Context: an optimization exercise on an open-source flow, tuned for small area. The choices shown serve that exercise and are no tape-out recipe.
Only simulation tests tie the RTL to the original design; equivalence was not proved.
The series may have gaps, and a smaller design here may also do less where the tests do not look.
Power is estimated from default activity; no workload was simulated.

Figure 1. Critical path on the layout (run 1).
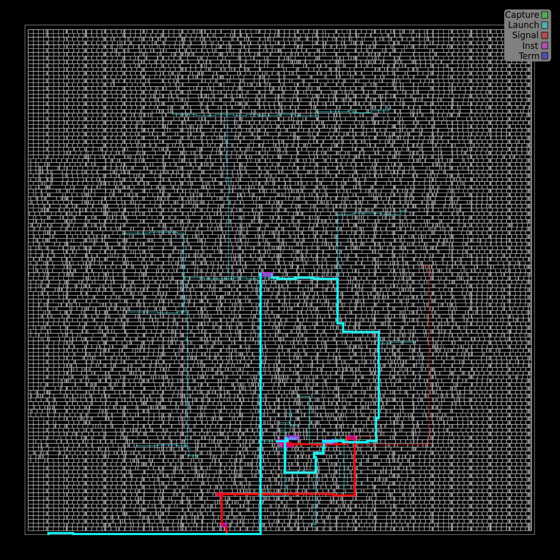
Figure 2. Wiring by layer (run 1).
Scale bar: 100 um.
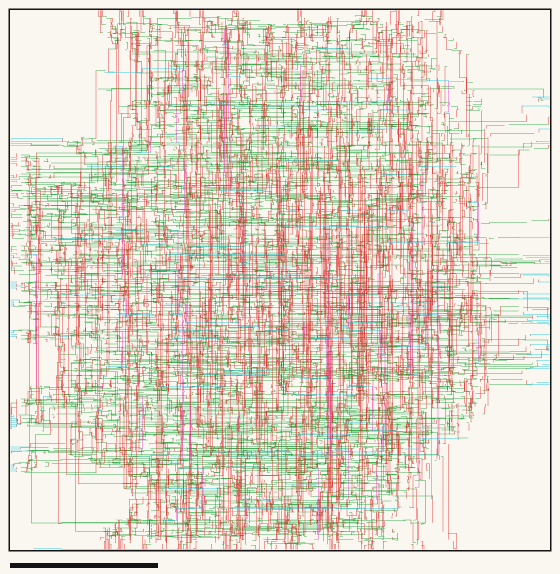
Figure 3. Placed cells, one colour a class (run 1).
Scale bar: 100 um.
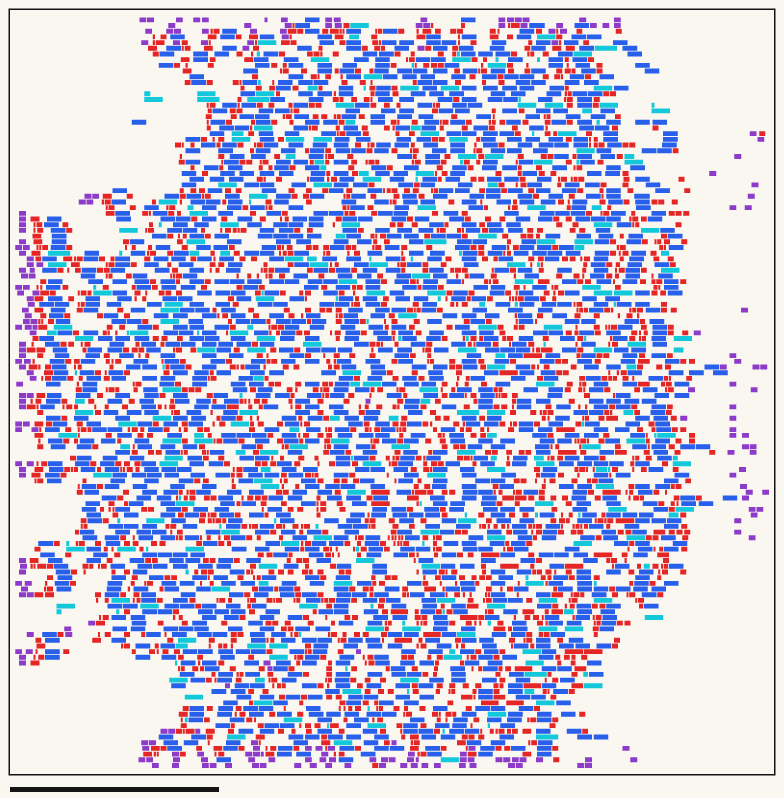
--- flow/design.v: outline only ---
// module xor_module: 11 lines
// module reg_module: 12 lines
// module reg_27bits: 11 lines
// module and_module: 20 lines
// module KSmod_32_latency_5: 1105 lines
module KSmod_32_latency_5 (
  input           clk,
  input  [63:0] share0_in,
  input  [63:0] share1_in,
  input  [26:0] rand_bit_share0,
  input  [26:0] rand_bit_share1,
  output [31:0] o_share0,
  output [31:0] o_share1
);
  // ...
==> flow/run.sh <==
#!/bin/bash
# synth_recipe.tcl (not shown) runs the flow's synth.tcl, then flattens the netlist and writes it again
# the make line also repeats each setting of config.mk as NAME=value (left out here)
make -C /OpenROAD-flow-scripts/flow DESIGN_CONFIG=/design/flow/config.mk WORK_HOME=/design/flow/orfs CLKGATE_MAP_FILE= SYNTH_SCRIPT=/design/flow/synth_recipe.tcl finish
==> flow/config.mk <==
export PLATFORM = sky130hd
export DESIGN_NAME = KSmod_32_latency_5
export DESIGN_NICKNAME = KSmod_32_latency_5
export VERILOG_FILES = /design/flow/design.v
export SDC_FILE = /design/flow/constraint.sdc
export NUM_CORES = 4
export LEC_CHECK = 0
export CAP_MARGIN = 20
export CORE_MARGIN = 2
export CORE_UTILIZATION = 40
export SLEW_MARGIN = 20
==> flow/constraint.sdc <==
create_clock -name core_clock -period 5.0 [get_ports {clk}]
set_input_delay 1.0000 -clock core_clock [delete_from_list [all_inputs] [get_ports {clk}]]
set_output_delay 1.0000 -clock core_clock [all_outputs]
set_load 0.01 [all_outputs]
==> run summary, run 1 <==
* DRT Wirelength at 115 mm
* Fin area at just over 60000 um2
* DR WL met2 at slightly above 50 mm
* Total GRT Usage at ~17%
* Post-layout util at ~47%
* Num ports at between 200 and 250
* Nets at approximately 4.7k
* Top cells by area, synth: dfxtp_1 (66%), xnor2_1 (16%), xor2_1 (5.1%)
* Initial antenna violation count at 14
* Yosys top cell by area: dfxtp_1
* Routing usage on met3 at under 10%
* Final GP Congestion at 0.800
* Commonest cells in the netlist: dfxtp_1 (1707), xnor2_1 (936), nand2_1 (444)
* Top layer in use: met4
* Synthesized flop and latch total at 1707
* Largest net degree at the start of global routing at 18
* Vias in the first global route at ~25k
* RSZ-0062 raised after global routing: false
* Die Span Y at roughly 370 um
* Mux share of post-synthesis cell area at 0%
* Buf/Inv on CP at 1
* Slew HR at a little under a fifth
* Run status: finished clean
* Hold_buf cts at 0
* # DRC at 0
* Compound-Gate Fraction of Synth Area at 0%
* EDFF count, synth at 0
* Lkg Pwr at roughly 25 nW
* Area of the multi-input gates at 17200 um2
* Final setup skew at 0.0276 ns
* Final Cycle Share at 81.1%
* Commonest non-fill, non-tap cells in the layout: dfxtp_1 (1705), xnor2_1 (936), nand2_1 (444)
* Drt pass-1 iters at 5
* Synth warn at between 1.5k and 2k
* Layer with the highest usage: met2
* Syn Area/Cell at about 13 um2
* Share of the synthesized area in the top cell type at between 60 and 70%
* Leading power group: sequential cells
* Arr. time, crit path at ~3.1 ns
* First-pass GRT wire length at between 150 and 200 mm
* Fmax at approximately 250 MHz
* Num sequential at about 1.7k
About Figure 1:
Final Worst Setup Slack: 0.946 ns
setup TNS: 0 ns

About Figure 2:
- magenta: metal 4 (wire length 2860 um)
- red: metal 2 (wire length 51.0 mm)
- green: metal 1 (wire length 56.9 mm)
- cyan: metal 3 (wire length 4690 um)

About Figure 3:
- cyan: clock drivers and dummy loads (cells 307)
- blue: flops (cells 1707)
- red: combinational and other logic (cells 2304)
- purple: other buffers and delay cells (cells 227)
Seq/total area: 55.6%
core area: 129000 um2

Figure 4. M2 wires (run 1).
Cells faint in the background.
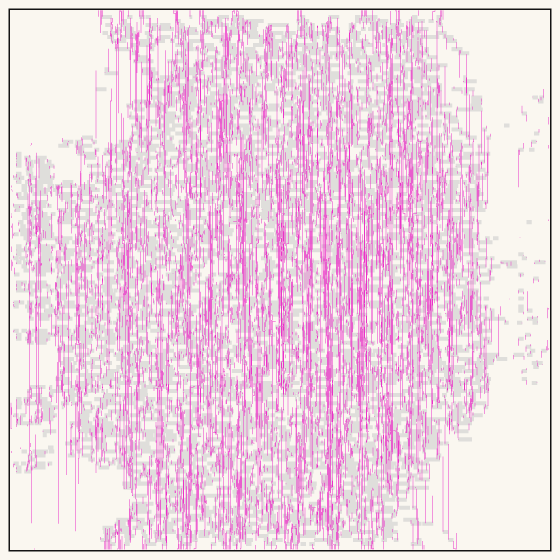

--- run 2: outline of the changes from run 1 ---
flow/design.v: 1160 -> 2933 lines; modules unchanged: 4
  KSmod_32_latency_5: edited, 1105 -> 2879 lines
Figure 5. M2 wires (run 2).
Cells faint in the background.
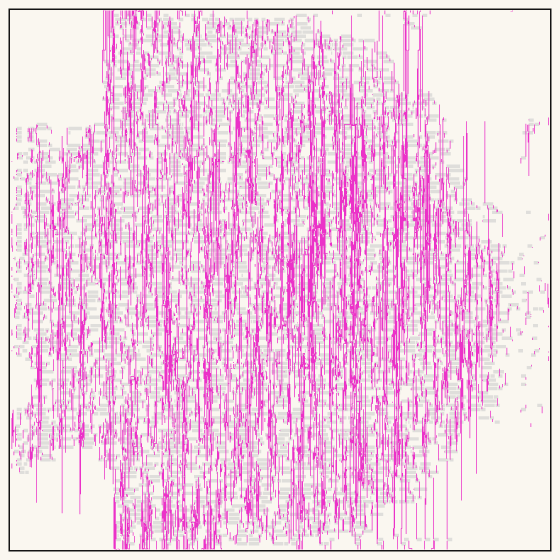
- main direction: vertical
- wire length on this layer: 49.6 mm
- longest straight run: 109 um
DRT Wirelength: 112 mm
DR vias: 25.2k
met2 Usage GRT: 28.9%

Figure 6. Critical path on the layout (run 2).
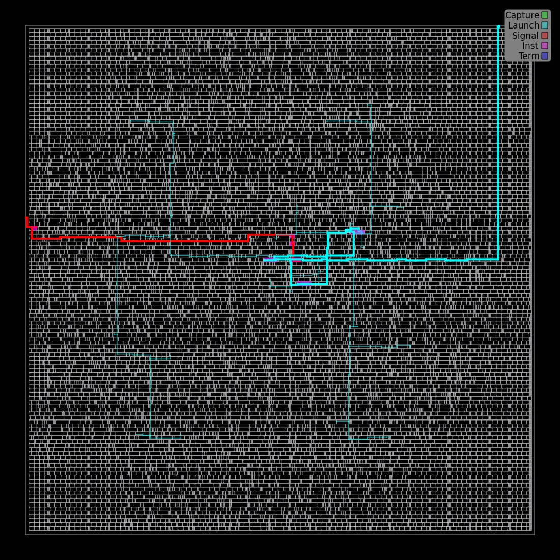
Final Worst Setup Slack: 1.46 ns
Layout Cells excl Fill: 6100
post-layout util: 47.0%

==> run 2 against run 1 <==
- utilization is 0.42 points lower
- flip-flop and latch count down 288
- sequential share of layout area shrank 5.1 points
- still clean
- global-route usage is 1.0 points higher
- first-iteration DRC count up 1.9%
- critical path depth shrank 1
- largest power group unchanged
==> run summary, run 2 <==
* Run status: finished clean (unchanged)
* Hold_buf cts at 0 (unchanged)
* Slew HR at 26.3% (was 18.1%)
* Area of the multi-input gates at 18700 um2 (was 17200 um2)
* Die Span Y at 350 um (was 365 um)
* Compound-Gate Fraction of Synth Area at 0% (unchanged)
* Commonest cells in the netlist: dfxtp_1 (1419), xnor2_1 (954), nand2_1 (685) (was dfxtp_1 (1707), xnor2_1 (936), nand2_1 (444))
* # DRC at 0 (unchanged)
* Largest net degree at the start of global routing at 18 (unchanged)
* Mux share of post-synthesis cell area at 0% (unchanged)
* Lkg Pwr at 22.9 nW (was 24.9 nW)
* Buf/Inv on CP at 1 (unchanged)
* Yosys top cell by area: dfxtp_1 (unchanged)
* Arr. time, crit path at 2.54 ns (was 3.05 ns)
* Layer with the highest usage: met2 (unchanged)
* Synthesized flop and latch total at 1419 (was 1707)
* Leading power group: sequential cells (unchanged)
* Share of the synthesized area in the top cell type at 59.2% (was 65.5%)
* Final Hold Slack at 0.325 ns (was 0.310 ns)
* Top layer in use: met5 (was met4)
* Syn Area/Cell at 11.6 um2 (was 12.6 um2)
* Synth warn at 1 (was 1794)
* Commonest non-fill, non-tap cells in the layout: dfxtp_1 (1419), xnor2_1 (954), nand2_1 (685) (was dfxtp_1 (1705), xnor2_1 (936), nand2_1 (444))
* RSZ-0062 raised after global routing: false (unchanged)
* Vias in the first global route at 24.6k (about the same)
* Num sequential at 1419 (was 1707)
* Drt pass-1 iters at 4 (was 5)
* Routing usage on met3 at 3.10% (was 2.96%)
* EDFF count, synth at 0 (unchanged)
* Top cells by area, synth: dfxtp_1 (59%), xnor2_1 (17%), xor2_1 (11%) (was dfxtp_1 (66%), xnor2_1 (16%), xor2_1 (5.1%))
* Num ports at 247 (unchanged)
* Final setup skew at 0.0281 ns (was 0.0276 ns)
* Final Cycle Share at 70.9% (was 81.1%)
* Seq/total area at 50.5% (was 55.6%)
* Initial antenna violation count at 9 (was 14)
* Setup TNS at 0 ns (unchanged)
Figure 7. Wiring by layer (run 2).
Scale bar: 100 um.
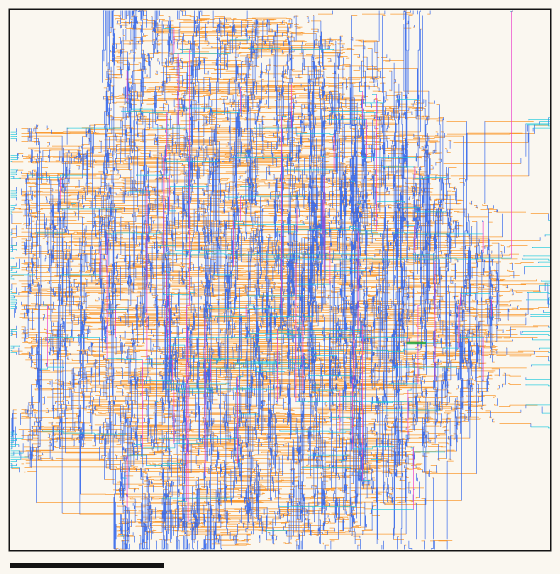
- green: metal 5 (wire length 11.0 um)
- cyan: metal 3 (wire length 4110 um)
- magenta: metal 4 (wire length 2740 um)
- orange: metal 1 (wire length 55.8 mm)
- blue: metal 2 (wire length 49.6 mm)
WL/cell: 18.4 um
Total GRT Usage: 18.4%

Figure 8. Placed cells, one colour a class (run 2).
Scale bar: 100 um.
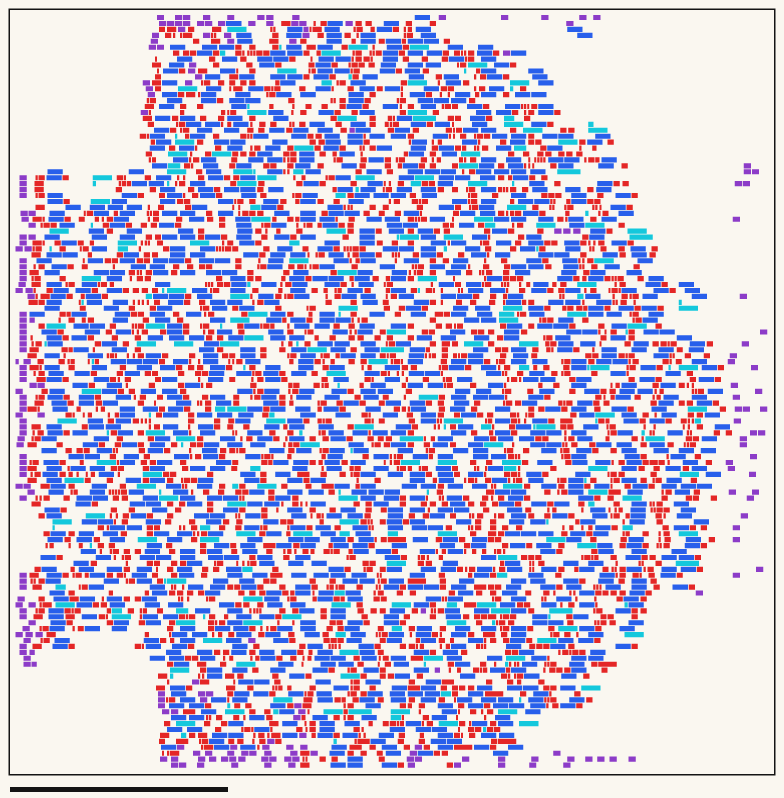
- purple: other buffers and delay cells (cells 226)
- red: combinational and other logic (cells 2580)
- cyan: clock drivers and dummy loads (cells 258)
- blue: flops (cells 1419)
core area: 119000 um2
fin area: 56200 um2
Std-Cell Rows: 127

Figure 9. Metal 1 (run 2).
Supply wires on this layer in grey. Cells faint in the background.
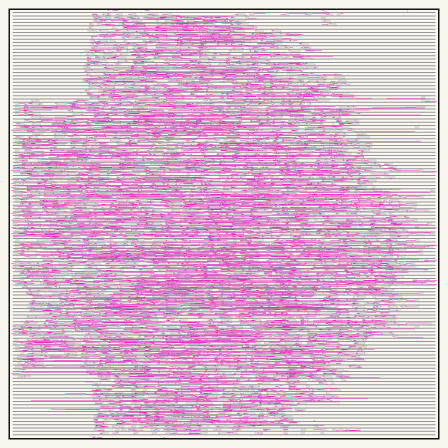

==> run 3: too many edits to list; what changed since run 2 <==
flow/design.v: 2933 -> 2883 lines; modules unchanged: 4
  KSmod_32_latency_5: edited, 2879 -> 2829 lines
--- a/flow/config.mk
+++ b/flow/config.mk
@@ -8,4 +8,4 @@
 export CAP_MARGIN = 20
 export CORE_MARGIN = 2
-export CORE_UTILIZATION = 40
+export CORE_UTILIZATION = 65
 export SLEW_MARGIN = 20
Figure 10. Metal 1 (run 3).
Supply wires on this layer in grey. Cells faint in the background.
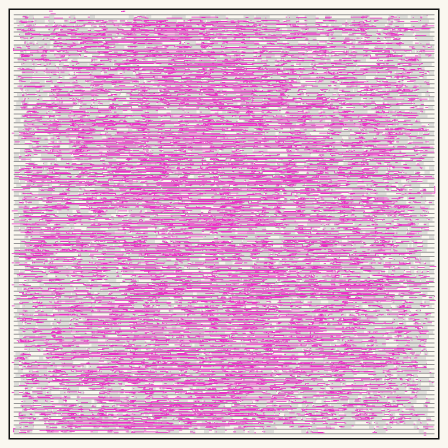
- wire length on this layer: 47.0 mm
- share of all routed wire: 45%
- longest straight run: 103 um

Figure 11. M2 wires (run 3).
Cells faint in the background.
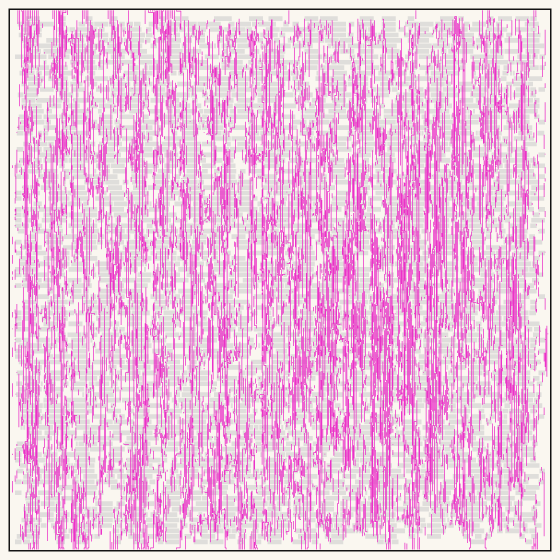
- nets with wire on the layer: 3547
- main direction: vertical
- share of all routed wire: 46%
- longest straight run: 111 um
- wire length on this layer: 48.2 mm

Figure 12. Wiring by layer (run 3).
Scale bar: 100 um.
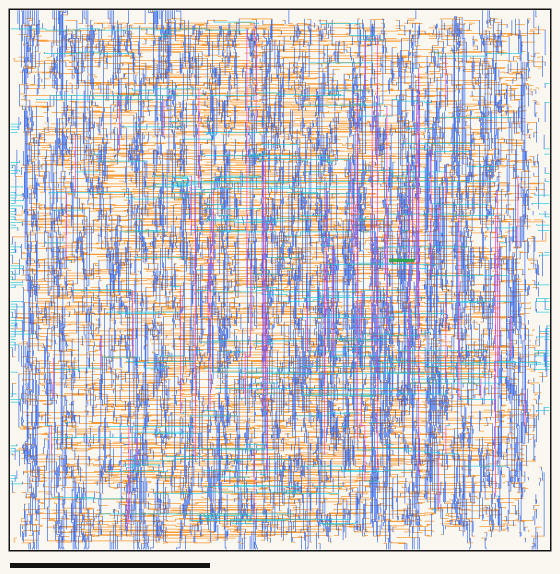
DR vias: 25.1k
WL/cell: 20.1 um

Figure 13. Critical path on the layout (run 3).
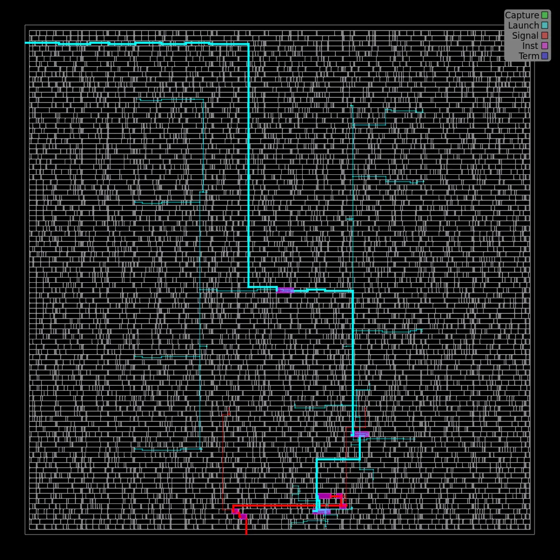
post-layout util: 75.8%
Final min period: 3.69 ns
Final Worst Setup Slack: 1.31 ns
Layout Cells excl Fill: 5180

==> run 3 against run 2 <==
- fmax decreased by 4.1%
- combinational power decreased by 12%
- critical path depth increased by 1
- largest power group unchanged
- still clean
- critical path type unchanged
- highest routed layer unchanged
==> run summary, run 3 <==
* Top layer in use: met5 (unchanged)
* Final Cycle Share at 73.9% (was 70.9%)
* RSZ-0062 raised after global routing: false (unchanged)
* # DRC at 0 (unchanged)
* Num sequential at 1423 (was 1419)
* Setup TNS at 0 ns (unchanged)
* Routing usage on met3 at 4.64% (was 3.10%)
* Compound-Gate Fraction of Synth Area at 0% (unchanged)
* Final GP Congestion at 0.909 (was 0.829)
* Share of the synthesized area in the top cell type at 62.2% (was 59.2%)
* Synth warn at 1 (unchanged)
* Seq/total area at 53.7% (was 50.5%)
* Fmax at 271 MHz (was 282 MHz)
* Lkg Pwr at 22.0 nW (was 22.9 nW)
* Std-Cell Rows at 97 (was 127)
* Largest net degree at the start of global routing at 18 (unchanged)
* Mux share of post-synthesis cell area at 0% (unchanged)
* DRT Wirelength at 104 mm (was 112 mm)
* Slew HR at 24.6% (was 26.3%)
* EDFF count, synth at 0 (unchanged)
* Num ports at 247 (unchanged)
* Hold_buf cts at 0 (unchanged)
* DR WL met2 at 48.2 mm (was 49.6 mm)
* Leading power group: sequential cells (unchanged)
* Yosys top cell by area: dfxtp_1 (unchanged)
* Initial antenna violation count at 16 (was 9)
* Vias in the first global route at 24.9k (was 24.6k)
* Final hold vios at 0 (unchanged)
* Synthesized flop and latch total at 1423 (was 1419)
* Arr. time, crit path at 2.69 ns (was 2.54 ns)
* Met2 Usage GRT at 46.4% (was 28.9%)
* Commonest cells in the netlist: dfxtp_1 (1423), xnor2_1 (842), nand2_1 (692) (was dfxtp_1 (1419), xnor2_1 (954), nand2_1 (685))
* Run status: finished clean (unchanged)
* First-pass GRT wire length at 151 mm (was 160 mm)
* Nets at 4374 (was 4615)
* Fin area at 53000 um2 (was 56200 um2)
* Die Span Y at 270 um (was 350 um)
* Final setup skew at 0.0222 ns (was 0.0281 ns)
* Buf/Inv on CP at 1 (unchanged)
* Top cells by area, synth: dfxtp_1 (62%), xnor2_1 (16%), xor2_1 (9.0%) (was dfxtp_1 (59%), xnor2_1 (17%), xor2_1 (11%))
* Syn Area/Cell at 11.8 um2 (was 11.6 um2)
* Total GRT Usage at 28.6% (was 18.4%)
* Commonest non-fill, non-tap cells in the layout: dfxtp_1 (1423), xnor2_1 (842), nand2_1 (692) (was dfxtp_1 (1419), xnor2_1 (954), nand2_1 (685))
* Setup Buffers After CTS at 0 (unchanged)
Figure 14. Placed cells, one colour a class (run 3).
Scale bar: 100 um.
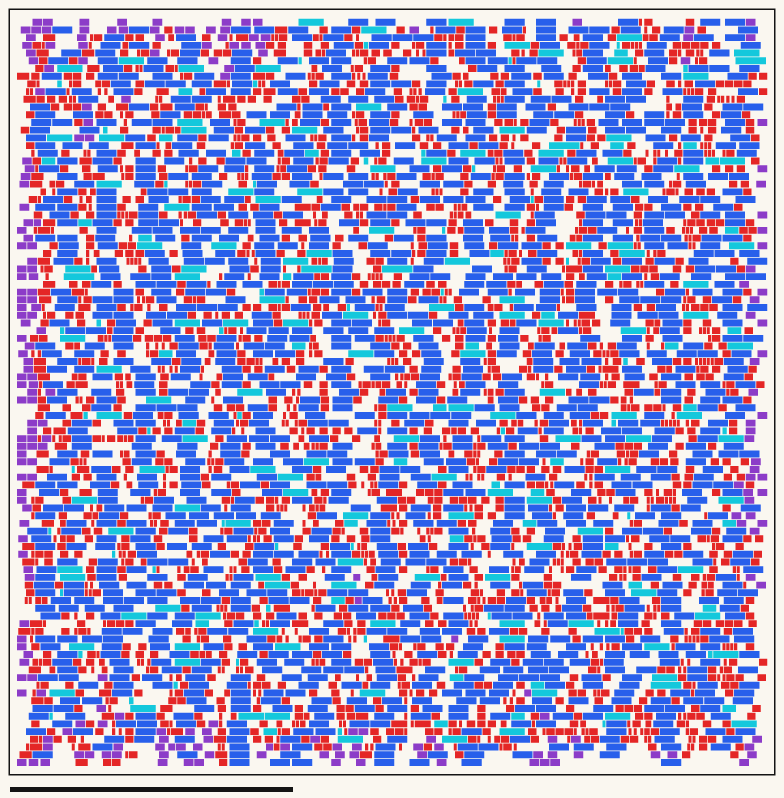

--- run 4 (diff from run 3) ---
--- a/flow/config.mk
+++ b/flow/config.mk
@@ -5,6 +5,7 @@
 export SDC_FILE = /design/flow/constraint.sdc
 export NUM_CORES = 4
 export LEC_CHECK = 0
+export ABC_AREA = 1
 export CAP_MARGIN = 20
 export CORE_MARGIN = 2
 export CORE_UTILIZATION = 65
Figure 15. Placed cells, one colour a class (run 4).
Scale bar: 100 um.
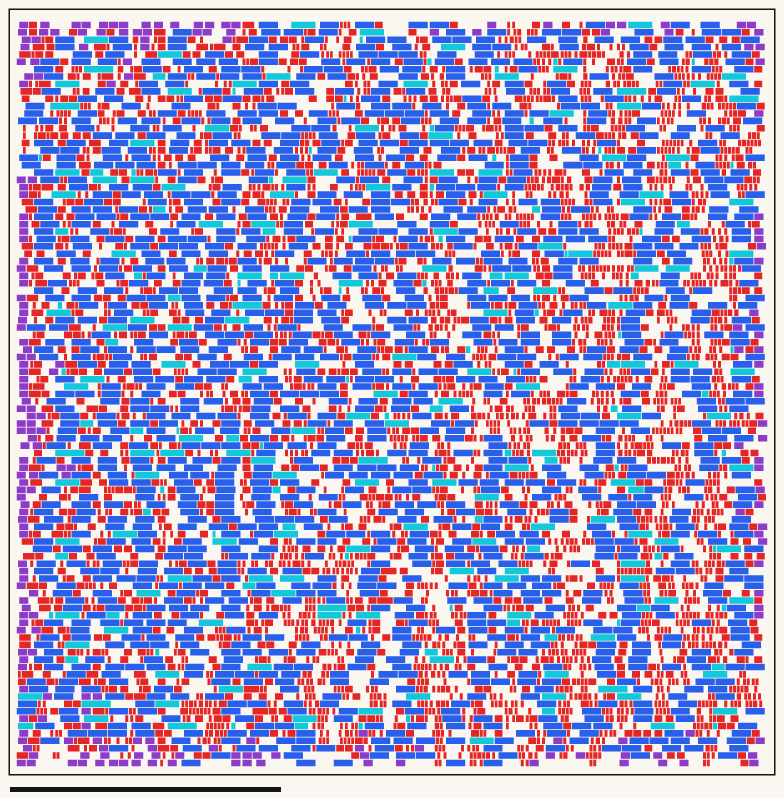
Std-Cell Rows: 101
core area: 76100 um2
Seq/total area: 49.3%

Figure 16. M2 wires (run 4).
Cells faint in the background.
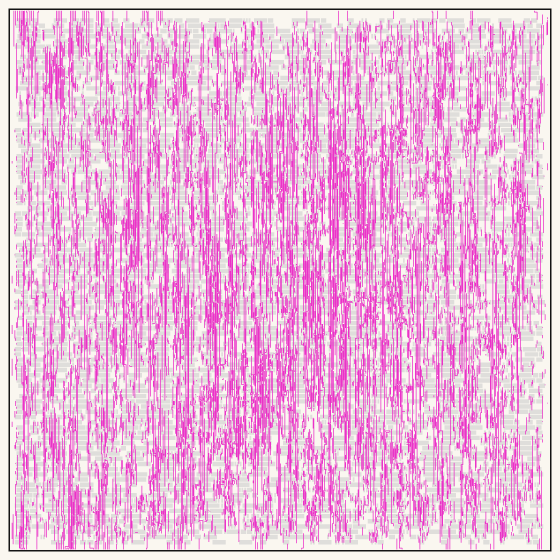
DR vias: 32.9k
met2 Usage GRT: 49.7%
DRT Wirelength: 125 mm

Figure 17. Critical path on the layout (run 4).
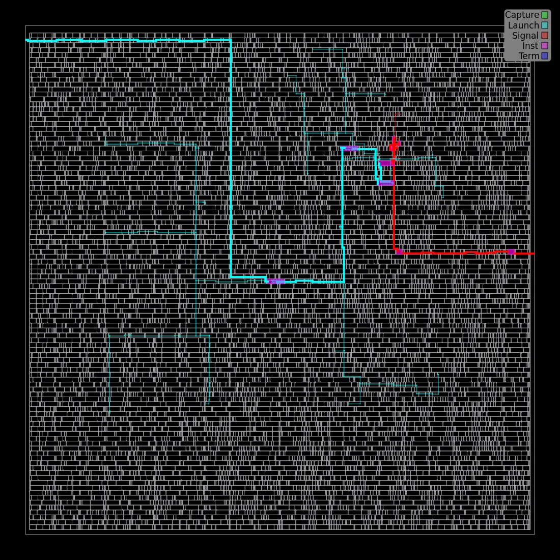
Final Worst Setup Slack: 1.51 ns
post-layout util: 75.9%

Figure 18. Wiring by layer (run 4).
Scale bar: 100 um.
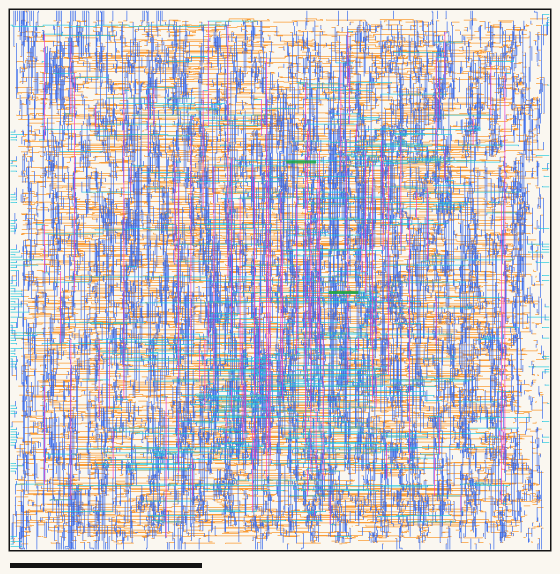
- cyan: metal 3 (wire length 9540 um)
- blue: metal 2 (wire length 55.0 mm)
- magenta: metal 4 (wire length 5190 um)
- green: metal 5 (wire length 27.6 um)
- orange: metal 1 (wire length 55.3 mm)

==> run 4 against run 3 <==
- still clean
- die area rose by 9.2%
- count of clock-buffer cells in the layout fell by 12
- sequential share of layout area fell by 4.4 points
- fmax rose by 5.7%
- first-iteration DRC count rose by 51%
- synthesized area rose by 9.3%
- register-to-register slack got worse by 0.08 ns
- worst hold slack got worse by 0.0090 ns
- synthesized cell count rose by 39%
- largest power group unchanged
==> run summary, run 4 <==
* WHS Path Cells at 0 (unchanged)
* Run status: finished clean (unchanged)
* Die Span Y at 282 um (was 270 um)
* Synthesized flop and latch total at 1423 (unchanged)
* Drt pass-1 iters at 6 (was 5)
* Final setup skew at 0.0256 ns (was 0.0222 ns)
* Setup TNS at 0 ns (unchanged)
* Compound-Gate Fraction of Synth Area at 0.270% (was 0%)
* Fmax at 286 MHz (was 271 MHz)
* Layer with the highest usage: met2 (unchanged)
* Final Hold Slack at 0.316 ns (was 0.325 ns)
* Final Cycle Share at 69.9% (was 73.9%)
* Initial antenna violation count at 17 (was 16)
* Top cells by area, synth: dfxtp_1 (57%), xor2_1 (14%), nand2_1 (11%) (was dfxtp_1 (62%), xnor2_1 (16%), xor2_1 (9.0%))
* # DRC at 0 (unchanged)
* Port Buffers at 219 (unchanged)
* First-pass GRT wire length at 183 mm (was 151 mm)
* Final hold vios at 0 (unchanged)
* Mux share of post-synthesis cell area at 0% (unchanged)
* Vias in the first global route at 31.0k (was 24.9k)
* Layout Cells excl Fill at 6851 (was 5180)
* Buf/Inv on CP at 2 (was 1)
* Most frequent cell after synthesis: nand2_1 (was dfxtp_1)
* Routed vias/inst at 4.80 (was 4.85)
* Synth warn at 1 (unchanged)
* Num ports at 247 (unchanged)
* Setup Buffers After CTS at 0 (unchanged)
* Lkg Pwr at 28.6 nW (was 22.0 nW)
* Final GP Congestion at 0.961 (was 0.909)
* Nets at 5955 (was 4374)
* Yosys top cell by area: dfxtp_1 (unchanged)
* Total GRT Usage at 31.9% (was 28.6%)
* Resized cells post-CTS at 0 (unchanged)
* DR WL met2 at 55.0 mm (was 48.2 mm)
* Commonest cells in the netlist: nand2_1 (1512), dfxtp_1 (1423), xor2_1 (820) (was dfxtp_1 (1423), xnor2_1 (842), nand2_1 (692))
* Top layer in use: met5 (unchanged)
* Area of the multi-input gates at 18300 um2 (was 16500 um2)
* Slew HR at 28.3% (was 24.6%)
* Num sequential at 1423 (unchanged)
* RSZ-0062 raised after global routing: false (unchanged)
* Arr. time, crit path at 2.49 ns (was 2.69 ns)
* Share of the synthesized area in the top cell type at 56.9% (was 62.2%)
* Largest net degree at the start of global routing at 17 (was 18)
* Leading power group: sequential cells (unchanged)
* Fin area at 57800 um2 (was 53000 um2)
* Final min period at 3.49 ns (was 3.69 ns)
* Syn Area/Cell at 9.24 um2 (was 11.8 um2)
Figure 19. Metal 1 (run 4).
Supply wires on this layer in grey. Cells faint in the background.
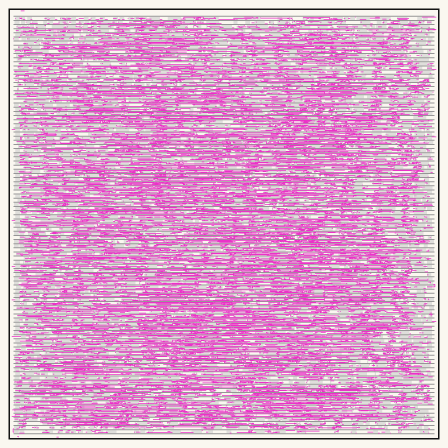

--- run 5 (diff from run 4) ---
--- a/flow/config.mk
+++ b/flow/config.mk
@@ -5,8 +5,9 @@
 export SDC_FILE = /design/flow/constraint.sdc
 export NUM_CORES = 4
 export LEC_CHECK = 0
-export ABC_AREA = 1
 export CAP_MARGIN = 20
 export CORE_MARGIN = 2
 export CORE_UTILIZATION = 65
+export CTS_CLUSTER_DIAMETER = 60
+export CTS_CLUSTER_SIZE = 30
 export SLEW_MARGIN = 20
Figure 20. Metal 1 (run 5).
Supply wires on this layer in grey. Cells faint in the background.
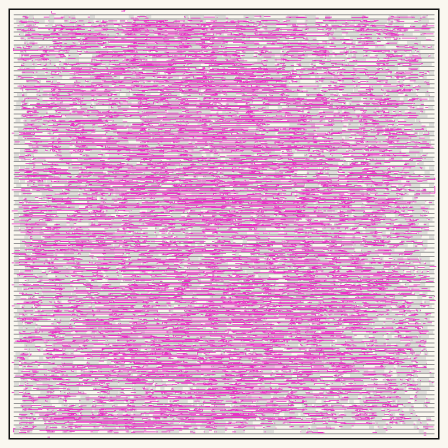
- nets with wire on the layer: 3988
- longest straight run: 104 um
- wire length on this layer: 47.1 mm
- share of all routed wire: 46%
- main direction: horizontal
GR Layer Usage met1: 38.8%
DR vias: 24.6k
DRT Wirelength: 102 mm

Figure 21. M2 wires (run 5).
Cells faint in the background.
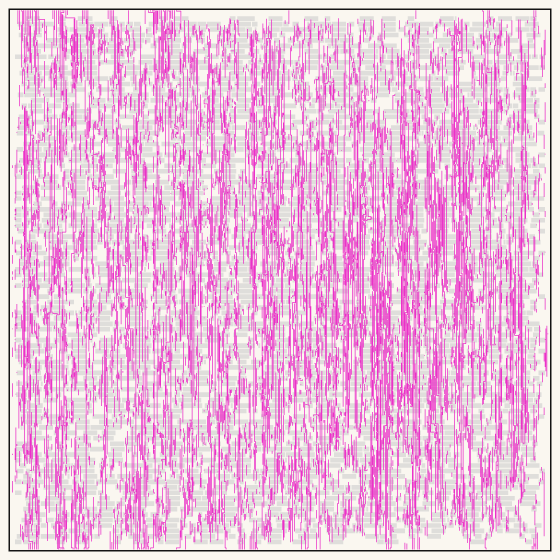
- main direction: vertical
- nets with wire on the layer: 3468
- longest straight run: 115 um
met2 Usage GRT: 46.0%

Figure 22. Wiring by layer (run 5).
Scale bar: 100 um.
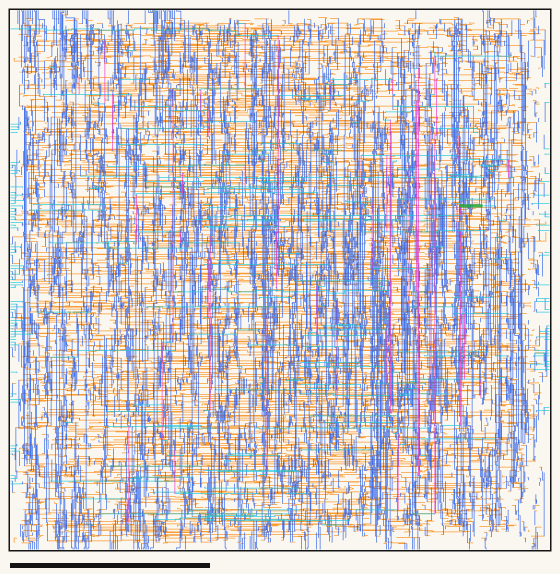
- magenta: metal 4 (wire length 2990 um)
- orange: metal 1 (wire length 47.1 mm)
- cyan: metal 3 (wire length 4920 um)
- green: metal 5 (wire length 10.1 um)
- blue: metal 2 (wire length 47.1 mm)

Figure 23. Placed cells, one colour a class (run 5).
Scale bar: 100 um.
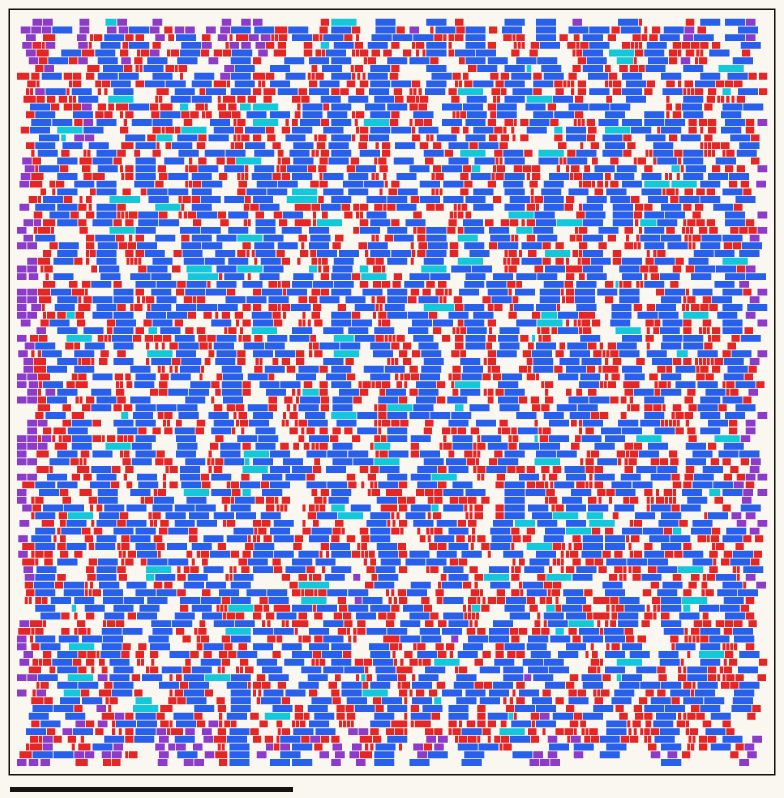
Seq/total area: 55.8%
core area: 69900 um2

==> run 5 against run 4 <==
- still clean on timing, DRC and antenna
- non-clock buffer count is 7 higher
- global-route usage is 3.9 points lower
- critical path depth is 2 lower
- design area is 12% lower
- utilization is 3.0 points lower
- first-iteration DRC count is 42% lower
- die area is 8.4% lower
- combinational power is 3% lower
- critical endpoint is now o_share1[3]
- largest power group unchanged
==> run summary, run 5 <==
* RSZ-0062 raised after global routing: false (unchanged)
* Final min period at 3.66 ns (was 3.49 ns)
* Arr. time, crit path at 2.66 ns (was 2.49 ns)
* Most frequent cell after synthesis: dfxtp_1 (was nand2_1)
* WHS Path Cells at 0 (unchanged)
* Final hold vios at 0 (unchanged)
* Slew HR at 22.0% (was 28.3%)
* Final Cycle Share at 73.2% (was 69.9%)
* DR WL met2 at 47.1 mm (was 55.0 mm)
* Initial antenna violation count at 10 (was 17)
* Syn Area/Cell at 11.8 um2 (was 9.24 um2)
* Std-Cell Rows at 97 (was 101)
* Mux share of post-synthesis cell area at 0% (unchanged)
* Share of the synthesized area in the top cell type at 62.2% (was 56.9%)
* Compound-Gate Fraction of Synth Area at 0% (was 0.270%)
* Lkg Pwr at 21.0 nW (was 28.6 nW)
* Yosys top cell by area: dfxtp_1 (unchanged)
* # DRC at 0 (unchanged)
* Total GRT Usage at 28.0% (was 31.9%)
* Routing usage on met3 at 3.42% (was 6.23%)
* EDFF count, synth at 0 (unchanged)
* Fin area at 51000 um2 (was 57800 um2)
* Fmax at 273 MHz (was 286 MHz)
* Top layer in use: met5 (unchanged)
* Buf/Inv on CP at 1 (was 2)
* Post-layout util at 73.0% (was 75.9%)
* Commonest non-fill, non-tap cells in the layout: dfxtp_1 (1423), xnor2_1 (842), nand2_1 (692) (was nand2_1 (1512), dfxtp_1 (1423), xor2_1 (820))
* Area of the multi-input gates at 16500 um2 (was 18300 um2)
* Largest net degree at the start of global routing at 31 (was 17)
* Resized cells post-CTS at 0 (unchanged)
* Run status: finished clean (unchanged)
Figure 24. Critical path on the layout (run 5).
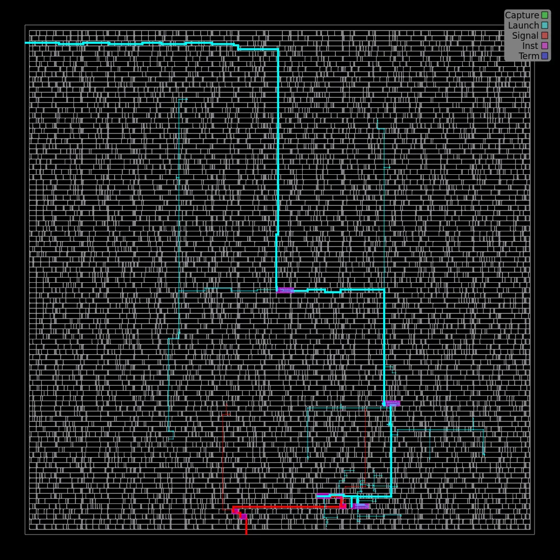

--- run 6 (diff from run 5) ---
--- a/flow/config.mk
+++ b/flow/config.mk
@@ -7,7 +7,7 @@
 export LEC_CHECK = 0
 export CAP_MARGIN = 20
 export CORE_MARGIN = 2
-export CORE_UTILIZATION = 65
+export CORE_UTILIZATION = 80
 export CTS_CLUSTER_DIAMETER = 60
 export CTS_CLUSTER_SIZE = 30
 export SLEW_MARGIN = 20
Figure 25. Critical path on the layout (run 6).
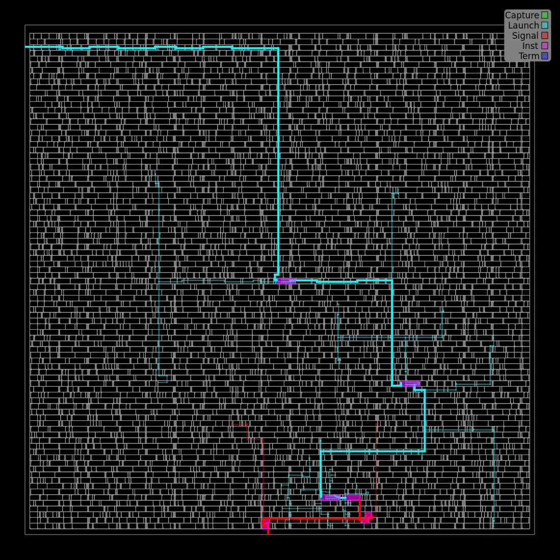
post-layout util: 88.7%
Final min period: 3.61 ns
Final Worst Setup Slack: 1.39 ns
Layout Cells excl Fill: 4836

Figure 26. Wiring by layer (run 6).
Scale bar: 50 um.
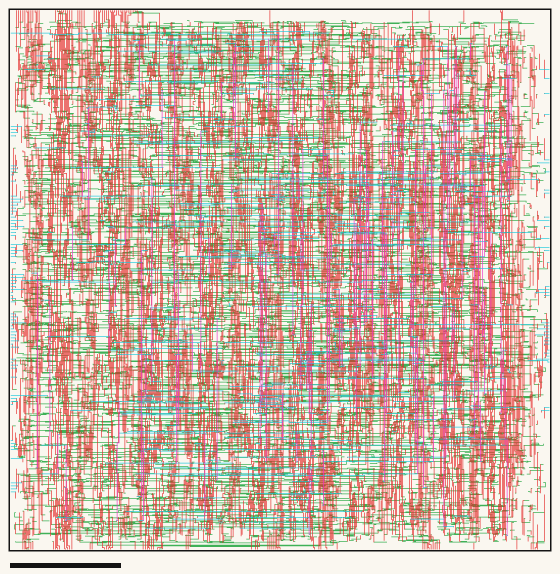
DRT Wirelength: 106 mm
WL/cell: 22.0 um
DR vias: 25.8k
Total GRT Usage: 35.9%

==> run 6 against run 5 <==
- synthesized cell count stayed put
- cell count decreased by 4.5%
- combinational power barely moved
- design area fell by 1.8%
- wire length rose by 4.2%
- critical path type unchanged
- largest cell class unchanged
- highest routed layer is now met4
==> run summary, run 6 <==
* Routing usage on met3 at 4.32% (was 3.42%)
* Final setup skew at 0.0277 ns (was 0.0351 ns)
* Seq/total area at 56.9% (was 55.8%)
* Most frequent cell after synthesis: dfxtp_1 (unchanged)
* Run status: finished clean (unchanged)
* Drt pass-1 iters at 7 (was 5)
* Final hold vios at 0 (unchanged)
* Top layer in use: met4 (was met5)
* Arr. time, crit path at 2.61 ns (was 2.66 ns)
* Setup Buffers After CTS at 0 (unchanged)
* Area of the multi-input gates at 16500 um2 (unchanged)
* Port Buffers at 219 (unchanged)
* Final Cycle Share at 72.2% (was 73.2%)
* Lkg Pwr at 20.7 nW (was 21.0 nW)
* First-pass GRT wire length at 157 mm (was 148 mm)
* Largest net degree at the start of global routing at 31 (unchanged)
* Final GP Congestion at 0.896 (was 0.909)
* Layer with the highest usage: met2 (unchanged)
* Std-Cell Rows at 87 (was 97)
* Synth warn at 1 (unchanged)
* Top cells by area, synth: dfxtp_1 (62%), xnor2_1 (16%), xor2_1 (9.0%) (unchanged)
* Vias in the first global route at 26.6k (was 24.1k)
* Core area at 56500 um2 (was 69900 um2)
* RSZ-0062 raised after global routing: false (unchanged)
* Fin area at 50100 um2 (was 51000 um2)
* Mux share of post-synthesis cell area at 0% (unchanged)
Figure 27. Placed cells, one colour a class (run 6).
Scale bar: 50 um.
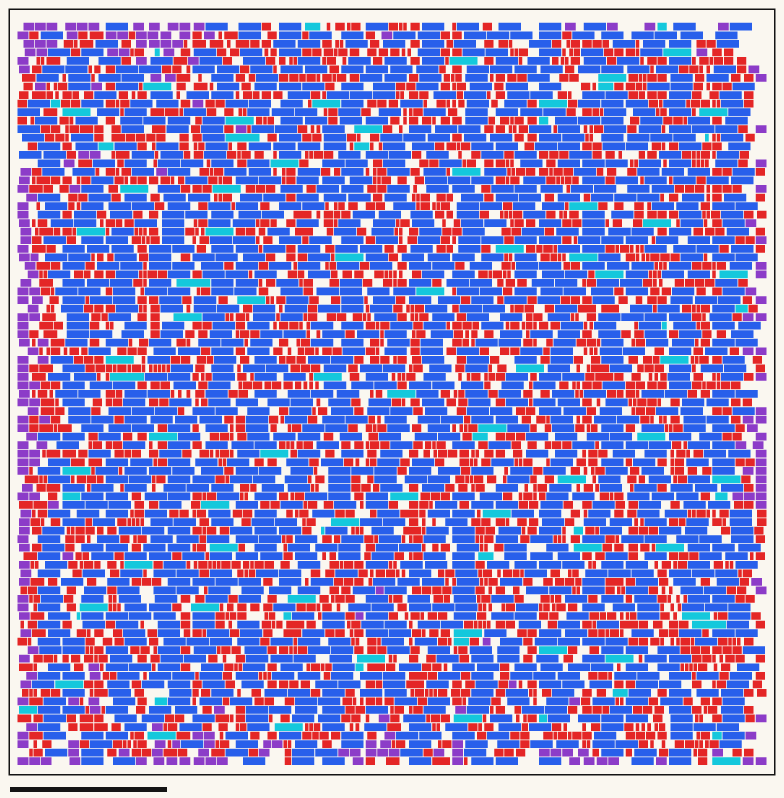
- red: combinational and other logic (cells 2342)
- purple: other buffers and delay cells (cells 226)
- blue: flops (cells 1423)
- cyan: clock drivers and dummy loads (cells 89)

Figure 28. M2 wires (run 6).
Cells faint in the background.
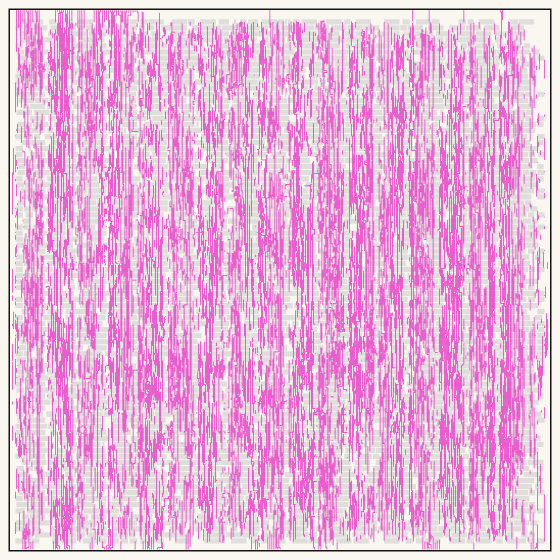
met2 Usage GRT: 59.5%

Figure 29. Metal 1 (run 6).
Supply wires on this layer in grey. Cells faint in the background.
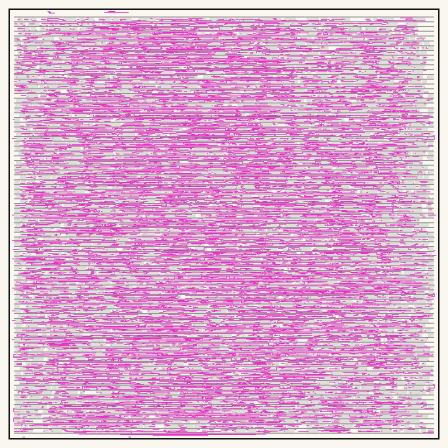

--- run 7 (diff from run 6) ---
==> flow/flow/run.sh (new file) <==
#!/bin/bash
set -euo pipefail
export BUFFER_PORTS_ARGS="-buffer_cell sky130_fd_sc_hd__buf_1"
bash standard.sh > standard.log 2>&1
==> flow/standard.sh (new file) <==
#!/bin/bash
# synth_recipe.tcl (not shown) runs the flow's synth.tcl, then flattens the netlist and writes it again
# the make line also repeats each setting of config.mk as NAME=value (left out here)
make -C /OpenROAD-flow-scripts/flow DESIGN_CONFIG=/design/flow/config.mk WORK_HOME=/design/flow/orfs CLKGATE_MAP_FILE= SYNTH_SCRIPT=/design/flow/synth_recipe.tcl "${@:-finish}"
removed: flow/run.sh
Figure 30. Metal 1 (run 7).
Supply wires on this layer in grey. Cells faint in the background.
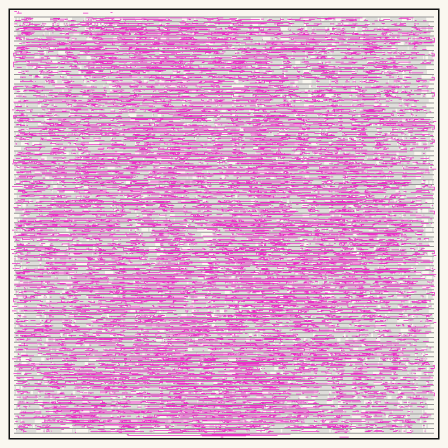
- longest straight run: 85.1 um
- nets with wire on the layer: 3975
- wire length on this layer: 43.4 mm
GR Layer Usage met1: 47.4%
DRT Wirelength: 102 mm
DR vias: 25.4k

Figure 31. Wiring by layer (run 7).
Scale bar: 50 um.
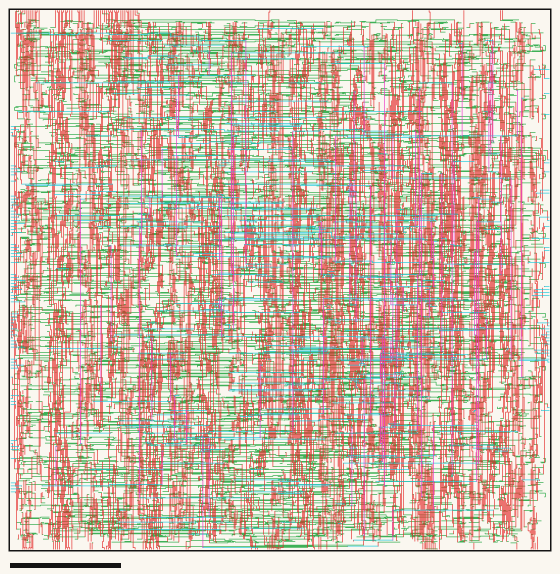
- magenta: metal 4 (wire length 3790 um)
- green: metal 1 (wire length 43.4 mm)
- red: metal 2 (wire length 48.4 mm)
- cyan: metal 3 (wire length 6860 um)
Total GRT Usage: 34.5%
WL/cell: 21.2 um

==> run 7 against run 6 <==
- sequential share of layout area is 1.7 points higher
- synthesized cell count stayed put
- combinational power is 7% lower
- sequential power hardly changed
- critical endpoint unchanged
- first-iteration DRC count is 5.2% higher
==> run summary, run 7 <==
* Arr. time, crit path at 2.32 ns (was 2.61 ns)
* Initial antenna violation count at 10 (unchanged)
* Layer with the highest usage: met2 (unchanged)
* Synth warn at 1 (unchanged)
* Largest net degree at the start of global routing at 31 (unchanged)
* Vias in the first global route at 25.2k (was 26.6k)
* Drt pass-1 iters at 8 (was 7)
* Setup Buffers After CTS at 0 (unchanged)
* Final setup skew at 0.0276 ns (was 0.0277 ns)
* Resized cells post-CTS at 0 (unchanged)
* WHS Path Cells at 0 (unchanged)
* Commonest cells in the netlist: dfxtp_1 (1423), xnor2_1 (842), nand2_1 (692) (unchanged)
* Run status: finished clean (unchanged)
* Syn Area/Cell at 11.8 um2 (unchanged)
* Hold_buf cts at 0 (unchanged)
* Final GP Congestion at 0.958 (was 0.896)
* Routing usage on met3 at 3.98% (was 4.32%)
* Slew HR at 25.8% (was 15.1%)
* Die Span Y at 243 um (unchanged)
* Final Hold Slack at 0.335 ns (was 0.334 ns)
* Share of the synthesized area in the top cell type at 62.2% (unchanged)
* Synthesized flop and latch total at 1423 (unchanged)
* Area of the multi-input gates at 16500 um2 (unchanged)
* Commonest non-fill, non-tap cells in the layout: dfxtp_1 (1423), xnor2_1 (842), nand2_1 (692) (unchanged)
* Fmax at 301 MHz (was 277 MHz)
* Setup TNS at 0 ns (unchanged)
* DR WL met2 at 48.4 mm (was 50.2 mm)
* Yosys top cell by area: dfxtp_1 (unchanged)
* Num sequential at 1423 (unchanged)
* Nets at 4295 (unchanged)
* Top layer in use: met4 (unchanged)
* Most frequent cell after synthesis: dfxtp_1 (unchanged)
Figure 32. M2 wires (run 7).
Cells faint in the background.
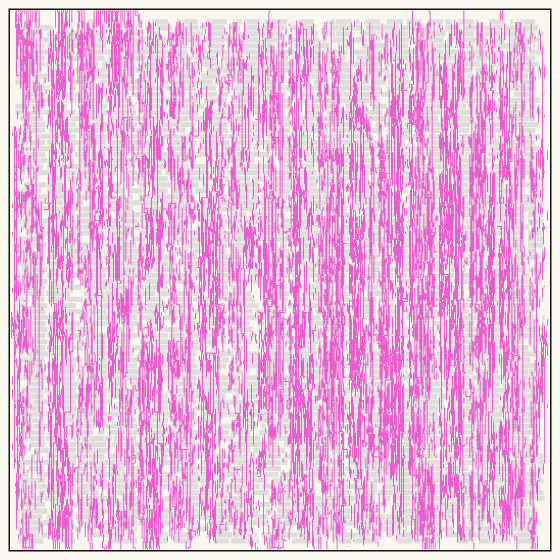
- nets with wire on the layer: 3643
- main direction: vertical
- wire length on this layer: 48.4 mm
- longest straight run: 154 um
- share of all routed wire: 47%

Figure 33. Critical path on the layout (run 7).
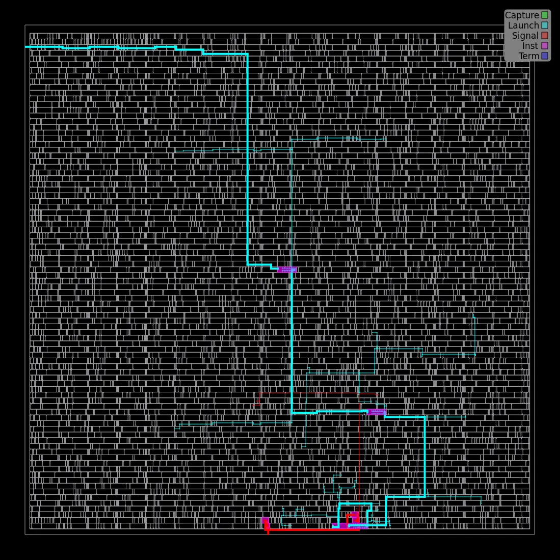
post-layout util: 86.2%
Final Worst Setup Slack: 1.68 ns
Layout Cells excl Fill: 4837
Final min period: 3.32 ns

Figure 34. Placed cells, one colour a class (run 7).
Scale bar: 50 um.
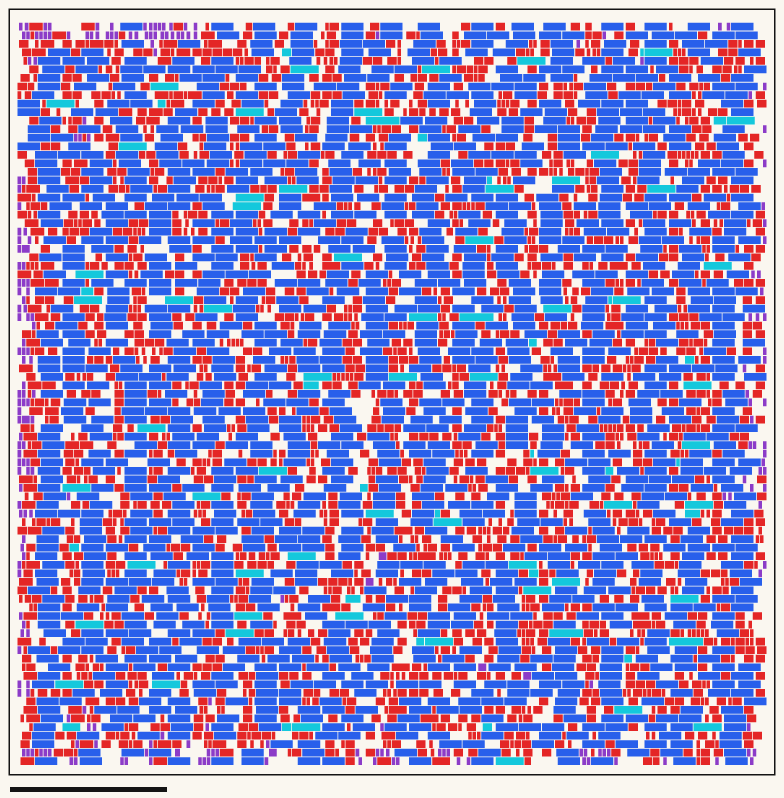

--- run 8 (diff from run 7) ---
--- a/flow/config.mk
+++ b/flow/config.mk
@@ -7,7 +7,7 @@
 export LEC_CHECK = 0
 export CAP_MARGIN = 20
 export CORE_MARGIN = 2
-export CORE_UTILIZATION = 80
+export CORE_UTILIZATION = 65
 export CTS_CLUSTER_DIAMETER = 60
 export CTS_CLUSTER_SIZE = 30
 export SLEW_MARGIN = 20
Figure 35. Placed cells, one colour a class (run 8).
Scale bar: 100 um.
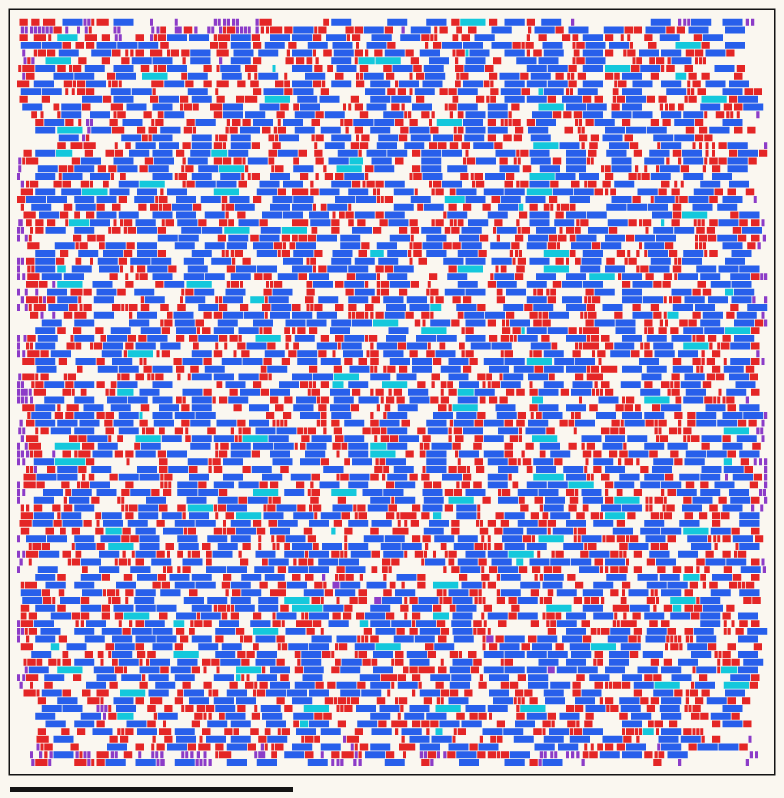
Seq/total area: 57.5%
post-layout util: 70.9%
Std-Cell Rows: 97
fin area: 49500 um2

Figure 36. Wiring by layer (run 8).
Scale bar: 100 um.
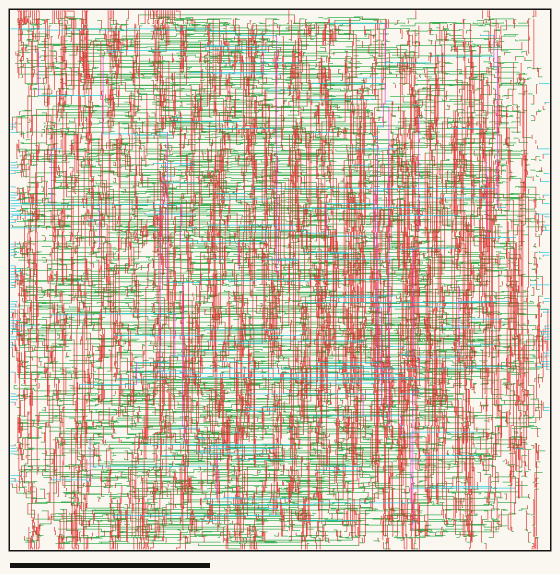
Total GRT Usage: 27.2%
WL/cell: 19.5 um
DRT Wirelength: 98.7 mm

Figure 37. M2 wires (run 8).
Cells faint in the background.
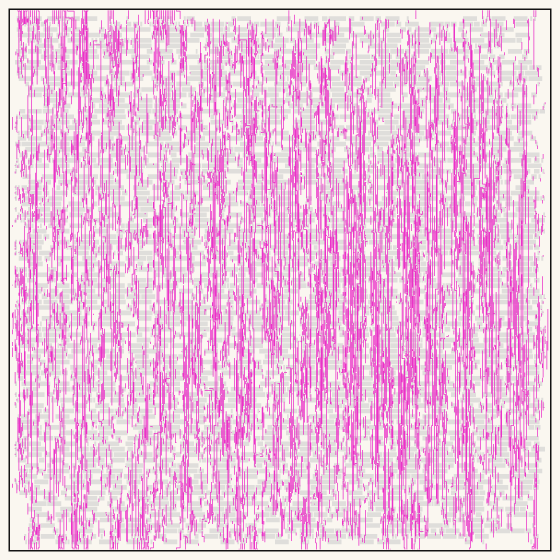
- nets with wire on the layer: 3209
- wire length on this layer: 44.6 mm
- longest straight run: 118 um
- share of all routed wire: 45%

Figure 38. Metal 1 (run 8).
Supply wires on this layer in grey. Cells faint in the background.
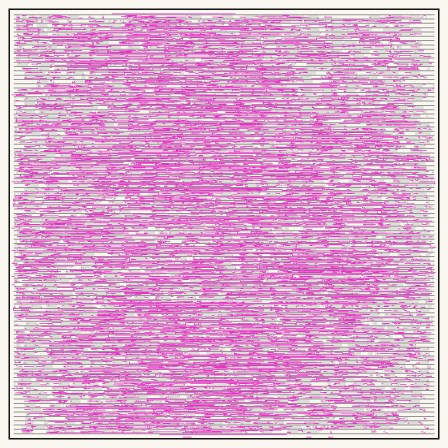
- nets with wire on the layer: 3923
- wire length on this layer: 48.4 mm
- share of all routed wire: 49%
- main direction: horizontal
- longest straight run: 98.0 um
GR Layer Usage met1: 40.6%
DR vias: 23.7k

==> run 8 against run 7 <==
- still clean
- wire length down 3.6%
- global-route usage shrank 7.4 points
- synthesized area stayed put
- critical path depth unchanged
- total power rose by 1.5%
- clock power grew 17%
- fmax grew 3.1%
- synthesized cell count stayed put
- clock skew increased by 0.00098 ns
- largest power group unchanged
==> run summary, run 8 <==
* Syn Area/Cell at 11.8 um2 (unchanged)
* Final Cycle Share at 64.4% (was 66.4%)
* Final GP Congestion at 0.864 (was 0.958)
* Setup TNS at 0 ns (unchanged)
* Fmax at 311 MHz (was 301 MHz)
* RSZ-0062 raised after global routing: false (unchanged)
* Run status: finished clean (unchanged)
* Layer with the highest usage: met2 (unchanged)
* Lkg Pwr at 20.4 nW (was 20.1 nW)
* Final Hold Slack at 0.330 ns (was 0.335 ns)
* Synth warn at 1 (unchanged)
* Mux share of post-synthesis cell area at 0% (unchanged)
* Top cells by area, synth: dfxtp_1 (62%), xnor2_1 (16%), xor2_1 (9.0%) (unchanged)
* Synthesized flop and latch total at 1423 (unchanged)
* Final min period at 3.22 ns (was 3.32 ns)
* Slew HR at 24.4% (was 25.8%)
* Final hold vios at 0 (unchanged)
* Hold_buf cts at 0 (unchanged)
* Final Worst Setup Slack at 1.78 ns (was 1.68 ns)
* Routing usage on met3 at 2.61% (was 3.98%)
* First-pass GRT wire length at 143 mm (was 150 mm)
* Layout Cells excl Fill at 5056 (was 4837)
* Initial antenna violation count at 10 (unchanged)
* Num ports at 247 (unchanged)
* Num sequential at 1423 (unchanged)
* Compound-Gate Fraction of Synth Area at 0% (unchanged)
* Nets at 4308 (was 4295)
Figure 39. Critical path on the layout (run 8).
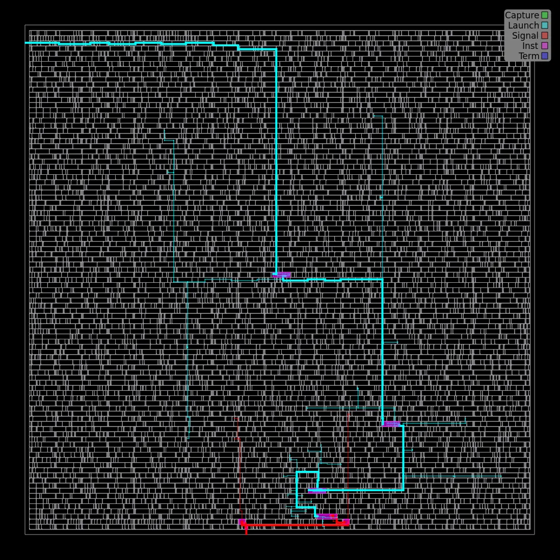

--- run 9 (diff from run 8) ---
==> flow/flow/run.sh (replaced) <==
#!/bin/bash
set -euo pipefail
export BUFFER_PORTS_ARGS="-buffer_cell sky130_fd_sc_hd__buf_1"
export CTS_ARGS="-sink_clustering_enable -repair_clock_nets -sink_clustering_size 30 -sink_clustering_max_diameter 60 -dont_use_dummy_load"
bash standard.sh > standard.log 2>&1
--- a/flow/config.mk
+++ b/flow/config.mk
@@ -7,7 +7,7 @@
 export LEC_CHECK = 0
 export CAP_MARGIN = 20
 export CORE_MARGIN = 2
-export CORE_UTILIZATION = 65
+export CORE_UTILIZATION = 80
 export CTS_CLUSTER_DIAMETER = 60
 export CTS_CLUSTER_SIZE = 30
 export SLEW_MARGIN = 20
Figure 40. Critical path on the layout (run 9).
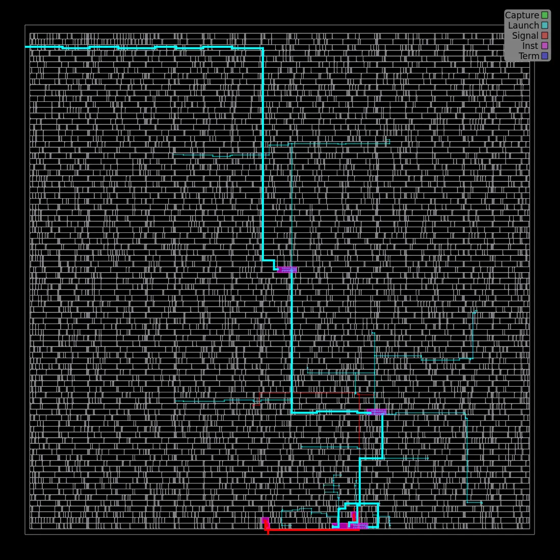
Final Worst Setup Slack: 1.67 ns
Layout Cells excl Fill: 4805
Final min period: 3.33 ns
post-layout util: 85.5%

Figure 41. Wiring by layer (run 9).
Scale bar: 50 um.
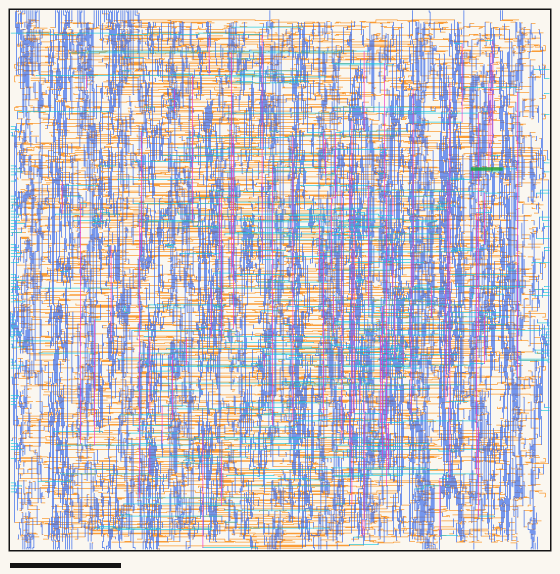
- orange: metal 1 (wire length 43.2 mm)
- blue: metal 2 (wire length 48.2 mm)
- cyan: metal 3 (wire length 6920 um)
- green: metal 5 (wire length 12.9 um)
- magenta: metal 4 (wire length 3570 um)
WL/cell: 21.2 um
Total GRT Usage: 34.3%

Figure 42. M2 wires (run 9).
Cells faint in the background.
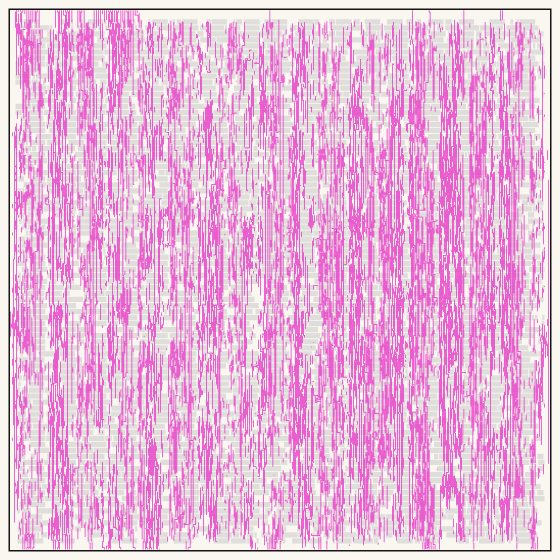
- longest straight run: 156 um
- wire length on this layer: 48.2 mm
- share of all routed wire: 47%
DR vias: 25.2k
DRT Wirelength: 102 mm
met2 Usage GRT: 57.2%

Figure 43. Metal 1 (run 9).
Supply wires on this layer in grey. Cells faint in the background.
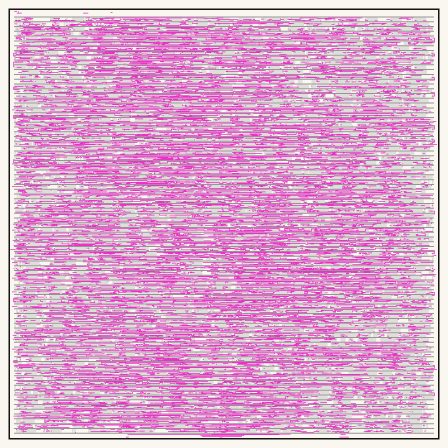
GR Layer Usage met1: 46.7%

==> run 9 against run 8 <==
- first-iteration DRC count is 34% higher
- flip-flop and latch count stayed put
- die area is 18% lower
- global-route usage is 7.1 points higher
- register-to-register slack worse by 0.06 ns
- design area is 2.5% lower
- via count is 6.4% higher
- clock power is 24% lower
- largest power group unchanged
==> run summary, run 9 <==
* Most frequent cell after synthesis: dfxtp_1 (unchanged)
* Fin area at 48300 um2 (was 49500 um2)
* Setup TNS at 0 ns (unchanged)
* Final GP Congestion at 0.958 (was 0.864)
* Compound-Gate Fraction of Synth Area at 0% (unchanged)
* Core area at 56500 um2 (was 69900 um2)
* Mux share of post-synthesis cell area at 0% (unchanged)
* Final setup skew at 0.0337 ns (was 0.0286 ns)
* Initial antenna violation count at 13 (was 10)
* Commonest non-fill, non-tap cells in the layout: dfxtp_1 (1423), xnor2_1 (842), nand2_1 (692) (unchanged)
* Fmax at 300 MHz (was 311 MHz)
* Std-Cell Rows at 87 (was 97)
* Routing usage on met3 at 4.56% (was 2.61%)
* Top cells by area, synth: dfxtp_1 (62%), xnor2_1 (16%), xor2_1 (9.0%) (unchanged)
* Setup Buffers After CTS at 0 (unchanged)
* Final Hold Slack at 0.334 ns (was 0.330 ns)
* Nets at 4295 (was 4308)
* EDFF count, synth at 0 (unchanged)
* Gate power share at 38.4% (was 36.4%)
* Worst hold path class: flop to flop (unchanged)
* Yosys top cell by area: dfxtp_1 (unchanged)
* Top layer in use: met5 (was met4)
* Num ports at 247 (unchanged)
* Vias in the first global route at 25.0k (was 22.1k)
* Hold_buf cts at 0 (unchanged)
* Register Area at 28500 um2 (unchanged)
* Share of the synthesized area in the top cell type at 62.2% (unchanged)
* First-pass GRT wire length at 149 mm (was 143 mm)
* Lkg Pwr at 19.9 nW (was 20.4 nW)
* Slew HR at 25.4% (was 24.4%)
* Drt pass-1 iters at 5 (unchanged)
* Seq/total area at 59.0% (was 57.5%)
* Area of the multi-input gates at 16500 um2 (unchanged)
* Post-Synthesis Cells at 3897 (unchanged)
* Die Span Y at 243 um (was 270 um)
* # DRC at 0 (unchanged)
* Final hold vios at 0 (unchanged)
* Resized cells post-CTS at 0 (unchanged)
* Buffers, non-clock at 226 (unchanged)
* WHS Path Cells at 0 (unchanged)
* CP max stage delay at 0.83 ns (was 0.72 ns)
* Layer with the highest usage: met2 (unchanged)
* Port Buffers at 219 (unchanged)
* Multi-input comb cells at 2326 (unchanged)
* Run status: finished clean (unchanged)
* DR iter-0 viols at 1925 (was 1433)
* Buf/Inv on CP at 1 (unchanged)
* Synth warn at 1 (unchanged)
* Leading power group: sequential cells (unchanged)
* Commonest cells in the netlist: dfxtp_1 (1423), xnor2_1 (842), nand2_1 (692) (unchanged)
* RSZ-0062 raised after global routing: false (unchanged)
* Largest net degree at the start of global routing at 31 (unchanged)
* HPWL Detailed at 81.3 mm (was 79.3 mm)
* DR WL met2 at 48.2 mm (was 44.6 mm)
Figure 44. Placed cells, one colour a class (run 9).
Scale bar: 50 um.
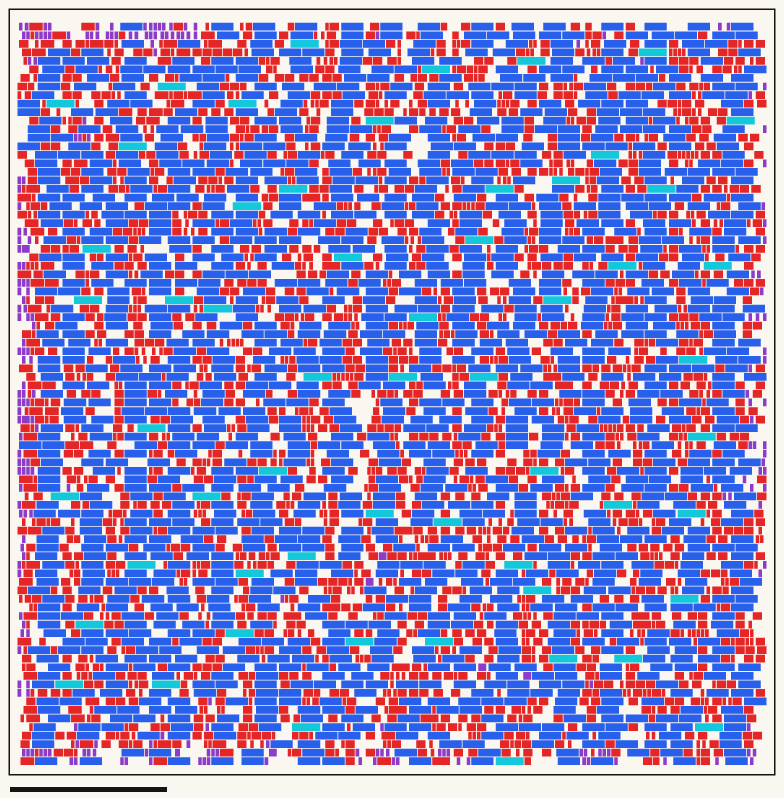

==> run 10: too many edits to list; what changed since run 9 <==
flow/design.v: 2883 -> 3648 lines; modules unchanged: 4
  KSmod_32_latency_5: edited, 2829 -> 3594 lines
--- a/flow/config.mk
+++ b/flow/config.mk
@@ -8,5 +8,5 @@
 export CAP_MARGIN = 20
 export CORE_MARGIN = 2
-export CORE_UTILIZATION = 80
+export CORE_UTILIZATION = 88
 export CTS_CLUSTER_DIAMETER = 60
 export CTS_CLUSTER_SIZE = 30
Figure 45. Placed cells, one colour a class (run 10).
Scale bar: 50 um.
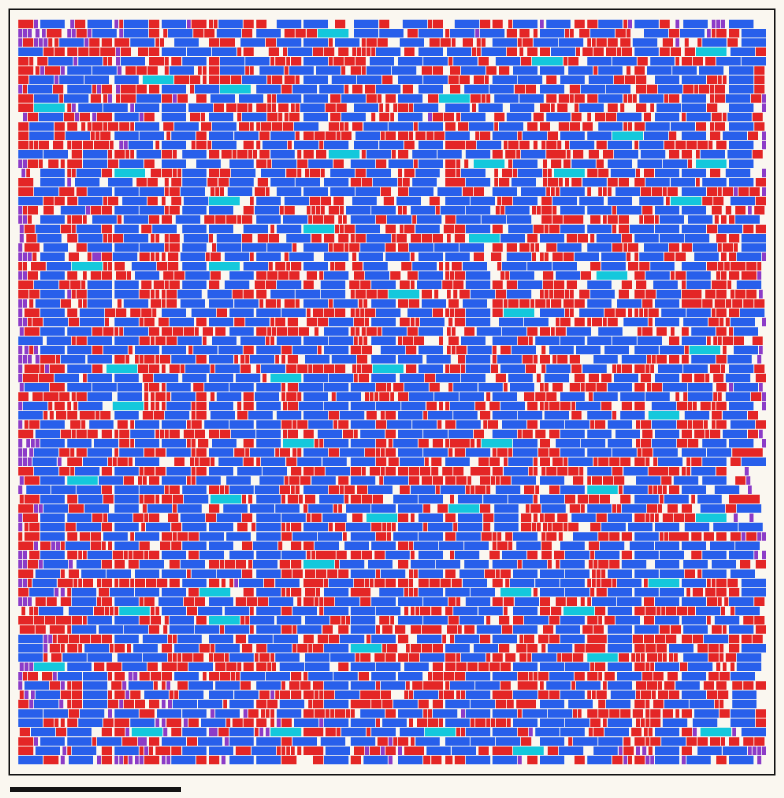
core area: 47500 um2
Seq/total area: 56.8%
Std-Cell Rows: 80

Figure 46. Critical path on the layout (run 10).
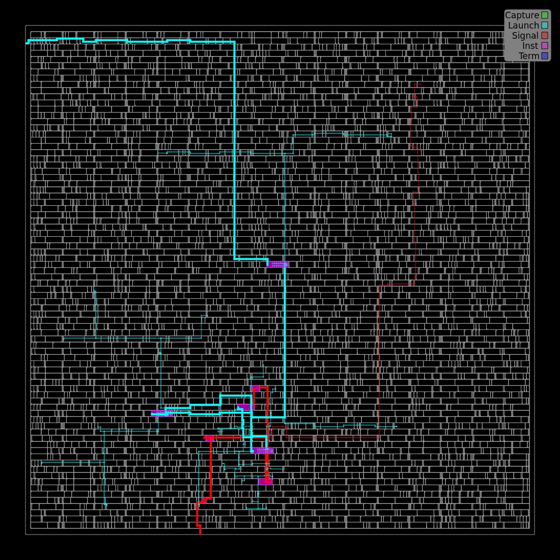
post-layout util: 93.2%
Final min period: 3.35 ns
Layout Cells excl Fill: 4481
Final Worst Setup Slack: 1.65 ns

Figure 47. Wiring by layer (run 10).
Scale bar: 50 um.
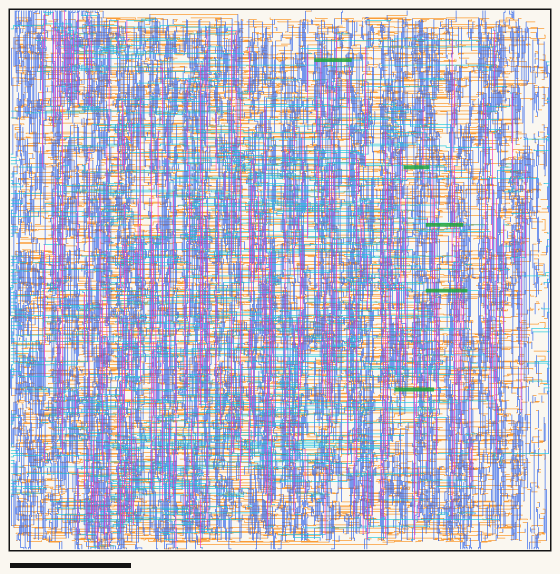
- orange: metal 1 (wire length 38.6 mm)
- cyan: metal 3 (wire length 12400 um)
- green: metal 5 (wire length 67.2 um)
- blue: metal 2 (wire length 53.2 mm)
- magenta: metal 4 (wire length 8930 um)
DR vias: 26.5k
Total GRT Usage: 45.3%
WL/cell: 25.2 um
DRT Wirelength: 113 mm

Figure 48. Metal 1 (run 10).
Supply wires on this layer in grey. Cells faint in the background.
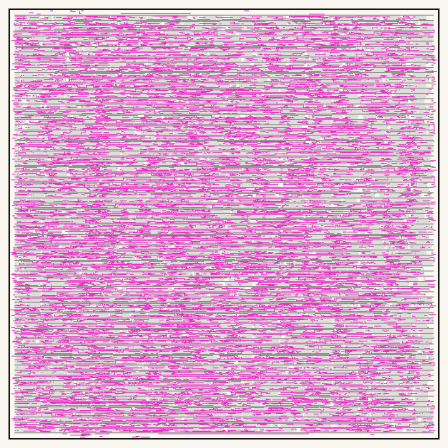
- wire length on this layer: 38.6 mm
- main direction: horizontal
- nets with wire on the layer: 3886
- share of all routed wire: 34%

==> run 10 against run 9 <==
- count of clock-buffer cells in the layout shrank 6
- register-to-register slack gained 0.03 ns
- sequential power shrank 8%
- sequential share of layout area shrank 2.2 points
- first-iteration DRC count grew 44%
- flip-flop and latch count shrank 166
- synthesized area shrank 7.9%
- non-clock buffer count shrank 4
- global-route usage grew 11 points
- critical path depth is the same
- critical endpoint is now o_share1[6]
- clock skew grew 0.0067 ns
- worst setup slack lost 0.016 ns
==> run summary, run 10 <==
* DR iter-0 viols at 2780 (was 1925)
* RSZ-0062 raised after global routing: false (unchanged)
* Nets at 4109 (was 4295)
* GR Layer Usage met1 at 52.6% (was 46.7%)
* Worst hold path class: flop to flop (unchanged)
* Buf/Inv on CP at 1 (unchanged)
* Drt pass-1 iters at 6 (was 5)
* CP max stage delay at 0.70 ns (was 0.83 ns)
* Final GP Congestion at 0.951 (was 0.958)
* Lkg Pwr at 18.0 nW (was 19.9 nW)
* Port Buffers at 219 (unchanged)
* Final Hold Slack at 0.321 ns (was 0.334 ns)
* Setup Buffers After CTS at 0 (unchanged)
* Resized cells post-CTS at 0 (unchanged)
* Final hold vios at 0 (unchanged)
* Fmax at 299 MHz (was 300 MHz)
* Post-Synthesis Cells at 3725 (was 3897)
* Fillers at 1539 (was 3000)
* Vias in the first global route at 27.8k (was 25.0k)
* Max VDD drop at 0.000448 V (was 0.000517 V)
* First-pass GRT wire length at 166 mm (was 149 mm)
* Commonest cells in the netlist: dfxtp_1 (1257), xnor2_1 (990), nand2_1 (906) (was dfxtp_1 (1423), xnor2_1 (842), nand2_1 (692))
* Buffers, non-clock at 222 (was 226)
* Routing usage on met3 at 10.5% (was 4.56%)
* Routed vias/inst at 5.92 (was 5.25)
* Run status: finished clean (unchanged)
* Synthesized flop and latch total at 1257 (was 1423)
* Area of the multi-input gates at 16300 um2 (was 16500 um2)
* Commonest non-fill, non-tap cells in the layout: dfxtp_1 (1257), xnor2_1 (990), nand2_1 (906) (was dfxtp_1 (1423), xnor2_1 (842), nand2_1 (692))
* Layer with the highest usage: met2 (unchanged)
* Syn Area/Cell at 11.3 um2 (was 11.8 um2)
* Final setup skew at 0.0404 ns (was 0.0337 ns)
* Gate power share at 41.0% (was 38.4%)
* Hold_buf cts at 0 (unchanged)
* Share of the synthesized area in the top cell type at 59.6% (was 62.2%)
* Arr. time, crit path at 2.35 ns (was 2.33 ns)
* Num ports at 247 (unchanged)
* Met2 Usage GRT at 75.6% (was 57.2%)
* Yosys top cell by area: dfxtp_1 (unchanged)
* Synth warn at 1 (unchanged)
* Top cells by area, synth: dfxtp_1 (60%), xnor2_1 (21%), nand2_1 (8.1%) (was dfxtp_1 (62%), xnor2_1 (16%), xor2_1 (9.0%))
* Slew HR at 19.1% (was 25.4%)
* Most frequent cell after synthesis: dfxtp_1 (unchanged)
* Multi-input comb cells at 2332 (was 2326)
* DR WL met2 at 53.2 mm (was 48.2 mm)
* Register Area at 25200 um2 (was 28500 um2)
* WHS Path Cells at 0 (unchanged)
* Mux share of post-synthesis cell area at 0% (unchanged)
* Top layer in use: met5 (unchanged)
* Compound-Gate Fraction of Synth Area at 0.142% (was 0%)
* Largest net degree at the start of global routing at 31 (unchanged)
* HPWL Detailed at 82.5 mm (was 81.3 mm)
* Setup TNS at 0 ns (unchanged)
Figure 49. M2 wires (run 10).
Cells faint in the background.
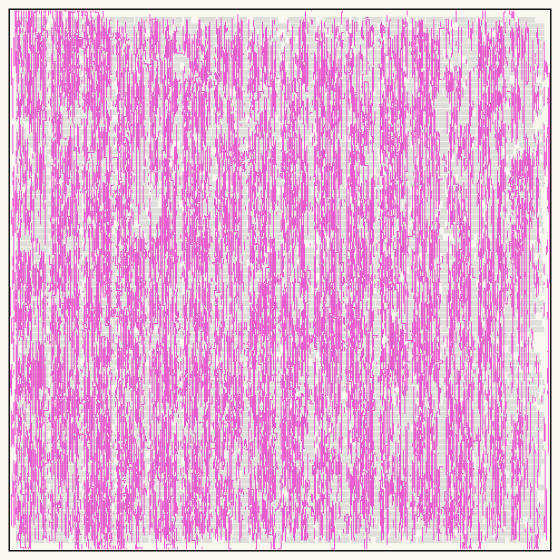

--- run 11 (diff from run 10) ---
--- a/flow/config.mk
+++ b/flow/config.mk
@@ -7,7 +7,8 @@
 export LEC_CHECK = 0
 export CAP_MARGIN = 20
 export CORE_MARGIN = 2
-export CORE_UTILIZATION = 88
+export CORE_UTILIZATION = 85
 export CTS_CLUSTER_DIAMETER = 60
 export CTS_CLUSTER_SIZE = 30
+export PLACE_DENSITY = 0.85
 export SLEW_MARGIN = 20
Figure 50. M2 wires (run 11).
Cells faint in the background.
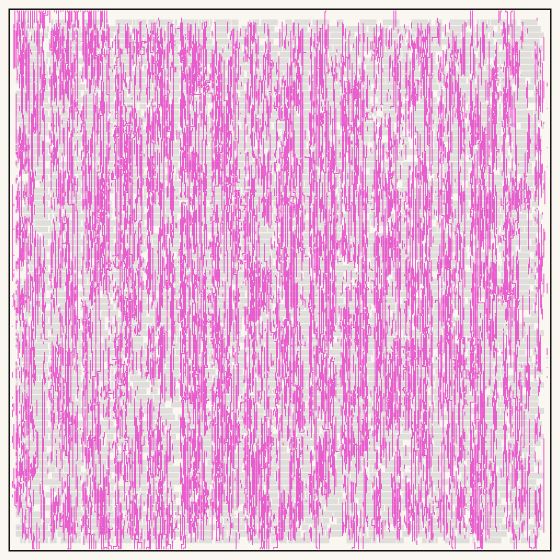
- wire length on this layer: 47.5 mm
- nets with wire on the layer: 3594
DR vias: 25.1k
DRT Wirelength: 102 mm
met2 Usage GRT: 65.9%

Figure 51. Metal 1 (run 11).
Supply wires on this layer in grey. Cells faint in the background.
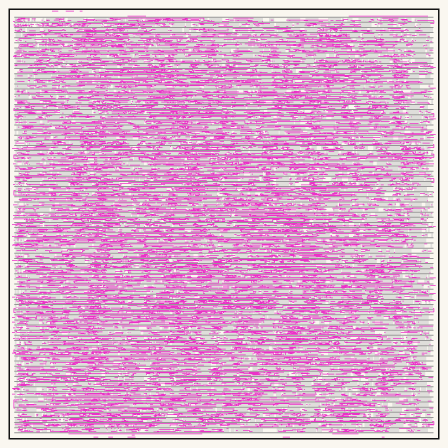
GR Layer Usage met1: 48.3%

Figure 52. Placed cells, one colour a class (run 11).
Scale bar: 50 um.
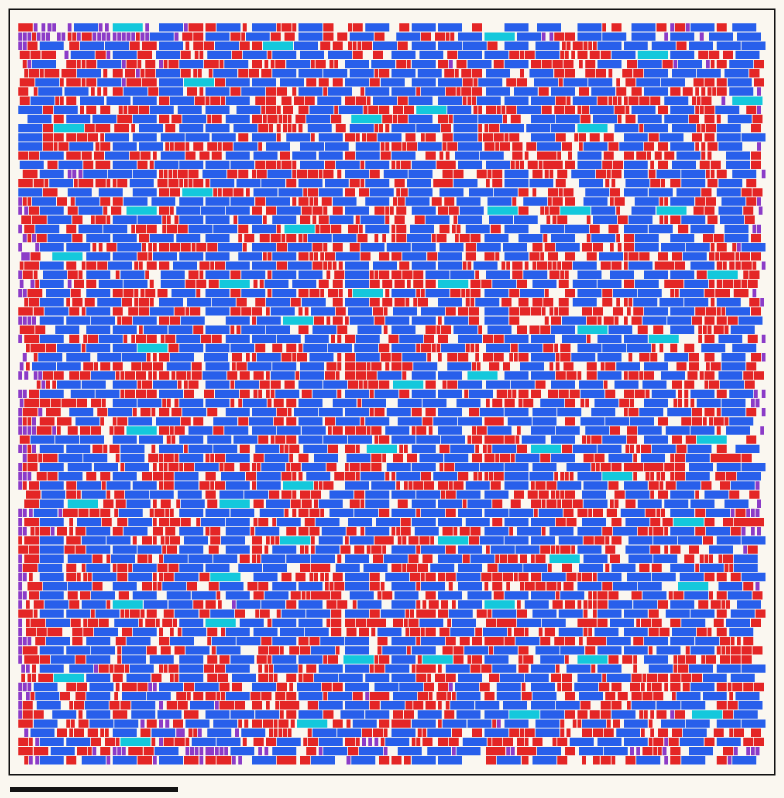
- purple: other buffers and delay cells (cells 222)
- cyan: clock drivers (cells 52)
- blue: flops (cells 1257)
- red: combinational and other logic (cells 2332)

Figure 53. Wiring by layer (run 11).
Scale bar: 50 um.
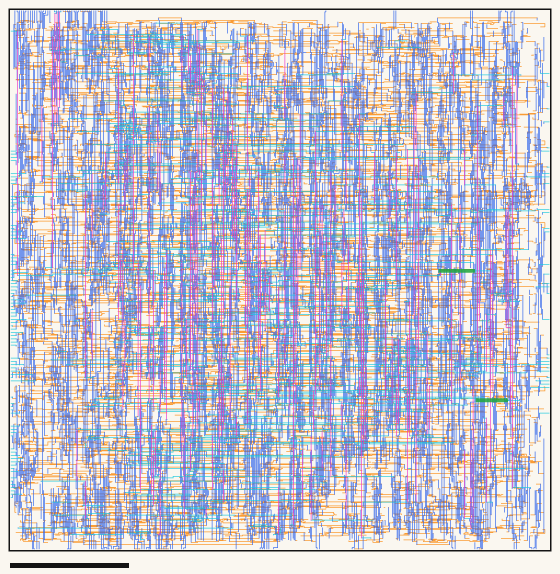
- blue: metal 2 (wire length 47.5 mm)
- orange: metal 1 (wire length 38.0 mm)
- cyan: metal 3 (wire length 9380 um)
- green: metal 5 (wire length 25.8 um)
- magenta: metal 4 (wire length 6760 um)

==> run 11 against run 10 <==
- still clean on timing, DRC and antenna
- via count fell by 5.3%
- total power fell by 1.3%
- critical path depth did not move
- critical path type unchanged
- critical endpoint is now o_share0[6]
- largest cell class unchanged
==> run summary, run 11 <==
* CP max stage delay at 0.61 ns (was 0.70 ns)
* Core area at 49000 um2 (was 47500 um2)
* Fillers at 2010 (was 1539)
* First-pass GRT wire length at 148 mm (was 166 mm)
* DR WL met2 at 47.5 mm (was 53.2 mm)
* Layout Cells excl Fill at 4527 (was 4481)
* Gate power share at 40.5% (was 41.0%)
* Final GP Congestion at 0.979 (was 0.951)
* Routed vias/inst at 5.55 (was 5.92)
* Layer with the highest usage: met2 (unchanged)
* Syn Area/Cell at 11.3 um2 (unchanged)
* Nets at 4110 (was 4109)
* Lkg Pwr at 18.0 nW (about the same)
* Most frequent cell after synthesis: dfxtp_1 (unchanged)
* Area of the multi-input gates at 16300 um2 (unchanged)
* Commonest non-fill, non-tap cells in the layout: dfxtp_1 (1257), xnor2_1 (990), nand2_1 (906) (unchanged)
* Largest net degree at the start of global routing at 31 (unchanged)
* Vias in the first global route at 25.6k (was 27.8k)
* Fmax at 309 MHz (was 299 MHz)
* Mux share of post-synthesis cell area at 0% (unchanged)
* Num ports at 247 (unchanged)
* Initial antenna violation count at 10 (was 14)
* Register Area at 25200 um2 (unchanged)
* Setup TNS at 0 ns (unchanged)
* Die Span Y at 227 um (was 223 um)
* Final Hold Slack at 0.323 ns (was 0.321 ns)
* Post-layout util at 90.7% (was 93.2%)
* Std-Cell Rows at 81 (was 80)
* Yosys top cell by area: dfxtp_1 (unchanged)
* Resized cells post-CTS at 0 (unchanged)
* Top layer in use: met5 (unchanged)
* Dpl cells at 4475 (was 4426)
* Share of the synthesized area in the top cell type at 59.6% (unchanged)
* Buffers, non-clock at 222 (unchanged)
* Top cells by area, synth: dfxtp_1 (60%), xnor2_1 (21%), nand2_1 (8.1%) (unchanged)
* Total GRT Usage at 39.6% (was 45.3%)
* Seq/total area at 56.7% (was 56.8%)
* WL/cell at 22.5 um (was 25.2 um)
* EDFF count, synth at 0 (unchanged)
* Post-Synthesis Cells at 3725 (unchanged)
* Synthesized flop and latch total at 1257 (unchanged)
* Buf/Inv on CP at 1 (unchanged)
* Arr. time, crit path at 2.24 ns (was 2.35 ns)
* HPWL Detailed at 79.6 mm (was 82.5 mm)
* Leading power group: sequential cells (unchanged)
* Run status: finished clean (unchanged)
* Fin area at 44400 um2 (was 44300 um2)
* Num sequential at 1257 (unchanged)
* Final Cycle Share at 64.7% (was 67.0%)
* Setup Buffers After CTS at 0 (unchanged)
* # DRC at 0 (unchanged)
* Drt pass-1 iters at 6 (unchanged)
* Port Buffers at 219 (unchanged)
* WHS Path Cells at 0 (unchanged)
* Compound-Gate Fraction of Synth Area at 0.142% (unchanged)
Figure 54. Critical path on the layout (run 11).
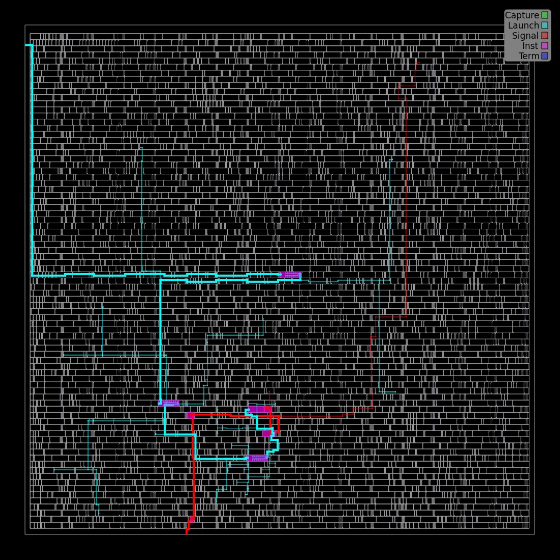

--- run 12 (diff from run 11) ---
--- a/flow/config.mk
+++ b/flow/config.mk
@@ -7,8 +7,7 @@
 export LEC_CHECK = 0
 export CAP_MARGIN = 20
 export CORE_MARGIN = 2
-export CORE_UTILIZATION = 85
+export CORE_UTILIZATION = 80
 export CTS_CLUSTER_DIAMETER = 60
 export CTS_CLUSTER_SIZE = 30
-export PLACE_DENSITY = 0.85
 export SLEW_MARGIN = 20
Figure 55. Critical path on the layout (run 12).
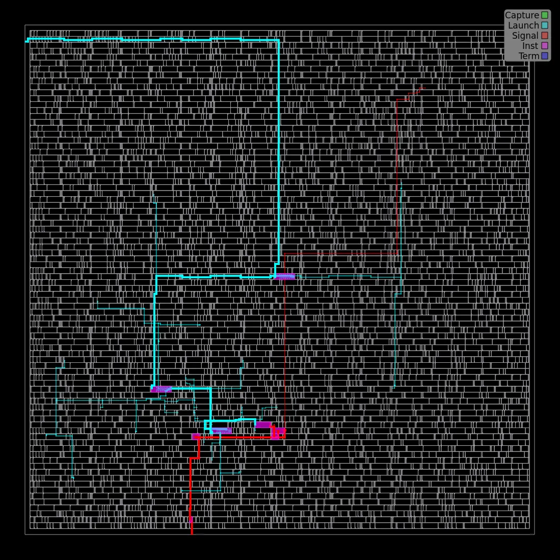
post-layout util: 85.0%
Final min period: 3.19 ns
Layout Cells excl Fill: 4556
Final Worst Setup Slack: 1.81 ns

Figure 56. Wiring by layer (run 12).
Scale bar: 50 um.
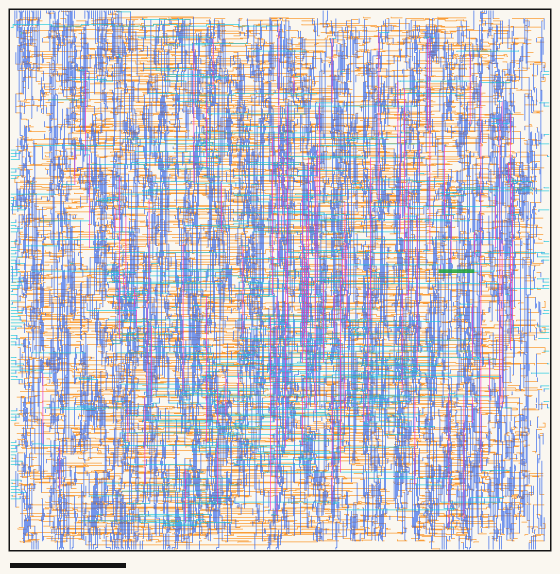
- orange: metal 1 (wire length 39.4 mm)
- blue: metal 2 (wire length 45.3 mm)
- cyan: metal 3 (wire length 7570 um)
- green: metal 5 (wire length 13.8 um)
- magenta: metal 4 (wire length 3710 um)

Figure 57. M2 wires (run 12).
Cells faint in the background.
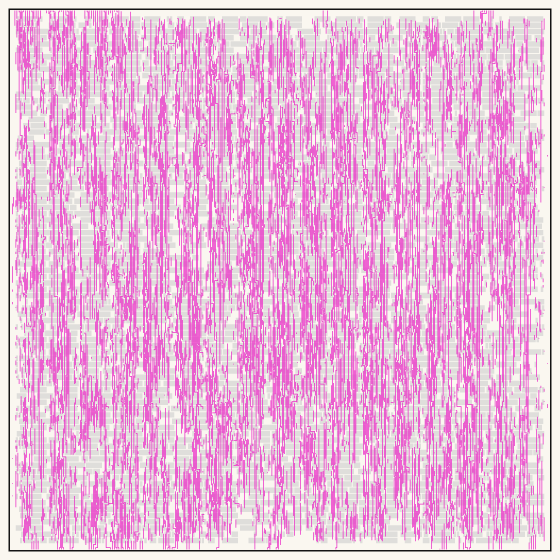
DR vias: 24.3k
met2 Usage GRT: 59.1%

Figure 58. Metal 1 (run 12).
Supply wires on this layer in grey. Cells faint in the background.
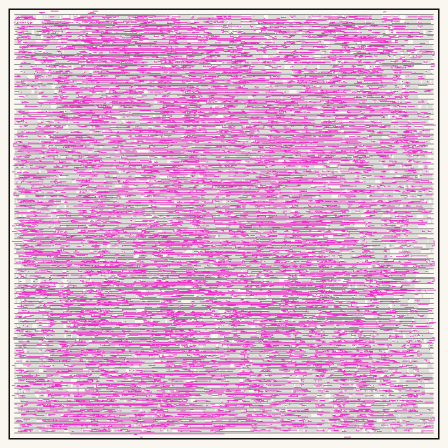
GR Layer Usage met1: 46.3%
DRT Wirelength: 95.9 mm

==> run 12 against run 11 <==
- still clean on timing, DRC and antenna
- combinational power is essentially flat
- synthesized area is the same
- fmax grew 1.4%
- flip-flop and latch count is the same
- non-clock buffer count is the same
- worst hold slack lost 0.0036 ns
- wire length shrank 5.7%
- cell count grew 0.64%
- global-route usage shrank 4.5 points
- critical path type unchanged
==> run summary, run 12 <==
* Run status: finished clean (unchanged)
* Multi-input comb cells at 2332 (unchanged)
* Routed vias/inst at 5.33 (was 5.55)
* Buf/Inv on CP at 1 (unchanged)
* Worst hold path class: flop to flop (unchanged)
* Routing usage on met3 at 5.02% (was 7.41%)
* Dpl cells at 4499 (was 4475)
* Slew HR at 23.5% (was 25.1%)
* Total GRT Usage at 35.1% (was 39.6%)
* Arr. time, crit path at 2.19 ns (was 2.24 ns)
* Core area at 52300 um2 (was 49000 um2)
* Synth warn at 1 (unchanged)
* Synthesized flop and latch total at 1257 (unchanged)
* Mux share of post-synthesis cell area at 0% (unchanged)
* Final setup skew at 0.0498 ns (was 0.0332 ns)
* Std-Cell Rows at 84 (was 81)
* Post-Synthesis Cells at 3725 (unchanged)
* Hold_buf cts at 0 (unchanged)
* Setup Buffers After CTS at 0 (unchanged)
* Final GP Congestion at 0.909 (was 0.979)
* Resized cells post-CTS at 0 (unchanged)
* Fillers at 2841 (was 2010)
* HPWL Detailed at 77.7 mm (was 79.6 mm)
* Leading power group: sequential cells (unchanged)
* Commonest cells in the netlist: dfxtp_1 (1257), xnor2_1 (990), nand2_1 (906) (unchanged)
* First-pass GRT wire length at 139 mm (was 148 mm)
* RSZ-0062 raised after global routing: false (unchanged)
* Lkg Pwr at 18.0 nW (about the same)
* Num ports at 247 (unchanged)
* Share of the synthesized area in the top cell type at 59.6% (unchanged)
* Gate power share at 40.2% (was 40.5%)
* Most frequent cell after synthesis: dfxtp_1 (unchanged)
* Buffers, non-clock at 222 (unchanged)
* Die Span Y at 234 um (was 227 um)
* DR iter-0 viols at 1604 (was 2214)
* Fmax at 313 MHz (was 309 MHz)
* Fin area at 44500 um2 (was 44400 um2)
* WHS Path Cells at 0 (unchanged)
* Layer with the highest usage: met2 (unchanged)
* CP max stage delay at 0.60 ns (was 0.61 ns)
* Commonest non-fill, non-tap cells in the layout: dfxtp_1 (1257), xnor2_1 (990), nand2_1 (906) (unchanged)
* Nets at 4111 (was 4110)
* Final Hold Slack at 0.319 ns (was 0.323 ns)
* Syn Area/Cell at 11.3 um2 (unchanged)
* # DRC at 0 (unchanged)
Figure 59. Placed cells, one colour a class (run 12).
Scale bar: 50 um.
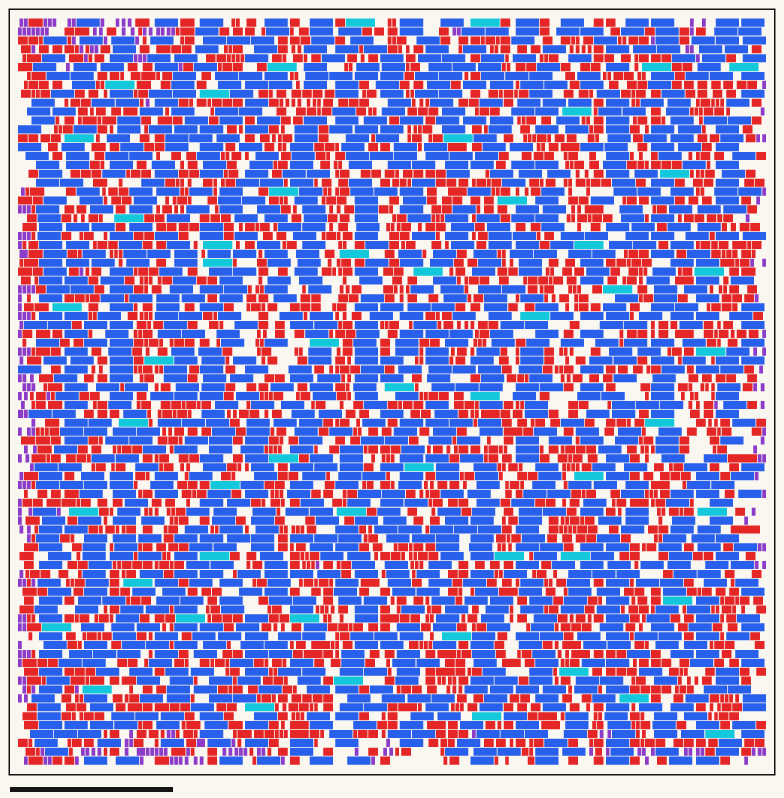

--- run 13 (diff from run 12) ---
==> flow/flow/run.sh (replaced) <==
#!/bin/bash
set -euo pipefail
export BUFFER_PORTS_ARGS="-buffer_cell sky130_fd_sc_hd__buf_1"
export CTS_ARGS="-sink_clustering_enable -repair_clock_nets -sink_clustering_size 40 -sink_clustering_max_diameter 50 -dont_use_dummy_load"
bash standard.sh > standard.log 2>&1
--- a/flow/config.mk
+++ b/flow/config.mk
@@ -5,6 +5,7 @@
 export SDC_FILE = /design/flow/constraint.sdc
 export NUM_CORES = 4
 export LEC_CHECK = 0
+export ABC_CLOCK_PERIOD_IN_PS = 20000
 export CAP_MARGIN = 20
 export CORE_MARGIN = 2
 export CORE_UTILIZATION = 80
Figure 60. Placed cells, one colour a class (run 13).
Scale bar: 50 um.
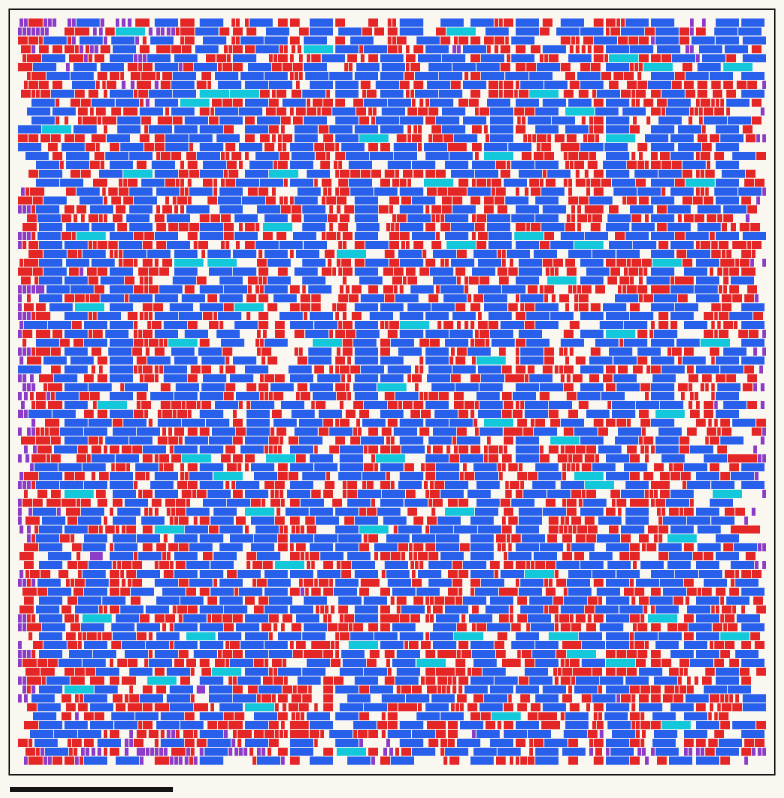
- purple: other buffers and delay cells (cells 223)
- red: combinational and other logic (cells 2332)
- blue: flops (cells 1257)
- cyan: clock drivers (cells 74)
Std-Cell Rows: 84
post-layout util: 86.0%

Figure 61. Wiring by layer (run 13).
Scale bar: 50 um.
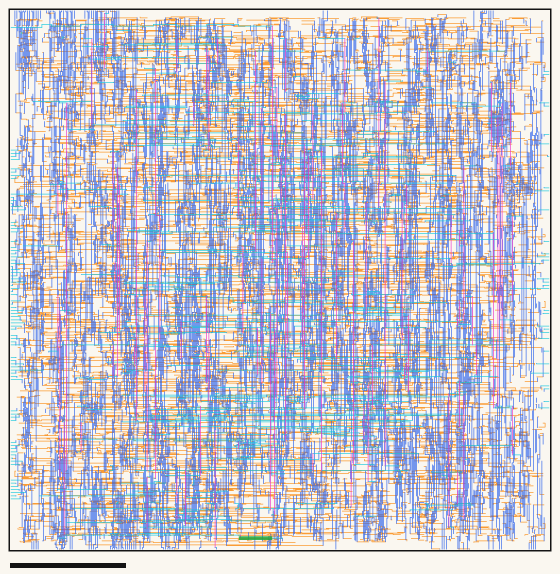
- orange: metal 1 (wire length 39.7 mm)
- cyan: metal 3 (wire length 8120 um)
- magenta: metal 4 (wire length 4280 um)
- green: metal 5 (wire length 12.9 um)
- blue: metal 2 (wire length 46.5 mm)
DRT Wirelength: 98.7 mm
WL/cell: 21.5 um

==> run 13 against run 12 <==
- fmax is 0.76% higher
- synthesized area stayed put
- synthesized cell count stayed put
- sequential share of layout area is 0.68 points lower
- utilization is 1.0 points higher
- total power is 3.0% higher
- first-iteration DRC count is 6.2% higher
- largest power group unchanged
- worst hold slack worse by 0.015 ns
- via count is 1.5% higher
- design area is 1.2% higher
- sequential power hardly changed
- register-to-register slack hardly changed
- still clean
==> run summary, run 13 <==
* Run status: finished clean (unchanged)
* Buffers, non-clock at 223 (was 222)
* # DRC at 0 (unchanged)
* Num sequential at 1257 (unchanged)
* Vias in the first global route at 24.3k (was 23.7k)
* CP max stage delay at 0.57 ns (was 0.60 ns)
* Worst hold path class: flop to flop (unchanged)
* Slew HR at 24.8% (was 23.5%)
* Final setup skew at 0.0630 ns (was 0.0498 ns)
* Fillers at 2706 (was 2841)
* Num ports at 247 (unchanged)
* Buf/Inv on CP at 1 (unchanged)
* Routing usage on met3 at 6.42% (was 5.02%)
* Largest net degree at the start of global routing at 31 (unchanged)
* Resized cells post-CTS at 0 (unchanged)
* Area of the multi-input gates at 16300 um2 (unchanged)
* First-pass GRT wire length at 142 mm (was 139 mm)
* Core area at 52300 um2 (unchanged)
* Die Span Y at 234 um (unchanged)
* Top cells by area, synth: dfxtp_1 (60%), xnor2_1 (21%), nand2_1 (8.1%) (unchanged)
* Yosys top cell by area: dfxtp_1 (unchanged)
* Gate power share at 39.2% (was 40.2%)
* HPWL Detailed at 77.7 mm (unchanged)
* Max VDD drop at 0.000381 V (was 0.000390 V)
* Syn Area/Cell at 11.3 um2 (unchanged)
* GR Layer Usage met1 at 46.3% (about the same)
* Compound-Gate Fraction of Synth Area at 0.142% (unchanged)
Figure 62. Critical path on the layout (run 13).
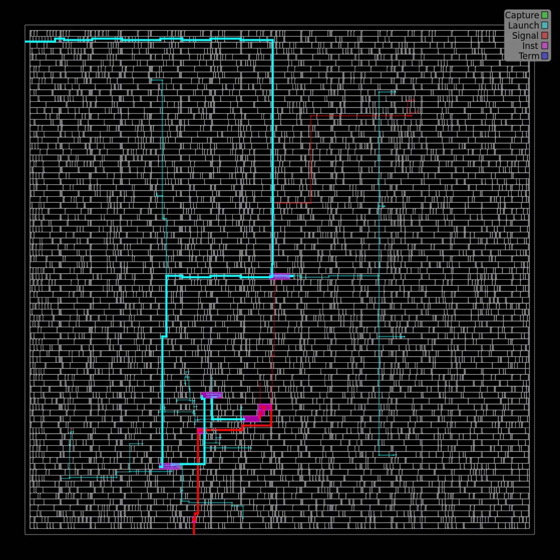
Final min period: 3.17 ns
Layout Cells excl Fill: 4580

Figure 63. M2 wires (run 13).
Cells faint in the background.
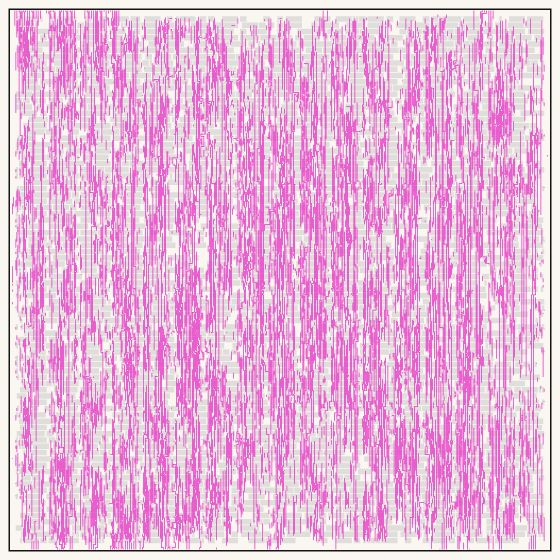
- nets with wire on the layer: 3518
- share of all routed wire: 47%
- wire length on this layer: 46.5 mm
- longest straight run: 101 um
met2 Usage GRT: 59.8%
DR vias: 24.7k

afterwards: timing with drivers on the ports:
In the flow no input, the clock included, has a driving cell. The finished layouts below were timed again as built, in two steps. Step 1 sets driving cells, clkbuf_16 on the clock port and buf_2 on the other inputs (assumed; they add their load-dependent delay and slew). Step 2, shift: input delay + t, output delay - t, t = (earliest + latest rising clock arrival at the registers) / 2. This alone moves slack from input paths to output paths. Slacks: ideal / step 1 / step 2; pairs: ideal / step 1.
| run | t (ns) | setup slack, ns | latest minus earliest clock arrival (ns) | cell pins on the clock port's net |
|---|---|---|---|---|
| run 1 | 0.829 | 0.946 / 0.876 / 1.705 | 0.029 / 0.029 | 1 |
| run 2 | 0.805 | 1.457 / 1.384 / 1.702 | 0.033 / 0.032 | 1 |
| run 3 | 0.764 | 1.307 / 1.237 / 1.717 | 0.022 / 0.023 | 1 |
| run 4 | 0.778 | 1.506 / 1.437 / 1.708 | 0.027 / 0.026 | 1 |
| run 5 | 0.705 | 1.341 / 1.270 / 1.717 | 0.037 / 0.037 | 1 |
| run 6 | 0.724 | 1.388 / 1.322 / 1.730 | 0.029 / 0.029 | 1 |
| run 7 | 0.720 | 1.679 / 1.616 / 2.337 | 0.030 / 0.029 | 1 |
| run 8 | 0.698 | 1.780 / 1.713 / 2.411 | 0.039 / 0.039 | 1 |
| run 9 | 0.709 | 1.667 / 1.602 / 2.311 | 0.043 / 0.044 | 1 |
| run 10 | 0.701 | 1.652 / 1.589 / 2.289 | 0.043 / 0.043 | 1 |
| run 11 | 0.704 | 1.763 / 1.696 / 2.400 | 0.042 / 0.042 | 1 |
| run 12 | 0.680 | 1.806 / 1.743 / 2.423 | 0.062 / 0.062 | 1 |
| run 13 | 0.675 | 1.830 / 1.767 / 2.442 | 0.068 / 0.068 | 1 |
After both steps setup and hold are still met in every run listed.
